Background: an optimization exercise with open tools, aiming at small area. Do not read the settings as production practice.
Function was checked by simulation only, so behaviour that the tests miss may differ from the original.
Some runs may be left out. An edit can pass the tests and still lose a function that they never use.

--- flow/config.mk ---
export PLATFORM = sky130hd
export DESIGN_NAME = eq_channel
export DESIGN_NICKNAME = eq_channel
export VERILOG_FILES = /design/flow/design.v
export SDC_FILE = /design/flow/constraint.sdc
export NUM_CORES = 4
export LEC_CHECK = 0
export CAP_MARGIN = 20
export CORE_MARGIN = 2
export CORE_UTILIZATION = 45
export SLEW_MARGIN = 20
export SYNTH_MEMORY_MAX_BITS = 65536
--- flow/constraint.sdc ---
create_clock -name core_clock -period 10.0 [get_ports {clk}]
set_input_delay 2.0000 -clock core_clock [delete_from_list [all_inputs] [get_ports {clk}]]
set_output_delay 2.0000 -clock core_clock [all_outputs]
set_load 0.01 [all_outputs]
--- flow/design.v ---
module CORE_FIR(clk, rst_n, sequencing, smpl_in, smpl_out, cff_ptr, cff_out);
parameter NUM_COEFF = 1021;
input clk, rst_n, sequencing;
input signed [15:0] smpl_in;
input signed [15:0] cff_out;
reg inc_smpl, clr_accum;
output reg [9:0] cff_ptr;
reg [31:0] accum;
output reg [15:0] smpl_out;
wire flt_done;
wire signed [31:0] mult;
typedef enum reg [1:0] {IDLE, MAC} state;
state st, nxt_st;
always@(posedge clk, negedge rst_n) 
  if(!rst_n)
    cff_ptr <= 10'h0;
  else 
    if(inc_smpl)
      cff_ptr <= cff_ptr + 1;
    else
      cff_ptr <= 10'h0;  
assign flt_done = (cff_ptr == 1022) ? 1'b1 : 1'b0;
assign mult = cff_out*smpl_in;
always@(posedge clk, negedge rst_n) 
  if(!rst_n) 
    accum <= 32'h0;
  else
    if(clr_accum)
      accum <= 32'h0;
    else if(inc_smpl)
      accum <= accum + mult;
always@(posedge clk, negedge rst_n) 
  if(!rst_n) 
    smpl_out <= 16'h0;
  else if(flt_done) 
    smpl_out <= accum[30:15];
always@(posedge clk, negedge rst_n) 
  if(!rst_n) 
    st <= IDLE;
  else 
    st <= nxt_st;
always_comb begin
  clr_accum = 1'b0;
  inc_smpl = 1'b0;
  nxt_st = IDLE;
  case(st)
    IDLE:
      if(sequencing) begin
        clr_accum = 1'b1;
        inc_smpl = 1'b1;  
        nxt_st = MAC; 
      end else 
        nxt_st = IDLE;
    MAC:
      if(sequencing) begin
        inc_smpl = 1'b1;
        nxt_st = MAC;
      end else
        nxt_st = IDLE;
  endcase
end
endmodule
module ROM_LP(clk,addr,dout);
input clk;				 
input [9:0] addr;		 
output reg [15:0] dout;	 
  reg [15:0] rom[1023:0];
  initial
    $readmemh("Coeff_LP.hex",rom);		 
  always @(posedge clk)
    dout <= rom[addr];
endmodule
module ROM_B1(clk,addr,dout);
input clk;				 
input [9:0] addr;		 
output reg [15:0] dout;	 
  reg [15:0] rom[1023:0];
  initial
    $readmemh("Coeff_B1.hex",rom);		 
  always @(posedge clk)
    dout <= rom[addr];
endmodule
module ROM_B2(clk,addr,dout);
input clk;				 
input [9:0] addr;		 
output reg [15:0] dout;	 
  reg [15:0] rom[1023:0];
  initial
    $readmemh("Coeff_B2.hex",rom);		 
  always @(posedge clk)
    dout <= rom[addr];
endmodule
module ROM_B3(clk,addr,dout);
input clk;				 
input [9:0] addr;		 
output reg [15:0] dout;	 
  reg [15:0] rom[1023:0];
  initial
    $readmemh("Coeff_B3.hex",rom);		 
  always @(posedge clk)
    dout <= rom[addr];
endmodule
module ROM_HP(clk,addr,dout);
input clk;				 
input [9:0] addr;		 
output reg [15:0] dout;	 
  reg [15:0] rom[1023:0];
  initial
    $readmemh("Coeff_HP.hex",rom);		 
  always @(posedge clk)
    dout <= rom[addr];
endmodule
module LP_FIR(clk, rst_n, sequencing, smpl_in, smpl_out);
input clk, rst_n, sequencing;
input signed [15:0] smpl_in;
wire [9:0] cff_ptr;
wire signed [15:0] cff_out;
output wire [15:0] smpl_out;
ROM_LP rom_lp(.clk(clk), .addr(cff_ptr), .dout(cff_out));
CORE_FIR filter(.clk(clk),
                .rst_n(rst_n),
                .sequencing(sequencing),
                .smpl_in(smpl_in),
                .smpl_out(smpl_out),
                .cff_ptr(cff_ptr),
                .cff_out(cff_out)
                );
endmodule
module B1_FIR(clk, rst_n, sequencing, smpl_in, smpl_out);
input clk, rst_n, sequencing;
input signed [15:0] smpl_in;
wire [9:0] cff_ptr;
wire signed [15:0] cff_out;
output wire [15:0] smpl_out;
ROM_B1 rom_b1(.clk(clk), .addr(cff_ptr), .dout(cff_out));
CORE_FIR filter(.clk(clk),
                .rst_n(rst_n),
                .sequencing(sequencing),
                .smpl_in(smpl_in),
                .smpl_out(smpl_out),
                .cff_ptr(cff_ptr),
                .cff_out(cff_out)
                );
endmodule
module B2_FIR(clk, rst_n, sequencing, smpl_in, smpl_out);
input clk, rst_n, sequencing;
input signed [15:0] smpl_in;
wire [9:0] cff_ptr;
wire signed [15:0] cff_out;
output wire [15:0] smpl_out;
ROM_B2 rom_b2(.clk(clk), .addr(cff_ptr), .dout(cff_out));
CORE_FIR filter(.clk(clk),
                .rst_n(rst_n),
                .sequencing(sequencing),
                .smpl_in(smpl_in),
                .smpl_out(smpl_out),
                .cff_ptr(cff_ptr),
                .cff_out(cff_out)
                );
endmodule
module B3_FIR(clk, rst_n, sequencing, smpl_in, smpl_out);
input clk, rst_n, sequencing;
input signed [15:0] smpl_in;
wire [9:0] cff_ptr;
wire signed [15:0] cff_out;
output wire [15:0] smpl_out;
ROM_B3 rom_b3(.clk(clk), .addr(cff_ptr), .dout(cff_out));
CORE_FIR filter(.clk(clk),
                .rst_n(rst_n),
                .sequencing(sequencing),
                .smpl_in(smpl_in),
                .smpl_out(smpl_out),
                .cff_ptr(cff_ptr),
                .cff_out(cff_out)
                );
endmodule
module HP_FIR(clk, rst_n, sequencing, smpl_in, smpl_out);
input clk, rst_n, sequencing;
input signed [15:0] smpl_in;
wire [9:0] cff_ptr;
wire signed [15:0] cff_out;
output wire [15:0] smpl_out;
ROM_HP rom_hp(.clk(clk), .addr(cff_ptr), .dout(cff_out));
CORE_FIR filter(.clk(clk),
                .rst_n(rst_n),
                .sequencing(sequencing),
                .smpl_in(smpl_in),
                .smpl_out(smpl_out),
                .cff_ptr(cff_ptr),
                .cff_out(cff_out)
                );
endmodule
module band_scale(clk, pot, audio, scaled);
input clk;
input [11:0] pot;
input signed [15:0] audio;
output wire [15:0] scaled;
wire [23:0] mult_pot;
reg signed [12:0] signed_mult_pot;
reg signed [28:0] signed_audio_scaled;
wire [3:0] sat_bits;
wire sat_pos, sat_neg;
assign mult_pot = pot*pot;
always@(posedge clk)
  signed_mult_pot <= {1'b0, mult_pot[23:12]};
always@(posedge clk) 
  signed_audio_scaled <= signed_mult_pot*audio;
assign sat_bits = signed_audio_scaled[28:25];
assign sat_pos = ((sat_bits[3] == 1'b0) && (sat_bits[2:0] > 3'b000)) ? 1'b1 : 1'b0;
assign sat_neg = ((sat_bits[3] == 1'b1) && (sat_bits[2:0] < 3'b111)) ? 1'b1 : 1'b0;
assign scaled = (sat_pos == 1'b1) ? 16'h7fff :
                (sat_neg == 1'b1) ? 16'h8000 : signed_audio_scaled[25:10];
endmodule
module band_scale_sum(LP_scl, B1_scl, B2_scl, B3_scl, HP_scl, out);
input signed [15:0] LP_scl, B1_scl, B2_scl, B3_scl, HP_scl;
output wire [15:0] out;
wire signed [18:0] sum_out;
wire [2:0] sat_bits;
wire sat_pos, sat_neg;
assign sum_out = LP_scl + B1_scl + B2_scl + B3_scl + HP_scl;
assign sat_bits = sum_out[18:16];
assign sat_pos = ((sat_bits[2] == 1'b0) && (sat_bits[1:0] > 2'b00)) ? 1'b1 : 1'b0;
assign sat_neg = ((sat_bits[2] == 1'b1) && (sat_bits[1:0] < 2'b11)) ? 1'b1 : 1'b0;
assign out = (sat_pos == 1'b1) ? 16'h7fff :
                (sat_neg == 1'b1) ? 16'h8000 : sum_out[15:0];
endmodule
module vol_scale(clk, pot, audio, scaled);
input clk;
input [11:0] pot;
input signed [15:0] audio;
output wire [15:0] scaled;
wire signed [12:0] signed_pot;
reg signed [28:0] signed_audio_scaled;
assign signed_pot = {1'b0, pot[11:0]};
always@(posedge clk) 
  signed_audio_scaled <= signed_pot*audio;
assign scaled = signed_audio_scaled[27:12];
endmodule
module eq_channel(clk, rst_n, seq_lo, smpl_lo, seq_hi, smpl_hi,
                  LP_pot, B1_pot, B2_pot, B3_pot, HP_pot, VOL_pot, aud_out);
input clk, rst_n;
input seq_lo, seq_hi;                  
input [15:0] smpl_lo, smpl_hi;         
input [11:0] LP_pot, B1_pot, B2_pot, B3_pot, HP_pot, VOL_pot;
output [15:0] aud_out;
wire [15:0] LP_out, B1_out, B2_out, B3_out, HP_out;
wire signed [15:0] LP_scl, B1_scl, B2_scl, B3_scl, HP_scl;
wire [15:0] sum_out;
reg [15:0] sum_out_buf;
LP_FIR iLP(.clk(clk), .rst_n(rst_n), .sequencing(seq_lo), .smpl_in(smpl_lo), .smpl_out(LP_out));
B1_FIR iB1(.clk(clk), .rst_n(rst_n), .sequencing(seq_lo), .smpl_in(smpl_lo), .smpl_out(B1_out));
B2_FIR iB2(.clk(clk), .rst_n(rst_n), .sequencing(seq_lo), .smpl_in(smpl_lo), .smpl_out(B2_out));
B3_FIR iB3(.clk(clk), .rst_n(rst_n), .sequencing(seq_hi), .smpl_in(smpl_hi), .smpl_out(B3_out));
HP_FIR iHP(.clk(clk), .rst_n(rst_n), .sequencing(seq_hi), .smpl_in(smpl_hi), .smpl_out(HP_out));
band_scale scale_LP(.pot(LP_pot), .clk(clk), .audio(LP_out), .scaled(LP_scl));
band_scale scale_B1(.pot(B1_pot), .clk(clk), .audio(B1_out), .scaled(B1_scl));
band_scale scale_B2(.pot(B2_pot), .clk(clk), .audio(B2_out), .scaled(B2_scl));
band_scale scale_B3(.pot(B3_pot), .clk(clk), .audio(B3_out), .scaled(B3_scl));
band_scale scale_HP(.pot(HP_pot), .clk(clk), .audio(HP_out), .scaled(HP_scl));
band_scale_sum sum(.LP_scl(LP_scl), .B1_scl(B1_scl), .B2_scl(B2_scl), .B3_scl(B3_scl),
                   .HP_scl(HP_scl), .out(sum_out));
always@(posedge clk, negedge rst_n)
  if(!rst_n)
    sum_out_buf <= 16'h0;
  else
    sum_out_buf <= sum_out;
vol_scale scale_vol(.pot(VOL_pot), .clk(clk), .audio(sum_out_buf), .scaled(aud_out));
endmodule
--- flow/Coeff_B1.hex ---
21C
FB0C
FE42
FF73
FFE3
D
1B
20
21
20
1F
1D
1B
19
17
15
13
10
E
C
9
7
4
1
FFFF
FFFC
FFFA
FFF7
FFF5
FFF2
FFF0
FFED
FFEB
FFE9
FFE6
FFE4
FFE2
FFE0
FFDE
FFDD
FFDB
FFD9
FFD8
FFD7
FFD5
FFD4
FFD3
FFD2
FFD2
FFD1
FFD1
FFD0
FFD0
FFD0
FFD0
FFD0
FFD1
FFD1
FFD2
FFD2
FFD3
FFD4
FFD5
FFD6
FFD7
FFD8
FFDA
FFDB
FFDD
FFDE
FFE0
FFE2
FFE3
FFE5
FFE7
FFE9
FFEB
FFED
FFEE
FFF0
FFF2
FFF4
FFF6
FFF8
FFFA
FFFC
FFFE
FFFF
1
3
4
6
7
9
A
B
C
D
E
F
10
10
11
11
12
12
12
12
12
12
12
11
11
11
F
10
D
E
D
B
B
A
8
7
6
5
3
2
1
0
FFFE
FFFD
FFFB
FFFB
FFFA
FFF8
FFF7
FFF6
FFF5
FFF4
FFF3
FFF3
FFF2
FFF1
FFF0
FFF0
FFF0
FFEF
FFEF
FFEF
FFEF
FFEF
FFEF
FFEF
FFF0
FFF1
FFF2
FFF2
FFF3
FFF4
FFF5
FFF6
FFF7
FFF9
FFFA
FFFC
FFFE
0
2
4
6
8
A
C
E
10
12
14
16
19
1B
1D
1F
21
23
25
27
29
2B
2D
2F
30
32
33
35
36
37
38
39
39
3A
3A
3B
3B
3B
3B
3A
3A
3A
39
38
37
36
35
34
33
31
30
2E
2C
2B
29
27
25
23
21
1F
1D
1B
19
17
15
13
11
F
D
B
9
8
7
5
4
3
2
0
0
FFFF
FFFE
FFFE
FFFE
FFFE
FFFE
FFFE
FFFE
FFFF
FFFF
0
1
2
3
4
6
7
9
B
D
E
10
12
15
17
19
1B
1E
20
22
25
27
29
2B
2D
2F
31
33
35
36
38
39
3A
3B
3C
3D
3D
3E
3E
3E
3D
3D
3C
3B
3A
39
38
36
34
32
2F
2D
2A
27
24
21
1E
1A
17
13
F
B
7
3
FFFE
FFFA
FFF6
FFF1
FFED
FFE9
FFE4
FFE0
FFDC
FFD8
FFD4
FFD0
FFCC
FFC8
FFC5
FFC1
FFBE
FFBB
FFB8
FFB6
FFB3
FFB1
FFAF
FFAD
FFAC
FFAA
FFA9
FFA9
FFA8
FFA8
FFA8
FFA8
FFA9
FFAA
FFAB
FFAC
FFAE
FFAF
FFB1
FFB3
FFB6
FFB8
FFBB
FFBE
FFC1
FFC4
FFC8
FFCB
FFCF
FFD2
FFD6
FFD9
FFDD
FFE0
FFE4
FFE7
FFEB
FFEE
FFF1
FFF4
FFF7
FFF9
FFFC
FFFE
0
2
3
4
5
5
5
5
4
4
2
1
FFFE
FFFC
FFF9
FFF6
FFF2
FFEE
FFEA
FFE5
FFE0
FFDA
FFD5
FFCE
FFC8
FFC1
FFBA
FFB3
FFAB
FFA3
FF9B
FF93
FF8B
FF82
FF7A
FF71
FF68
FF60
FF57
FF4E
FF46
FF3E
FF35
FF2D
FF26
FF1E
FF17
FF10
FF0A
FF03
FEFE
FEF8
FEF4
FEEF
FEEC
FEE9
FEE6
FEE4
FEE3
FEE2
FEE2
FEE3
FEE4
FEE6
FEE9
FEED
FEF1
FEF6
FEFC
FF03
FF0A
FF12
FF1B
FF25
FF2F
FF3A
FF46
FF53
FF60
FF6E
FF7C
FF8B
FF9A
FFAA
FFBB
FFCC
FFDD
FFEF
1
14
26
39
4D
60
73
87
9A
AD
C1
D4
E7
F9
10C
11E
12F
140
151
161
171
180
18F
19C
1A9
1B6
1C1
1CC
1D6
1DF
1E7
1EE
1F5
1FA
1FF
202
204
206
206
206
204
202
1FF
1FA
1F5
1EE
1E7
1DF
1D6
1CC
1C1
1B6
1A9
19C
18F
180
171
161
151
140
12F
11E
10C
F9
E7
D4
C1
AD
9A
87
73
60
4D
39
26
14
1
FFEF
FFDD
FFCC
FFBB
FFAA
FF9A
FF8B
FF7C
FF6E
FF60
FF53
FF46
FF3A
FF2F
FF25
FF1B
FF12
FF0A
FF03
FEFC
FEF6
FEF1
FEED
FEE9
FEE6
FEE4
FEE3
FEE2
FEE2
FEE3
FEE4
FEE6
FEE9
FEEC
FEEF
FEF4
FEF8
FEFE
FF03
FF0A
FF10
FF17
FF1E
FF26
FF2D
FF35
FF3E
FF46
FF4E
FF57
FF60
FF68
FF71
FF7A
FF82
FF8B
FF93
FF9B
FFA3
FFAB
FFB3
FFBA
FFC1
FFC8
FFCE
FFD5
FFDA
FFE0
FFE5
FFEA
FFEE
FFF2
FFF6
FFF9
FFFC
FFFE
1
2
4
4
5
5
5
5
4
3
2
0
FFFE
FFFC
FFF9
FFF7
FFF4
FFF1
FFEE
FFEB
FFE7
FFE4
FFE0
FFDD
FFD9
FFD6
FFD2
FFCF
FFCB
FFC8
FFC4
FFC1
FFBE
FFBB
FFB8
FFB6
FFB3
FFB1
FFAF
FFAE
FFAC
FFAB
FFAA
FFA9
FFA8
FFA8
FFA8
FFA8
FFA9
FFA9
FFAA
FFAC
FFAD
FFAF
FFB1
FFB3
FFB6
FFB8
FFBB
FFBE
FFC1
FFC5
FFC8
FFCC
FFD0
FFD4
FFD8
FFDC
FFE0
FFE4
FFE9
FFED
FFF1
FFF6
FFFA
FFFE
3
7
B
F
13
17
1A
1E
21
24
27
2A
2D
2F
32
34
36
38
39
3A
3B
3C
3D
3D
3E
3E
3E
3D
3D
3C
3B
3A
39
38
36
35
33
31
2F
2D
2B
29
27
25
22
20
1E
1B
19
17
15
12
10
E
D
B
9
7
6
4
3
2
1
0
FFFF
FFFF
FFFE
FFFE
FFFE
FFFE
FFFE
FFFE
FFFE
FFFF
0
0
2
3
4
5
7
8
9
B
D
F
11
13
15
17
19
1B
1D
1F
21
23
25
27
29
2B
2C
2E
30
31
33
34
35
36
37
38
39
3A
3A
3A
3B
3B
3B
3B
3A
3A
39
39
38
37
36
35
33
32
30
2F
2D
2B
29
27
25
23
21
1F
1D
1B
19
16
14
12
10
E
C
A
8
6
4
2
0
FFFE
FFFC
FFFA
FFF9
FFF7
FFF6
FFF5
FFF4
FFF3
FFF2
FFF2
FFF1
FFF0
FFEF
FFEF
FFEF
FFEF
FFEF
FFEF
FFEF
FFF0
FFF0
FFF0
FFF1
FFF2
FFF3
FFF3
FFF4
FFF5
FFF6
FFF7
FFF8
FFFA
FFFB
FFFB
FFFD
FFFE
0
1
2
3
5
6
7
8
A
B
B
D
E
D
10
F
11
11
11
12
12
12
12
12
12
12
11
11
10
10
F
E
D
C
B
A
9
7
6
4
3
1
FFFF
FFFE
FFFC
FFFA
FFF8
FFF6
FFF4
FFF2
FFF0
FFEE
FFED
FFEB
FFE9
FFE7
FFE5
FFE3
FFE2
FFE0
FFDE
FFDD
FFDB
FFDA
FFD8
FFD7
FFD6
FFD5
FFD4
FFD3
FFD2
FFD2
FFD1
FFD1
FFD0
FFD0
FFD0
FFD0
FFD0
FFD1
FFD1
FFD2
FFD2
FFD3
FFD4
FFD5
FFD7
FFD8
FFD9
FFDB
FFDD
FFDE
FFE0
FFE2
FFE4
FFE6
FFE9
FFEB
FFED
FFF0
FFF2
FFF5
FFF7
FFFA
FFFC
FFFF
1
4
7
9
C
E
10
13
15
17
19
1B
1D
1F
20
21
20
1B
D
FFE3
FF73
FE42
FB0C
21C
0
0
0
--- flow/Coeff_B2.hex ---
1A7
FDF0
FEE5
FF6F
FFBC
FFE4
FFF8
0
1
FFFD
FFF8
FFF2
FFEC
FFE6
FFE2
FFDF
FFDE
FFDF
FFE1
FFE4
FFE9
FFEE
FFF3
FFF9
FFFE
3
6
9
A
A
9
7
5
1
FFFE
FFFB
FFF8
FFF6
FFF5
FFF5
FFF6
FFF8
FFFB
FFFF
3
8
C
11
15
18
1B
1C
1D
1C
1A
17
14
10
C
9
5
3
1
FFFF
FFFF
0
2
4
7
A
D
10
12
14
15
14
13
11
E
A
5
0
FFFB
FFF7
FFF2
FFEF
FFEC
FFEA
FFEA
FFEA
FFEB
FFED
FFF0
FFF3
FFF6
FFF9
FFFB
FFFD
FFFE
FFFE
FFFE
FFFC
FFF9
FFF6
FFF2
FFEE
FFEA
FFE6
FFE3
FFE1
FFE0
FFE0
FFE1
FFE3
FFE6
FFEA
FFEE
FFF3
FFF8
FFFD
2
5
8
A
A
A
8
6
4
1
FFFE
FFFB
FFF9
FFF8
FFF7
FFF9
FFFA
FFFE
1
6
C
11
16
1B
20
23
25
26
26
24
22
1E
1A
15
10
C
8
5
3
2
2
4
6
9
D
11
15
18
1B
1C
1C
1B
18
15
F
9
3
FFFC
FFF5
FFEE
FFE9
FFE4
FFE1
FFE0
FFDF
FFE1
FFE3
FFE6
FFEA
FFEF
FFF3
FFF7
FFFA
FFFC
FFFD
FFFC
FFFA
FFF7
FFF2
FFED
FFE7
FFE1
FFDB
FFD6
FFD2
FFD0
FFCF
FFD0
FFD2
FFD6
FFDC
FFE3
FFEA
FFF2
FFFA
1
7
C
F
10
10
E
B
7
2
FFFD
FFF9
FFF5
FFF3
FFF2
FFF2
FFF5
FFF9
FFFF
6
E
17
20
28
30
36
3A
3C
3D
3B
37
31
2A
23
1B
13
C
7
3
1
1
3
7
C
13
19
20
26
2B
2E
2F
2E
2B
25
1D
13
8
FFFC
FFF1
FFE6
FFDC
FFD4
FFCE
FFCB
FFCA
FFCC
FFCF
FFD5
FFDC
FFE4
FFEC
FFF3
FFF8
FFFD
FFFF
FFFE
FFFB
FFF6
FFEE
FFE5
FFDB
FFD0
FFC6
FFBC
FFB5
FFAF
FFAD
FFAD
FFB1
FFB7
FFC0
FFCC
FFD8
FFE6
FFF3
0
B
14
1A
1D
1D
1B
15
E
6
FFFD
FFF4
FFEC
FFE7
FFE4
FFE4
FFE7
FFEE
FFF7
4
12
22
32
42
50
5C
64
6A
6B
68
62
59
4D
3F
30
22
15
B
3
FFFE
FFFE
1
7
11
1D
2A
37
43
4E
55
59
58
53
4A
3C
2A
16
0
FFEA
FFD5
FFC1
FFB1
FFA4
FF9C
FF99
FF9B
FFA2
FFAC
FFB9
FFC9
FFD8
FFE7
FFF4
FFFD
2
3
FFFE
FFF4
FFE6
FFD4
FFBF
FFA9
FF93
FF7E
FF6D
FF60
FF58
FF56
FF5B
FF67
FF78
FF8E
FFA7
FFC3
FFE0
FFFB
13
28
36
3F
41
3D
32
23
10
FFFC
FFE7
FFD5
FFC6
FFBD
FFBA
FFBF
FFCB
FFE0
FFFB
1B
40
67
8D
B1
D0
E9
F9
101
FF
F3
DF
C4
A3
80
5C
3A
1D
6
FFF8
FFF4
FFFA
A
23
43
68
8F
B6
D8
F4
105
10A
102
EC
C8
97
5B
18
FFD0
FF88
FF43
FF06
FED3
FEAF
FE9A
FE97
FEA5
FEC2
FEED
FF22
FF5C
FF96
FFCB
FFF6
12
1B
C
FFE5
FFA5
FF4D
FEE0
FE63
FDDB
FD4F
FCC9
FC50
FBEC
FBA5
FB84
FB8C
FBC3
FC29
FCBF
FD82
FE6E
FF7A
9E
1D0
303
42E
542
636
6FF
795
7F2
811
7F2
795
6FF
636
542
42E
303
1D0
9E
FF7A
FE6E
FD82
FCBF
FC29
FBC3
FB8C
FB84
FBA5
FBEC
FC50
FCC9
FD4F
FDDB
FE63
FEE0
FF4D
FFA5
FFE5
C
1B
12
FFF6
FFCB
FF96
FF5C
FF22
FEED
FEC2
FEA5
FE97
FE9A
FEAF
FED3
FF06
FF43
FF88
FFD0
18
5B
97
C8
EC
102
10A
105
F4
D8
B6
8F
68
43
23
A
FFFA
FFF4
FFF8
6
1D
3A
5C
80
A3
C4
DF
F3
FF
101
F9
E9
D0
B1
8D
67
40
1B
FFFB
FFE0
FFCB
FFBF
FFBA
FFBD
FFC6
FFD5
FFE7
FFFC
10
23
32
3D
41
3F
36
28
13
FFFB
FFE0
FFC3
FFA7
FF8E
FF78
FF67
FF5B
FF56
FF58
FF60
FF6D
FF7E
FF93
FFA9
FFBF
FFD4
FFE6
FFF4
FFFE
3
2
FFFD
FFF4
FFE7
FFD8
FFC9
FFB9
FFAC
FFA2
FF9B
FF99
FF9C
FFA4
FFB1
FFC1
FFD5
FFEA
0
16
2A
3C
4A
53
58
59
55
4E
43
37
2A
1D
11
7
1
FFFE
FFFE
3
B
15
22
30
3F
4D
59
62
68
6B
6A
64
5C
50
42
32
22
12
4
FFF7
FFEE
FFE7
FFE4
FFE4
FFE7
FFEC
FFF4
FFFD
6
E
15
1B
1D
1D
1A
14
B
0
FFF3
FFE6
FFD8
FFCC
FFC0
FFB7
FFB1
FFAD
FFAD
FFAF
FFB5
FFBC
FFC6
FFD0
FFDB
FFE5
FFEE
FFF6
FFFB
FFFE
FFFF
FFFD
FFF8
FFF3
FFEC
FFE4
FFDC
FFD5
FFCF
FFCC
FFCA
FFCB
FFCE
FFD4
FFDC
FFE6
FFF1
FFFC
8
13
1D
25
2B
2E
2F
2E
2B
26
20
19
13
C
7
3
1
1
3
7
C
13
1B
23
2A
31
37
3B
3D
3C
3A
36
30
28
20
17
E
6
FFFF
FFF9
FFF5
FFF2
FFF2
FFF3
FFF5
FFF9
FFFD
2
7
B
E
10
10
F
C
7
1
FFFA
FFF2
FFEA
FFE3
FFDC
FFD6
FFD2
FFD0
FFCF
FFD0
FFD2
FFD6
FFDB
FFE1
FFE7
FFED
FFF2
FFF7
FFFA
FFFC
FFFD
FFFC
FFFA
FFF7
FFF3
FFEF
FFEA
FFE6
FFE3
FFE1
FFDF
FFE0
FFE1
FFE4
FFE9
FFEE
FFF5
FFFC
3
9
F
15
18
1B
1C
1C
1B
18
15
11
D
9
6
4
2
2
3
5
8
C
10
15
1A
1E
22
24
26
26
25
23
20
1B
16
11
C
6
1
FFFE
FFFA
FFF9
FFF7
FFF8
FFF9
FFFB
FFFE
1
4
6
8
A
A
A
8
5
2
FFFD
FFF8
FFF3
FFEE
FFEA
FFE6
FFE3
FFE1
FFE0
FFE0
FFE1
FFE3
FFE6
FFEA
FFEE
FFF2
FFF6
FFF9
FFFC
FFFE
FFFE
FFFE
FFFD
FFFB
FFF9
FFF6
FFF3
FFF0
FFED
FFEB
FFEA
FFEA
FFEA
FFEC
FFEF
FFF2
FFF7
FFFB
0
5
A
E
11
13
14
15
14
12
10
D
A
7
4
2
0
FFFF
FFFF
1
3
5
9
C
10
14
17
1A
1C
1D
1C
1B
18
15
11
C
8
3
FFFF
FFFB
FFF8
FFF6
FFF5
FFF5
FFF6
FFF8
FFFB
FFFE
1
5
7
9
A
A
9
6
3
FFFE
FFF9
FFF3
FFEE
FFE9
FFE4
FFE1
FFDF
FFDE
FFDF
FFE2
FFE6
FFEC
FFF2
FFF8
FFFD
1
0
FFF8
FFE4
FFBC
FF6F
FEE5
FDF0
1A7
0
0
0
--- flow/Coeff_B3.hex ---
549
FF30
FF50
FF75
FF99
FFB7
FFCC
FFD7
FFD8
FFD0
FFC4
FFB7
FFAD
FFA7
FFA7
FFAB
FFB3
FFBB
FFC2
FFC6
FFC6
FFC3
FFBE
FFBA
FFB7
FFB7
FFBB
FFC2
FFCB
FFD4
FFDC
FFE2
FFE4
FFE4
FFE3
FFE2
FFE2
FFE4
FFE9
FFF0
FFF9
0
6
9
9
7
3
FFFE
FFFB
FFFA
FFFC
FFFF
3
6
8
7
3
FFFD
FFF5
FFEE
FFE9
FFE7
FFE7
FFEA
FFED
FFF1
FFF3
FFF3
FFF0
FFEB
FFE6
FFE2
FFE0
FFE1
FFE5
FFEB
FFF3
FFFA
FFFF
2
2
0
FFFD
FFFB
FFFB
FFFD
2
A
11
18
1C
1D
1B
16
10
A
6
5
7
B
F
12
13
10
A
1
FFF8
FFF0
FFEA
FFE8
FFE9
FFED
FFF2
FFF6
FFF7
FFF6
FFF0
FFED
FFE5
FFDF
FFDE
FFE0
FFE7
FFEF
FFF8
0
6
8
7
3
FFFF
FFFC
FFFC
0
7
10
1A
22
26
25
21
19
11
A
6
6
9
F
15
18
18
13
9
FFFE
FFF2
FFE9
FFE3
FFE2
FFE6
FFEC
FFF3
FFF7
FFF8
FFF5
FFEE
FFE5
FFDD
FFD7
FFD6
FFDB
FFE4
FFF0
FFFC
6
B
C
8
2
FFFC
FFF9
FFFA
1
B
18
24
2D
30
2D
25
1A
F
8
4
7
D
15
1C
20
1D
15
7
FFF8
FFE9
FFDF
FFDA
FFDC
FFE2
FFEC
FFF4
FFF9
FFF9
FFF2
FFE7
FFDB
FFD1
FFCB
FFCD
FFD5
FFE3
FFF3
2
D
11
F
7
FFFE
FFF7
FFF5
FFF9
4
13
24
33
3A
3C
35
28
19
D
5
3
9
13
1F
27
29
23
15
2
FFEE
FFDD
FFD2
FFD0
FFD5
FFE0
FFED
FFF7
FFFB
FFF7
FFEC
FFDC
FFCC
FFC0
FFBC
FFC2
FFD0
FFE4
FFF9
A
15
16
10
4
FFF8
FFF0
FFF0
FFF9
A
20
36
46
4D
4A
3D
2B
17
8
1
4
F
1F
2D
36
35
29
13
FFF9
FFDF
FFCB
FFC1
FFC3
FFCE
FFDF
FFF0
FFFB
FFFC
FFF2
FFE0
FFC9
FFB5
FFA9
FFA8
FFB4
FFCB
FFE7
2
16
1F
1C
F
FFFD
FFEE
FFE6
FFEB
FFFC
17
35
51
62
66
5C
47
2C
13
3
FFFF
9
1C
32
44
4C
44
2E
D
FFE8
FFC7
FFB1
FFAA
FFB3
FFC8
FFE0
FFF5
FFFF
FFFA
FFE7
FFC9
FFAA
FF91
FF85
FF8B
FFA3
FFC7
FFEF
11
27
2C
20
A
FFF0
FFDD
FFD9
FFE7
5
2F
5A
7D
8F
8C
76
53
2D
D
FFFD
0
15
35
55
6B
6E
5A
32
FFFE
FFC9
FF9D
FF86
FF86
FF9C
FFBE
FFE2
FFFC
2
FFF1
FFCC
FF9C
FF6E
FF4E
FF47
FF5B
FF87
FFC2
FFFE
2C
43
3F
24
FFFC
FFD6
FFC0
FFC4
FFE5
1F
65
A7
D6
E6
D5
A8
6A
2E
4
FFF7
A
36
6F
A2
BC
B3
84
35
FFD8
FF80
FF41
FF28
FF38
FF69
FFAA
FFE6
7
1
FFD1
FF81
FF24
FED4
FEA6
FEAA
FEE3
FF44
FFB9
25
6F
88
6B
26
FFD1
FF8B
FF70
FF90
FFEE
7B
118
1A3
1F9
207
1C8
150
BE
3C
FFF0
FFF1
41
CD
16A
1E9
21A
1DF
136
37
FF15
FE0D
FD5C
FD2A
FD7F
FE3D
FF27
FFEB
36
FFCE
FE9F
FCCA
FAA2
F8A0
F749
F713
F84C
FAFE
FEED
39B
85A
C6E
F2E
1027
F2E
C6E
85A
39B
FEED
FAFE
F84C
F713
F749
F8A0
FAA2
FCCA
FE9F
FFCE
36
FFEB
FF27
FE3D
FD7F
FD2A
FD5C
FE0D
FF15
37
136
1DF
21A
1E9
16A
CD
41
FFF1
FFF0
3C
BE
150
1C8
207
1F9
1A3
118
7B
FFEE
FF90
FF70
FF8B
FFD1
26
6B
88
6F
25
FFB9
FF44
FEE3
FEAA
FEA6
FED4
FF24
FF81
FFD1
1
7
FFE6
FFAA
FF69
FF38
FF28
FF41
FF80
FFD8
35
84
B3
BC
A2
6F
36
A
FFF7
4
2E
6A
A8
D5
E6
D6
A7
65
1F
FFE5
FFC4
FFC0
FFD6
FFFC
24
3F
43
2C
FFFE
FFC2
FF87
FF5B
FF47
FF4E
FF6E
FF9C
FFCC
FFF1
2
FFFC
FFE2
FFBE
FF9C
FF86
FF86
FF9D
FFC9
FFFE
32
5A
6E
6B
55
35
15
0
FFFD
D
2D
53
76
8C
8F
7D
5A
2F
5
FFE7
FFD9
FFDD
FFF0
A
20
2C
27
11
FFEF
FFC7
FFA3
FF8B
FF85
FF91
FFAA
FFC9
FFE7
FFFA
FFFF
FFF5
FFE0
FFC8
FFB3
FFAA
FFB1
FFC7
FFE8
D
2E
44
4C
44
32
1C
9
FFFF
3
13
2C
47
5C
66
62
51
35
17
FFFC
FFEB
FFE6
FFEE
FFFD
F
1C
1F
16
2
FFE7
FFCB
FFB4
FFA8
FFA9
FFB5
FFC9
FFE0
FFF2
FFFC
FFFB
FFF0
FFDF
FFCE
FFC3
FFC1
FFCB
FFDF
FFF9
13
29
35
36
2D
1F
F
4
1
8
17
2B
3D
4A
4D
46
36
20
A
FFF9
FFF0
FFF0
FFF8
4
10
16
15
A
FFF9
FFE4
FFD0
FFC2
FFBC
FFC0
FFCC
FFDC
FFEC
FFF7
FFFB
FFF7
FFED
FFE0
FFD5
FFD0
FFD2
FFDD
FFEE
2
15
23
29
27
1F
13
9
3
5
D
19
28
35
3C
3A
33
24
13
4
FFF9
FFF5
FFF7
FFFE
7
F
11
D
2
FFF3
FFE3
FFD5
FFCD
FFCB
FFD1
FFDB
FFE7
FFF2
FFF9
FFF9
FFF4
FFEC
FFE2
FFDC
FFDA
FFDF
FFE9
FFF8
7
15
1D
20
1C
15
D
7
4
8
F
1A
25
2D
30
2D
24
18
B
1
FFFA
FFF9
FFFC
2
8
C
B
6
FFFC
FFF0
FFE4
FFDB
FFD6
FFD7
FFDD
FFE5
FFEE
FFF5
FFF8
FFF7
FFF3
FFEC
FFE6
FFE2
FFE3
FFE9
FFF2
FFFE
9
13
18
18
15
F
9
6
6
A
11
19
21
25
26
22
1A
10
7
0
FFFC
FFFC
FFFF
3
7
8
6
0
FFF8
FFEF
FFE7
FFE0
FFDE
FFDF
FFE5
FFED
FFF0
FFF6
FFF7
FFF6
FFF2
FFED
FFE9
FFE8
FFEA
FFF0
FFF8
1
A
10
13
12
F
B
7
5
6
A
10
16
1B
1D
1C
18
11
A
2
FFFD
FFFB
FFFB
FFFD
0
2
2
FFFF
FFFA
FFF3
FFEB
FFE5
FFE1
FFE0
FFE2
FFE6
FFEB
FFF0
FFF3
FFF3
FFF1
FFED
FFEA
FFE7
FFE7
FFE9
FFEE
FFF5
FFFD
3
7
8
6
3
FFFF
FFFC
FFFA
FFFB
FFFE
3
7
9
9
6
0
FFF9
FFF0
FFE9
FFE4
FFE2
FFE2
FFE3
FFE4
FFE4
FFE2
FFDC
FFD4
FFCB
FFC2
FFBB
FFB7
FFB7
FFBA
FFBE
FFC3
FFC6
FFC6
FFC2
FFBB
FFB3
FFAB
FFA7
FFA7
FFAD
FFB7
FFC4
FFD0
FFD8
FFD7
FFCC
FFB7
FF99
FF75
FF50
FF30
549
0
0
0
--- flow/Coeff_HP.hex ---
E1
FFF5
FFF1
FFEA
FFE3
FFDD
FFDA
FFDB
FFDE
FFE4
FFEB
FFF1
FFF5
FFF7
FFF6
FFF4
FFF0
FFED
FFEC
FFED
FFF0
FFF5
FFFA
FFFF
1
1
FFFF
FFFB
FFF7
FFF4
FFF3
FFF4
FFF7
FFFC
1
4
6
6
3
FFFE
FFFA
FFF6
FFF5
FFF6
FFF9
FFFE
3
7
9
8
4
FFFF
FFFA
FFF6
FFF5
FFF7
FFFA
0
5
9
A
9
4
FFFF
FFFA
FFF6
FFF5
FFF7
FFFB
1
6
A
B
9
5
FFFF
FFF9
FFF5
FFF4
FFF6
FFFB
1
7
B
C
A
5
FFFE
FFF8
FFF4
FFF3
FFF6
FFFB
2
8
C
D
A
4
FFFD
FFF7
FFF3
FFF3
FFF6
FFFC
3
9
D
E
A
4
FFFD
FFF6
FFF2
FFF2
FFF5
FFFC
4
B
F
F
B
4
FFFC
FFF5
FFF1
FFF1
FFF5
FFFC
5
C
10
10
B
3
FFFB
FFF4
FFF0
FFF0
FFF5
FFFD
6
D
11
10
B
3
FFFA
FFF2
FFEE
FFEF
FFF5
FFFD
7
E
12
11
B
2
FFF9
FFF1
FFED
FFEE
FFF4
FFFE
8
10
14
12
C
2
FFF7
FFEF
FFEC
FFED
FFF4
FFFF
9
12
15
13
C
1
FFF6
FFEE
FFEA
FFED
FFF4
FFFF
B
13
17
14
C
0
FFF5
FFEC
FFE9
FFEC
FFF4
0
C
15
18
15
C
FFFF
FFF3
FFEA
FFE7
FFEB
FFF4
1
E
17
1A
16
C
FFFE
FFF1
FFE8
FFE5
FFEA
FFF4
2
10
19
1C
17
B
FFFD
FFEF
FFE6
FFE4
FFE9
FFF5
4
12
1B
1D
17
B
FFFC
FFED
FFE4
FFE2
FFE8
FFF5
5
14
1E
1F
18
B
FFFA
FFEB
FFE1
FFE0
FFE7
FFF6
7
17
20
21
19
A
FFF8
FFE8
FFDE
FFDE
FFE6
FFF6
9
19
23
23
1A
9
FFF6
FFE5
FFDC
FFDC
FFE6
FFF7
B
1C
26
26
1B
9
FFF4
FFE2
FFD8
FFD9
FFE5
FFF8
D
20
29
28
1C
8
FFF1
FFDF
FFD5
FFD7
FFE4
FFF9
10
23
2D
2A
1C
6
FFEE
FFDB
FFD1
FFD4
FFE3
FFFA
13
27
31
2D
1D
5
FFEB
FFD7
FFCD
FFD2
FFE3
FFFC
17
2C
35
30
1E
3
FFE7
FFD2
FFC9
FFCE
FFE2
FFFE
1B
31
3A
33
1E
1
FFE3
FFCC
FFC3
FFCB
FFE1
0
20
37
3F
37
1F
FFFE
FFDE
FFC6
FFBE
FFC7
FFE1
3
25
3D
46
3B
20
FFFB
FFD8
FFBF
FFB7
FFC3
FFE0
6
2B
45
4D
3F
20
FFF8
FFD1
FFB6
FFAF
FFBE
FFE0
A
33
4F
55
44
21
FFF3
FFC9
FFAC
FFA6
FFB9
FFDF
F
3C
5A
5F
4B
21
FFEE
FFBE
FFA0
FF9B
FFB2
FFDF
16
48
68
6C
52
22
FFE7
FFB1
FF90
FF8D
FFA9
FFDE
1E
57
79
7B
5C
22
FFDD
FFA0
FF7C
FF7B
FF9E
FFDE
29
6A
91
90
68
22
FFD0
FF89
FF60
FF62
FF90
FFDE
38
86
B2
AE
7A
22
FFBE
FF68
FF38
FF3E
FF7A
FFDD
4F
AF
E4
DB
95
23
FFA1
FF33
FEF8
FF04
FF57
FFDD
75
F5
139
129
C5
23
FF6C
FED1
FE80
FE95
FF12
FFDD
C3
187
1EF
1D3
130
23
FEEC
FDDE
FD4A
FD6A
FE51
FFDD
1BB
375
486
47A
307
23
FC0C
F740
F26C
EE4A
EB83
6A88
EB83
EE4A
F26C
F740
FC0C
23
307
47A
486
375
1BB
FFDD
FE51
FD6A
FD4A
FDDE
FEEC
23
130
1D3
1EF
187
C3
FFDD
FF12
FE95
FE80
FED1
FF6C
23
C5
129
139
F5
75
FFDD
FF57
FF04
FEF8
FF33
FFA1
23
95
DB
E4
AF
4F
FFDD
FF7A
FF3E
FF38
FF68
FFBE
22
7A
AE
B2
86
38
FFDE
FF90
FF62
FF60
FF89
FFD0
22
68
90
91
6A
29
FFDE
FF9E
FF7B
FF7C
FFA0
FFDD
22
5C
7B
79
57
1E
FFDE
FFA9
FF8D
FF90
FFB1
FFE7
22
52
6C
68
48
16
FFDF
FFB2
FF9B
FFA0
FFBE
FFEE
21
4B
5F
5A
3C
F
FFDF
FFB9
FFA6
FFAC
FFC9
FFF3
21
44
55
4F
33
A
FFE0
FFBE
FFAF
FFB6
FFD1
FFF8
20
3F
4D
45
2B
6
FFE0
FFC3
FFB7
FFBF
FFD8
FFFB
20
3B
46
3D
25
3
FFE1
FFC7
FFBE
FFC6
FFDE
FFFE
1F
37
3F
37
20
0
FFE1
FFCB
FFC3
FFCC
FFE3
1
1E
33
3A
31
1B
FFFE
FFE2
FFCE
FFC9
FFD2
FFE7
3
1E
30
35
2C
17
FFFC
FFE3
FFD2
FFCD
FFD7
FFEB
5
1D
2D
31
27
13
FFFA
FFE3
FFD4
FFD1
FFDB
FFEE
6
1C
2A
2D
23
10
FFF9
FFE4
FFD7
FFD5
FFDF
FFF1
8
1C
28
29
20
D
FFF8
FFE5
FFD9
FFD8
FFE2
FFF4
9
1B
26
26
1C
B
FFF7
FFE6
FFDC
FFDC
FFE5
FFF6
9
1A
23
23
19
9
FFF6
FFE6
FFDE
FFDE
FFE8
FFF8
A
19
21
20
17
7
FFF6
FFE7
FFE0
FFE1
FFEB
FFFA
B
18
1F
1E
14
5
FFF5
FFE8
FFE2
FFE4
FFED
FFFC
B
17
1D
1B
12
4
FFF5
FFE9
FFE4
FFE6
FFEF
FFFD
B
17
1C
19
10
2
FFF4
FFEA
FFE5
FFE8
FFF1
FFFE
C
16
1A
17
E
1
FFF4
FFEB
FFE7
FFEA
FFF3
FFFF
C
15
18
15
C
0
FFF4
FFEC
FFE9
FFEC
FFF5
0
C
14
17
13
B
FFFF
FFF4
FFED
FFEA
FFEE
FFF6
1
C
13
15
12
9
FFFF
FFF4
FFED
FFEC
FFEF
FFF7
2
C
12
14
10
8
FFFE
FFF4
FFEE
FFED
FFF1
FFF9
2
B
11
12
E
7
FFFD
FFF5
FFEF
FFEE
FFF2
FFFA
3
B
10
11
D
6
FFFD
FFF5
FFF0
FFF0
FFF4
FFFB
3
B
10
10
C
5
FFFC
FFF5
FFF1
FFF1
FFF5
FFFC
4
B
F
F
B
4
FFFC
FFF5
FFF2
FFF2
FFF6
FFFD
4
A
E
D
9
3
FFFC
FFF6
FFF3
FFF3
FFF7
FFFD
4
A
D
C
8
2
FFFB
FFF6
FFF3
FFF4
FFF8
FFFE
5
A
C
B
7
1
FFFB
FFF6
FFF4
FFF5
FFF9
FFFF
5
9
B
A
6
1
FFFB
FFF7
FFF5
FFF6
FFFA
FFFF
4
9
A
9
5
0
FFFA
FFF7
FFF5
FFF6
FFFA
FFFF
4
8
9
7
3
FFFE
FFF9
FFF6
FFF5
FFF6
FFFA
FFFE
3
6
6
4
1
FFFC
FFF7
FFF4
FFF3
FFF4
FFF7
FFFB
FFFF
1
1
FFFF
FFFA
FFF5
FFF0
FFED
FFEC
FFED
FFF0
FFF4
FFF6
FFF7
FFF5
FFF1
FFEB
FFE4
FFDE
FFDB
FFDA
FFDD
FFE3
FFEA
FFF1
FFF5
E1
0
0
0
--- flow/Coeff_LP.hex ---
FA2A
93
8C
86
7F
79
74
6F
69
65
60
5C
58
54
50
4D
4A
47
44
41
3E
3C
3A
37
35
33
32
30
2E
2D
2B
2A
28
27
26
25
24
23
22
21
20
1F
1E
1D
1D
1C
1B
1B
1A
1A
19
19
18
18
17
17
16
16
15
15
15
14
16
13
12
13
13
13
13
12
12
11
11
10
10
10
10
10
10
F
F
F
F
E
E
E
D
D
D
C
C
C
C
C
B
B
B
B
A
A
A
9
9
9
8
8
8
7
7
7
6
6
6
5
5
5
4
4
4
4
3
3
2
2
1
2
1
1
0
0
FFFF
FFFF
FFFF
FFFE
FFFE
FFFD
FFFD
FFFD
FFFC
FFFC
FFFC
FFFB
FFFB
FFFA
FFFA
FFF9
FFF9
FFF9
FFF8
FFF8
FFF7
FFF7
FFF7
FFF6
FFF6
FFF6
FFF5
FFF5
FFF4
FFF4
FFF3
FFF3
FFF2
FFF2
FFF2
FFF1
FFF1
FFF0
FFF0
FFF0
FFEF
FFEF
FFEE
FFEE
FFEE
FFED
FFED
FFEC
FFEC
FFEC
FFEB
FFEB
FFEA
FFEA
FFEA
FFE9
FFE9
FFE9
FFE8
FFE8
FFE8
FFE7
FFE7
FFE7
FFE6
FFE6
FFE6
FFE5
FFE5
FFE5
FFE4
FFE4
FFE4
FFE3
FFE3
FFE3
FFE3
FFE2
FFE2
FFE2
FFE1
FFE1
FFE1
FFE1
FFE1
FFE0
FFE0
FFE0
FFE0
FFE0
FFDF
FFDF
FFDF
FFDF
FFDF
FFDF
FFDE
FFDE
FFDE
FFDE
FFDE
FFDE
FFDE
FFDE
FFDE
FFDE
FFDE
FFDE
FFDE
FFDE
FFDE
FFDE
FFDE
FFDE
FFDE
FFDE
FFDE
FFDE
FFDE
FFDE
FFDE
FFDE
FFDE
FFDE
FFDE
FFDF
FFDF
FFDF
FFDF
FFDF
FFDF
FFE0
FFE0
FFE0
FFE0
FFE1
FFE1
FFE1
FFE1
FFE2
FFE2
FFE2
FFE3
FFE3
FFE3
FFE4
FFE4
FFE4
FFE5
FFE5
FFE6
FFE6
FFE7
FFE7
FFE8
FFE8
FFE9
FFE9
FFEA
FFEA
FFEB
FFEB
FFEC
FFEC
FFED
FFEE
FFEE
FFEF
FFEF
FFF0
FFF1
FFF1
FFF2
FFF3
FFF3
FFF4
FFF5
FFF5
FFF6
FFF7
FFF8
FFF9
FFF9
FFFA
FFFB
FFFC
FFFC
FFFD
FFFE
FFFF
0
1
2
3
3
4
5
6
7
8
9
A
B
C
D
E
F
10
11
12
13
14
15
16
17
19
1A
1B
1C
1D
1E
1F
20
21
23
24
25
26
27
28
2A
2B
2C
2D
2E
2F
31
32
33
34
36
37
38
39
3A
3C
3D
3E
3F
41
42
43
44
46
47
48
49
4A
4C
4D
4E
4F
51
52
53
54
56
57
58
59
5B
5C
5D
5E
5F
61
62
63
64
66
67
68
69
6A
6B
6D
6E
6F
70
71
72
74
75
76
77
78
79
7A
7B
7C
7E
7F
80
81
82
83
84
85
86
87
88
89
8A
8B
8C
8D
8D
8E
8F
90
91
92
93
94
94
95
96
97
98
98
99
9A
9B
9B
9C
9D
9D
9E
9F
9F
A0
A1
A1
A2
A2
A3
A3
A4
A4
A5
A5
A6
A6
A7
A7
A8
A8
A8
A9
A9
A9
AA
AA
AA
AA
AB
AB
AB
AB
AC
AC
AC
AC
AC
AC
AC
AC
AC
AC
AC
AC
AC
AC
AC
AC
AC
AC
AC
AC
AC
AC
AC
AB
AB
AB
AB
AA
AA
AA
AA
A9
A9
A9
A8
A8
A8
A7
A7
A6
A6
A5
A5
A4
A4
A3
A3
A2
A2
A1
A1
A0
9F
9F
9E
9D
9D
9C
9B
9B
9A
99
98
98
97
96
95
94
94
93
92
91
90
8F
8E
8D
8D
8C
8B
8A
89
88
87
86
85
84
83
82
81
80
7F
7E
7C
7B
7A
79
78
77
76
75
74
72
71
70
6F
6E
6D
6B
6A
69
68
67
66
64
63
62
61
5F
5E
5D
5C
5B
59
58
57
56
54
53
52
51
4F
4E
4D
4C
4A
49
48
47
46
44
43
42
41
3F
3E
3D
3C
3A
39
38
37
36
34
33
32
31
2F
2E
2D
2C
2B
2A
28
27
26
25
24
23
21
20
1F
1E
1D
1C
1B
1A
19
17
16
15
14
13
12
11
10
F
E
D
C
B
A
9
8
7
6
5
4
3
3
2
1
0
FFFF
FFFE
FFFD
FFFC
FFFC
FFFB
FFFA
FFF9
FFF9
FFF8
FFF7
FFF6
FFF5
FFF5
FFF4
FFF3
FFF3
FFF2
FFF1
FFF1
FFF0
FFEF
FFEF
FFEE
FFEE
FFED
FFEC
FFEC
FFEB
FFEB
FFEA
FFEA
FFE9
FFE9
FFE8
FFE8
FFE7
FFE7
FFE6
FFE6
FFE5
FFE5
FFE4
FFE4
FFE4
FFE3
FFE3
FFE3
FFE2
FFE2
FFE2
FFE1
FFE1
FFE1
FFE1
FFE0
FFE0
FFE0
FFE0
FFDF
FFDF
FFDF
FFDF
FFDF
FFDF
FFDE
FFDE
FFDE
FFDE
FFDE
FFDE
FFDE
FFDE
FFDE
FFDE
FFDE
FFDE
FFDE
FFDE
FFDE
FFDE
FFDE
FFDE
FFDE
FFDE
FFDE
FFDE
FFDE
FFDE
FFDE
FFDE
FFDE
FFDE
FFDE
FFDF
FFDF
FFDF
FFDF
FFDF
FFDF
FFE0
FFE0
FFE0
FFE0
FFE0
FFE1
FFE1
FFE1
FFE1
FFE1
FFE2
FFE2
FFE2
FFE3
FFE3
FFE3
FFE3
FFE4
FFE4
FFE4
FFE5
FFE5
FFE5
FFE6
FFE6
FFE6
FFE7
FFE7
FFE7
FFE8
FFE8
FFE8
FFE9
FFE9
FFE9
FFEA
FFEA
FFEA
FFEB
FFEB
FFEC
FFEC
FFEC
FFED
FFED
FFEE
FFEE
FFEE
FFEF
FFEF
FFF0
FFF0
FFF0
FFF1
FFF1
FFF2
FFF2
FFF2
FFF3
FFF3
FFF4
FFF4
FFF5
FFF5
FFF6
FFF6
FFF6
FFF7
FFF7
FFF7
FFF8
FFF8
FFF9
FFF9
FFF9
FFFA
FFFA
FFFB
FFFB
FFFC
FFFC
FFFC
FFFD
FFFD
FFFD
FFFE
FFFE
FFFF
FFFF
FFFF
0
0
1
1
2
1
2
2
3
3
4
4
4
4
5
5
5
6
6
6
7
7
7
8
8
8
9
9
9
A
A
A
B
B
B
B
C
C
C
C
C
D
D
D
E
E
E
F
F
F
F
10
10
10
10
10
10
11
11
12
12
13
13
13
13
12
13
16
14
15
15
15
16
16
17
17
18
18
19
19
1A
1A
1B
1B
1C
1D
1D
1E
1F
20
21
22
23
24
25
26
27
28
2A
2B
2D
2E
30
32
33
35
37
3A
3C
3E
41
44
47
4A
4D
50
54
58
5C
60
65
69
6F
74
79
7F
86
8C
93
FA2A
0
0
0
--- flow/run.sh ---
#!/bin/bash
# synth_recipe.tcl (not shown) runs the flow's synth.tcl, then flattens the netlist and writes it again
# the make line also repeats each setting of config.mk as NAME=value (left out here)
make -C /OpenROAD-flow-scripts/flow DESIGN_CONFIG=/design/flow/config.mk WORK_HOME=/design/flow/orfs CLKGATE_MAP_FILE= SYNTH_SCRIPT=/design/flow/synth_recipe.tcl finish
==> impl_metrics.json, run 1 <==
{
  "route.vias.total": 146000,
  "slew_viol_final": 0,
  "met2WireLength_um": 282000,
  "yosysWarnings": 9,
  "htreeDepth": 3,
  "synth_xor_xnor_area_share_pct": 2.32,
  "synth_most_common_cell": "inv_1",
  "dp_cells": 23800,
  "max_stage_delay_ns": 1.01,
  "ctsHoldBuffers": 0,
  "finalWirelength_um": 654000,
  "hpwl_um": 493000,
  "synth_edf_count": 0,
  "synthAdderAreaFrac_pct": 44.2,
  "die_w_um": 606,
  "area_growth_pct": 4.99,
  "rows": 221,
  "drt-pass1-iter-count": 10,
  "die_y_um": 606,
  "cts_resized": 0,
  "hp-class": "flop to flop",
  "start_util_pct": 45.1,
  "dominantRegCellSynth": "dfrtp_1",
  "crit_path_top_delay_cell": "clkdlybuf4s50_1",
  "outcome": "no timing/DRC/antenna violations",
  "dieArea_um2": 367000,
  "grt_start_max_net_pins": 169,
  "drt_iter0_markers": 17200,
  "highest_layer": "met5",
  "fin_crit_sh_pct": 87.5,
  "clock-sinks": 538,
  "busiest_layer": "met2",
  "critPathRequiredTime_ns": 10.76,
  "ys_top_cells_by_area": "fa_1 34%, ha_1 9.9%, inv_1 7.3%",
  "cts_tree": "built",
  "instances_no_fill": 24000,
  "ys_seq_elements": 538,
  "wl_met1_um": 267000,
  "setup_violations": 0,
  "drc": 0,
  "core_area_um2": 362000,
  "worstSkewPairLatency_ns": 0.87,
  "cts_buffer_depth": 4,
  "cp-start-kind": "primary input",
  "yosysTopAreaCell": "fa_1",
  "hold_start": "iHP.filter.accum[10]",
  "period_needed_ns": 8.75,
  "synth_top_area_share_pct": 34.3,
  "final_cell_area_um2": 171000,
  "synth_compound_area_share_pct": 17.0,
  "fin_tns_setup_ns": 0,
  "grt_pass1_wl_um": 982000,
  "cp-startpoint": "smpl_hi[1]",
  "synth_mux_area_share_pct": 1.80,
  "placed_cell_area_um2": 168000,
  "antenna_left": 0,
  "async_reset_ff_share_pct": 56.3,
  "cts_buffers": 84,
  "setup_ws_ns": 1.25,
  "syn_inst": 19800,
  "netlist-cell-type-count": 97,
  "crit_type": "primary input to flop",
  "synth_area_um2": 163000,
  "holdWs_ns": 0.509,
  "postCtsSetupBuffers": 0,
  "yosysSeqAreaShare_pct": 7.53,
  "ys_top_cells_by_count": "3191 x inv_1, 2793 x fa_1, 2168 x nand2_1, 1303 x and2_1, 1294 x ha_1",
  "gp_congestion": 1.07,
  "overflow": 0,
  "synth_simple_gate_area_share_pct": 16.6,
  "cpMostUsedCell": "fa_1",
  "root_buffer": "clkbuf_16",
  "drive_gt1_share_pct": 4.51,
  "rsz0062_at_grt": "false",
  "viasPerCell": 6.11,
  "clock_skew_ns": 0.0735,
  "fin_util_pct": 47.4,
  "pre_cts_slack_ns": 0.363,
  "avgSynthCellArea_um2": 8.23,
  "synth_top_family_by_area": "adder cells",
  "endpoint_kind": "flop"
}
## run 1: worst max-delay path, delay by kind of cell
kind,cells,cell delay (ns)
compound gates,6,2.50
xor+xnor,1,0.09
fa+ha+maj,7,3.47
buf+inv,4,1.18
simple gates,2,0.24
## run 1: cell type report
| cell class | instances | area, um^2 |
|---|---|---|
| diodes | 29 | 72.6 |
| clock buffers | 101 | 2260 |
| clock inverters | 48 | 576 |
| fillers | 36000 | 190000 |
| inverters | 3208 | 12000 |
| multi-input cells | 14700 | 134000 |
| flip-flops and latches | 538 | 12400 |
| well taps | 4794 | 6000 |
| repair buffers | 504 | 4210 |
## run 1: final timing paths
path	end	slack [ns]	cells after the start
worst max-delay path	iHP.filter.accum[30]	1.25	20
max in group asynchronous	iB2.filter.cff_ptr[4]	6.90	3
worst max register to register	sum_out_buf[15]	2.21	25
worst min-delay path	iHP.filter.accum[10]	0.51	1
worst min register to register	iHP.filter.accum[10]	0.51	1
min in group asynchronous	iB1.filter.cff_ptr[3]	1.13	1
## run 1: cells in the final DEF, fill, tap and decap left out, types with 41 or more instances in the layout
cell             synthesis  routed
or2_2                   55      55
nor2_1                1032    1022
o21ai_0               1066    1065
nand3_1                288     288
mux4_2                  69      69
o22ai_1                107     107
o31ai_1                 81      79
a21o_1                 143     143
a211oi_1               188     188
o311ai_0                97      94
nor2b_1                138     134
or3_1                   60      60
o211ai_1               177     177
xnor2_1                328     328
and3_1                  65      65
nor3_1                 302     300
nand2_1               2168    2166
clkbuf_16                0      84
a31oi_1                230     230
ha_1                  1294    1292
a21oi_1               1182    1180
mux2_2                  91      91
a22o_1                 115     115
o21a_1                 142     142
a22oi_1                 41      41
and2_1                1303    1301
buf_4                    2     367
fa_1                  2793    2793
dfxtp_1                235     235
dfrtp_1                303     274
o221ai_1                78      77
inv_1                 3191    3185
a311oi_1               101     100
nand2b_1               180     180
a2111oi_0               42      42
xor2_1                 105     105
a221oi_1                88      88
clkdlybuf4s50_1          0     114
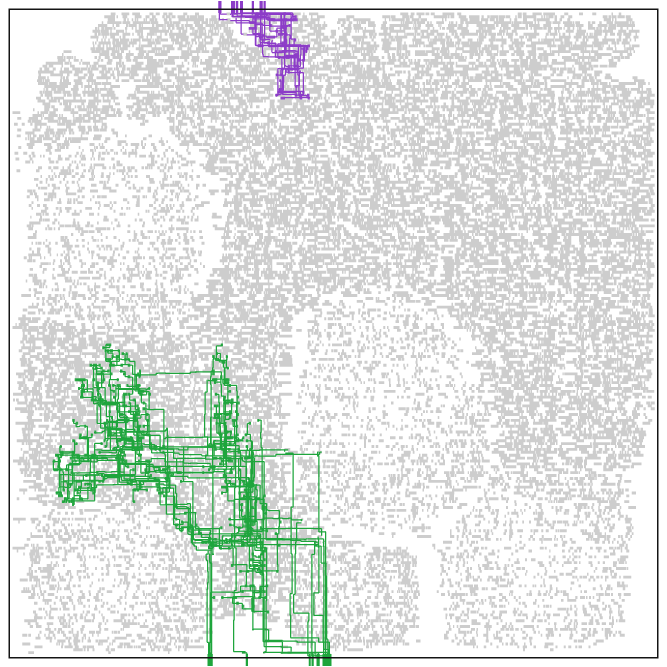
(run_1/port_nets.png)
purple -> LP_pot  # bits 12, direction input, end cells 74, buffers 12, wire 2110 um
green -> smpl_lo  # bits 16, direction input, end cells 548, buffers 43, wire 12800 um
Port Buf Inserts: 123
Ports: 124

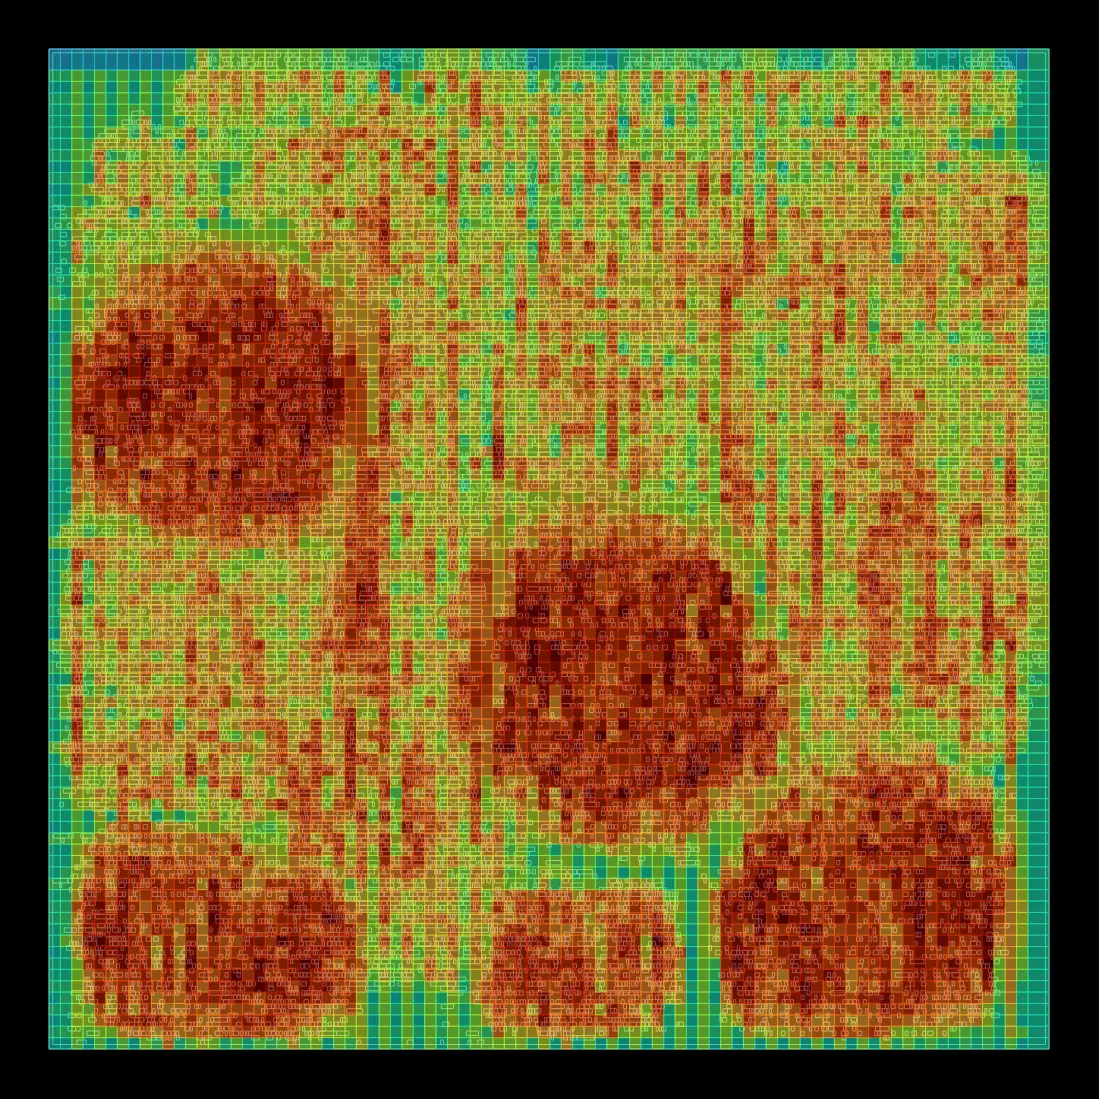
(run_1/final_congestion.png)
GR met2 Demand/Resource: 53.8%
M3 GR Usage: 7.91%
WL per Instance: 27.3 um
Total GRT Usage: 35.5%

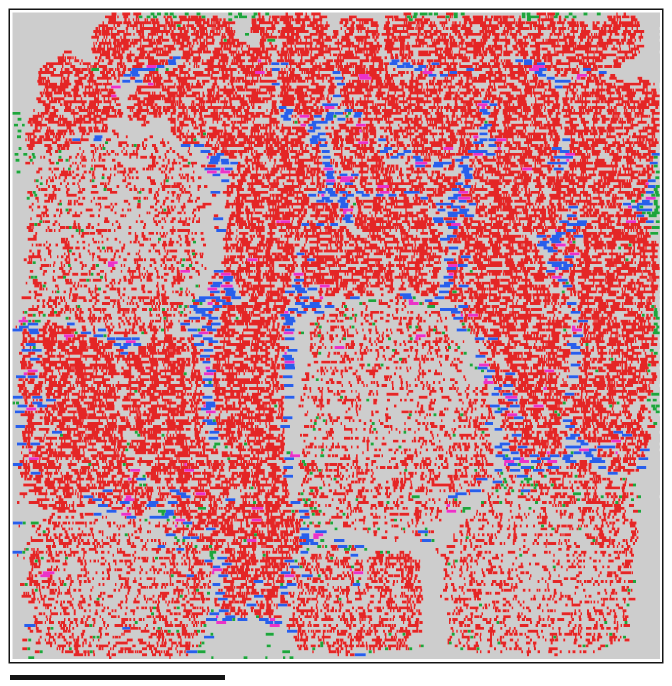
(run_1/cell_classes.png)
Scale bar: 200 um. Fill, decap, tap and diode cells in grey.
green -> other buffers and delay cells  # cells 504, share of their area 2.5%
blue -> flip-flops  # cells 538, share of their area 7.5%
red -> all other logic  # cells 17951, share of their area 88%
magenta -> clock drivers and dummy loads  # cells 149, share of their area 1.7%

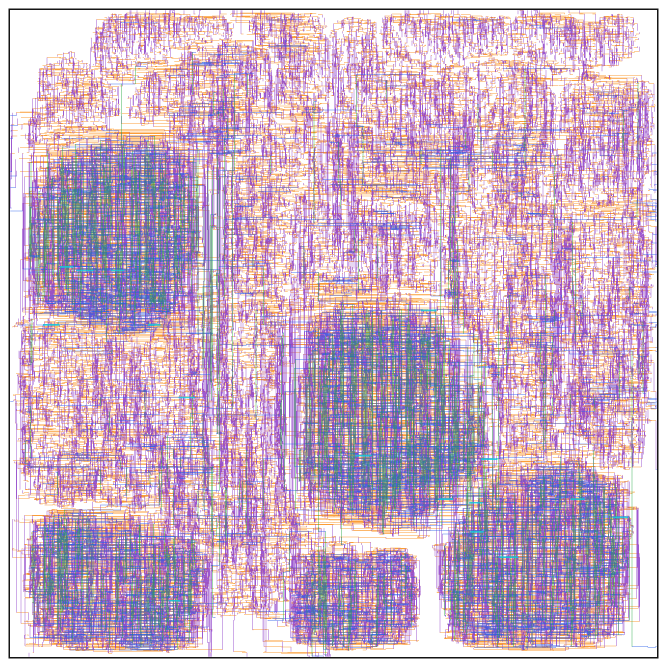
(run_1/metal_stack.png)
purple -> met2  # wire length 282 mm
blue -> met3  # wire length 63.4 mm
orange -> met1  # wire length 267 mm
green -> met4  # wire length 41.0 mm
cyan -> met5  # wire length 200 um

## Run 2: large edit since run 1, in outline
flow/design.v: 268 -> 12051 lines; modules unchanged: 0
  eq_channel: edited, 30 -> 12051 lines
  removed: CORE_FIR, ROM_LP, ROM_B1, ROM_B2, ROM_B3, ROM_HP, LP_FIR, B1_FIR, B2_FIR, B3_FIR, HP_FIR, band_scale, band_scale_sum, vol_scale
removed: flow/Coeff_B1.hex
removed: flow/Coeff_B2.hex
removed: flow/Coeff_B3.hex
removed: flow/Coeff_HP.hex
removed: flow/Coeff_LP.hex
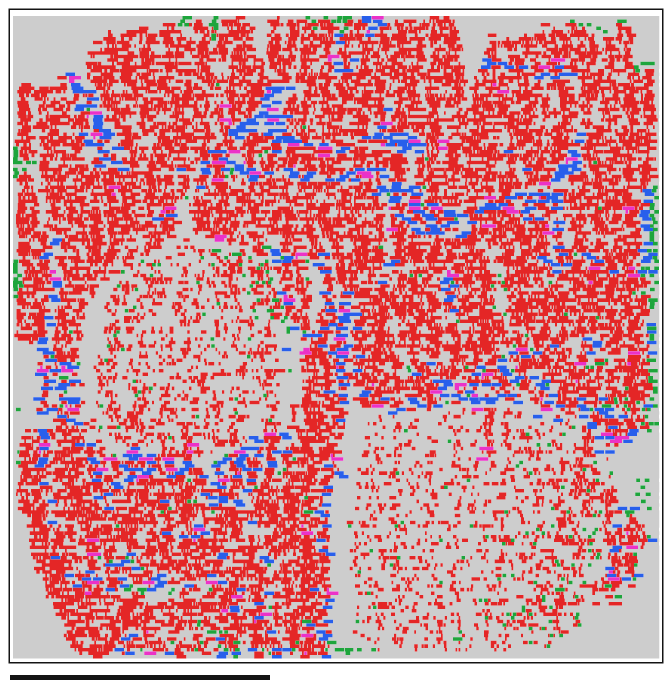
(run_2/cell_classes.png)
Scale bar: 200 um. Fill, decap, tap and diode cells in grey.
Core ar.: 246000 um^2
row cnt: 182
sequential share of cell area: 9.68%
fin util: 48.6%
Finished Cell Area: 120000 um^2

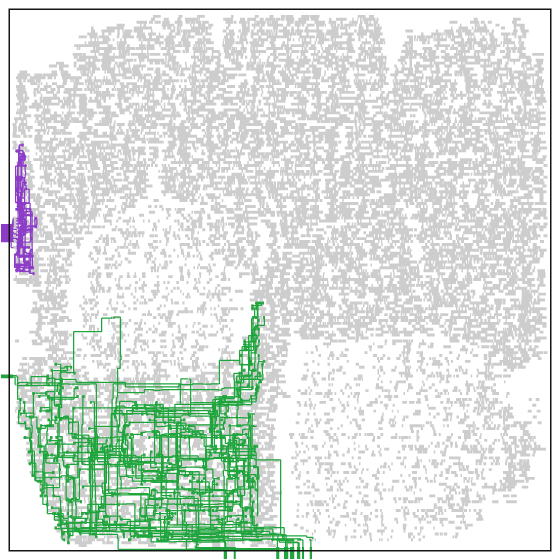
(run_2/port_nets.png)

==> impl_metrics.json, run 2 <==
{
  "area_growth_pct": 7.06,
  "overflow": 0,
  "critPathMaxFanout": 4,
  "viasPerCell": 5.76,
  "finalWirelength_um": 412000,
  "port_buffers": 123,
  "fillers": 23600,
  "synth_edf_count": 0,
  "cpMostUsedCell": "fa_1",
  "avgSynthCellArea_um2": 8.87,
  "crit_path_top_delay_cell": "clkdlybuf4s50_1",
  "cts_buffers": 79,
  "root_buffer": "clkbuf_16",
  "drv_cap": 0,
  "worstSkewPairLatency_ns": 0.75,
  "dp_cells": 15600,
  "instances_no_fill": 15700,
  "dieArea_um2": 252000,
  "slew_viol_final": 0,
  "cts_resized": 0,
  "final_cell_mix": "2369 x inv_1, 2265 x fa_1, 1668 x and2_1",
  "cp-start-kind": "primary input",
  "htreeDepth": 3,
  "endpoint_kind": "flop",
  "relSlewSlack_pct": 11.2,
  "clock_skew_ns": 0.0365,
  "path_clk_slew_ns": 0.05,
  "period_needed_ns": 9.42,
  "fin_crit_sh_pct": 94.2,
  "postCtsSetupBuffers": 0,
  "critPathArrivalTime_ns": 10.05,
  "max_stage_delay_ns": 0.59,
  "gp_congestion": 1.05,
  "die_w_um": 502,
  "syn_inst": 12600,
  "ys_top_cells_by_area": "fa_1 41%, and2_1 9.3%, dfxtp_1 8.5%",
  "drc": 0,
  "hpwl_um": 312000,
  "route.vias.total": 90800,
  "grt_start_max_net_pins": 126,
  "critPathRequiredTime_ns": 10.63,
  "yosysTopAreaCell": "fa_1",
  "outcome": "no timing/DRC/antenna violations",
  "synth_most_common_cell": "inv_1",
  "max_freq_ghz": 0.106,
  "syn_nets": 15600,
  "grt_pass1_vias": 98700,
  "drive_gt1_share_pct": 5.13,
  "cp_top_family": "adder cells",
  "grt.total_usage_pct": 33.4,
  "setup_violations": 0,
  "antenna_left": 0,
  "dominantRegCellSynth": "dfxtp_1",
  "ys_seq_elements": 558,
  "ys_top_cells_by_count": "2370 x inv_1, 2265 x fa_1, 1668 x and2_1, 1306 x nand2_1, 636 x ha_1",
  "grt_pass1_wl_um": 630000,
  "drt_iter0_markers": 8059,
  "cts_buffer_depth": 3,
  "crit_type": "primary input to flop",
  "critPathBufInv": 3,
  "die_y_um": 502,
  "clock-sinks": 558,
  "yosysWarnings": 1,
  "netlist-cell-type-count": 112,
  "antenna_found_initial": 28,
  "layout.nets": 15400,
  "final_hold_viol_count": 0,
  "cts_tree": "built",
  "start_util_pct": 45.4,
  "num_io_pins": 124,
  "hp-class": "flop to flop",
  "wire_per_inst_um": 26.2,
  "synth_top_area_share_pct": 40.6,
  "synth_area_um2": 112000,
  "async_reset_ff_share_pct": 14.7,
  "drt-pass1-iter-count": 8,
  "worstPathCellList": "clkdlybuf4s50_1 > and2_1 > fa_1 > fa_1 > inv_1 > fa_1 > fa_1 > inv_1 > fa_1 > ha_1 > fa_1 > fa_1 > fa_1 > fa_1 > fa_1 > fa_1 > fa_1 > fa_1 > fa_1 > and2_1",
  "final_common_cell": "inv_1",
  "ctsHoldBuffers": 0,
  "rsz0062_at_grt": "false",
  "worst_pin_slew_ns": 1.33,
  "yosysSeqAreaShare_pct": 10.4
}
## run 2: path summary, 6_finish.rpt
check | from | to | slack, ns | cells past startpoint
min | d_B3[0] | c_B3[0] | 0.50 | 2
max reg2reg | c_HP[6] | acc_HP[19] | 1.57 | 22
max in group asynchronous | rst_n | r_LP[10] | 7.50 | 2
max | smpl_lo[1] | acc_LP[19] | 0.58 | 20
min in group asynchronous | rst_n | r_HP[0] | 1.20 | 1
min reg2reg | d_B3[0] | c_B3[0] | 0.50 | 2
## run 2: kinds of logic after synthesis
kind of cell / synth area share [%]
AOI/OAI and AO/OA: 10.4
and+or+nand+nor: 18.5
adders and majority gates: 47.7
buffers and inverters: 10.7
xor gates and xnor gates: 1.52
muxes: 0.799
DFF: 10.4
## run 2: metal layers
metal / part of all wire (%) / global-route usage [%] / wire length (um)
met3: 8.6 / 6.90 / 35300
met1: 40 / 43.6 / 166000
met5: 0.031 / 0 / 128
met4: 6.0 / 17.3 / 24600
met2: 45 / 52.4 / 186000
## run 2: stage by stage
step	setup TNS, ns	setup slack [ns]	hold WS (ns)	cell area (um^2)
CTS	0	0.604	0.506	120000
detailed placement	-0.381	-0.204	0.493	117000
global route	0	0.306	0.519	120000
finish	0	0.579	0.501	120000
global placement	-0.269	-0.165	0.493	117000
floorplan	0	0.201	0.465	112000
## run 2: worst register-to-register path, delay by kind of cell (launching register included)
family / cells / cell delay [ns]
buf+inv: 5 / 0.33
simple gates: 2 / 0.31
flops: 1 / 0.97
fa+ha+maj: 15 / 6.72
## run 2: final cells by class
type | count | area [um^2] | area share [%]
multi-input combinational | 8912 | 88500 | 74.0
timing repair buffer | 418 | 3630 | 3.04
antenna | 23 | 57.6 | 0.0481
inverter | 2378 | 8930 | 7.46
clock inverter | 42 | 554 | 0.463
tap | 3312 | 4140 | 3.46
sequential | 558 | 11600 | 9.68
clock buffer | 105 | 2230 | 1.86

-- re-timing with driven ports --
The results above use ideal ports. As a check the final layouts listed here were re-extracted and re-timed, cells and wires unchanged.
Step 1 assumes that a clkbuf_16 drives the clock port and a buf_2 every other input.
Step 2 times the ports against the registers' clock, not the clock port: input delays grow and output delays shrink by t, the midpoint of the rising clock arrivals with the driver on.
Slacks: ideal / step 1 / step 2; pairs: ideal / step 1.
| run | shift t [ns] | setup WS [ns] | worst setup path at the end | slew at the worst register clock pin (ns) | cell pins on the clock port's net |
|---|---|---|---|---|---|
| run 1 | 0.954 | 1.253 / 1.345 / 0.391 | input to register | 0.08 / 0.08 | 1 |
| run 2 | 0.824 | 0.579 / 0.639 / -0.185 | input to register | 0.07 / 0.07 | 1 |
Met with ideal ports but missed after step 2: setup timing in run 2. The setup slack of run 1, which loses most, moves by +0.092 ns with the drivers and by -0.862 ns with both steps.
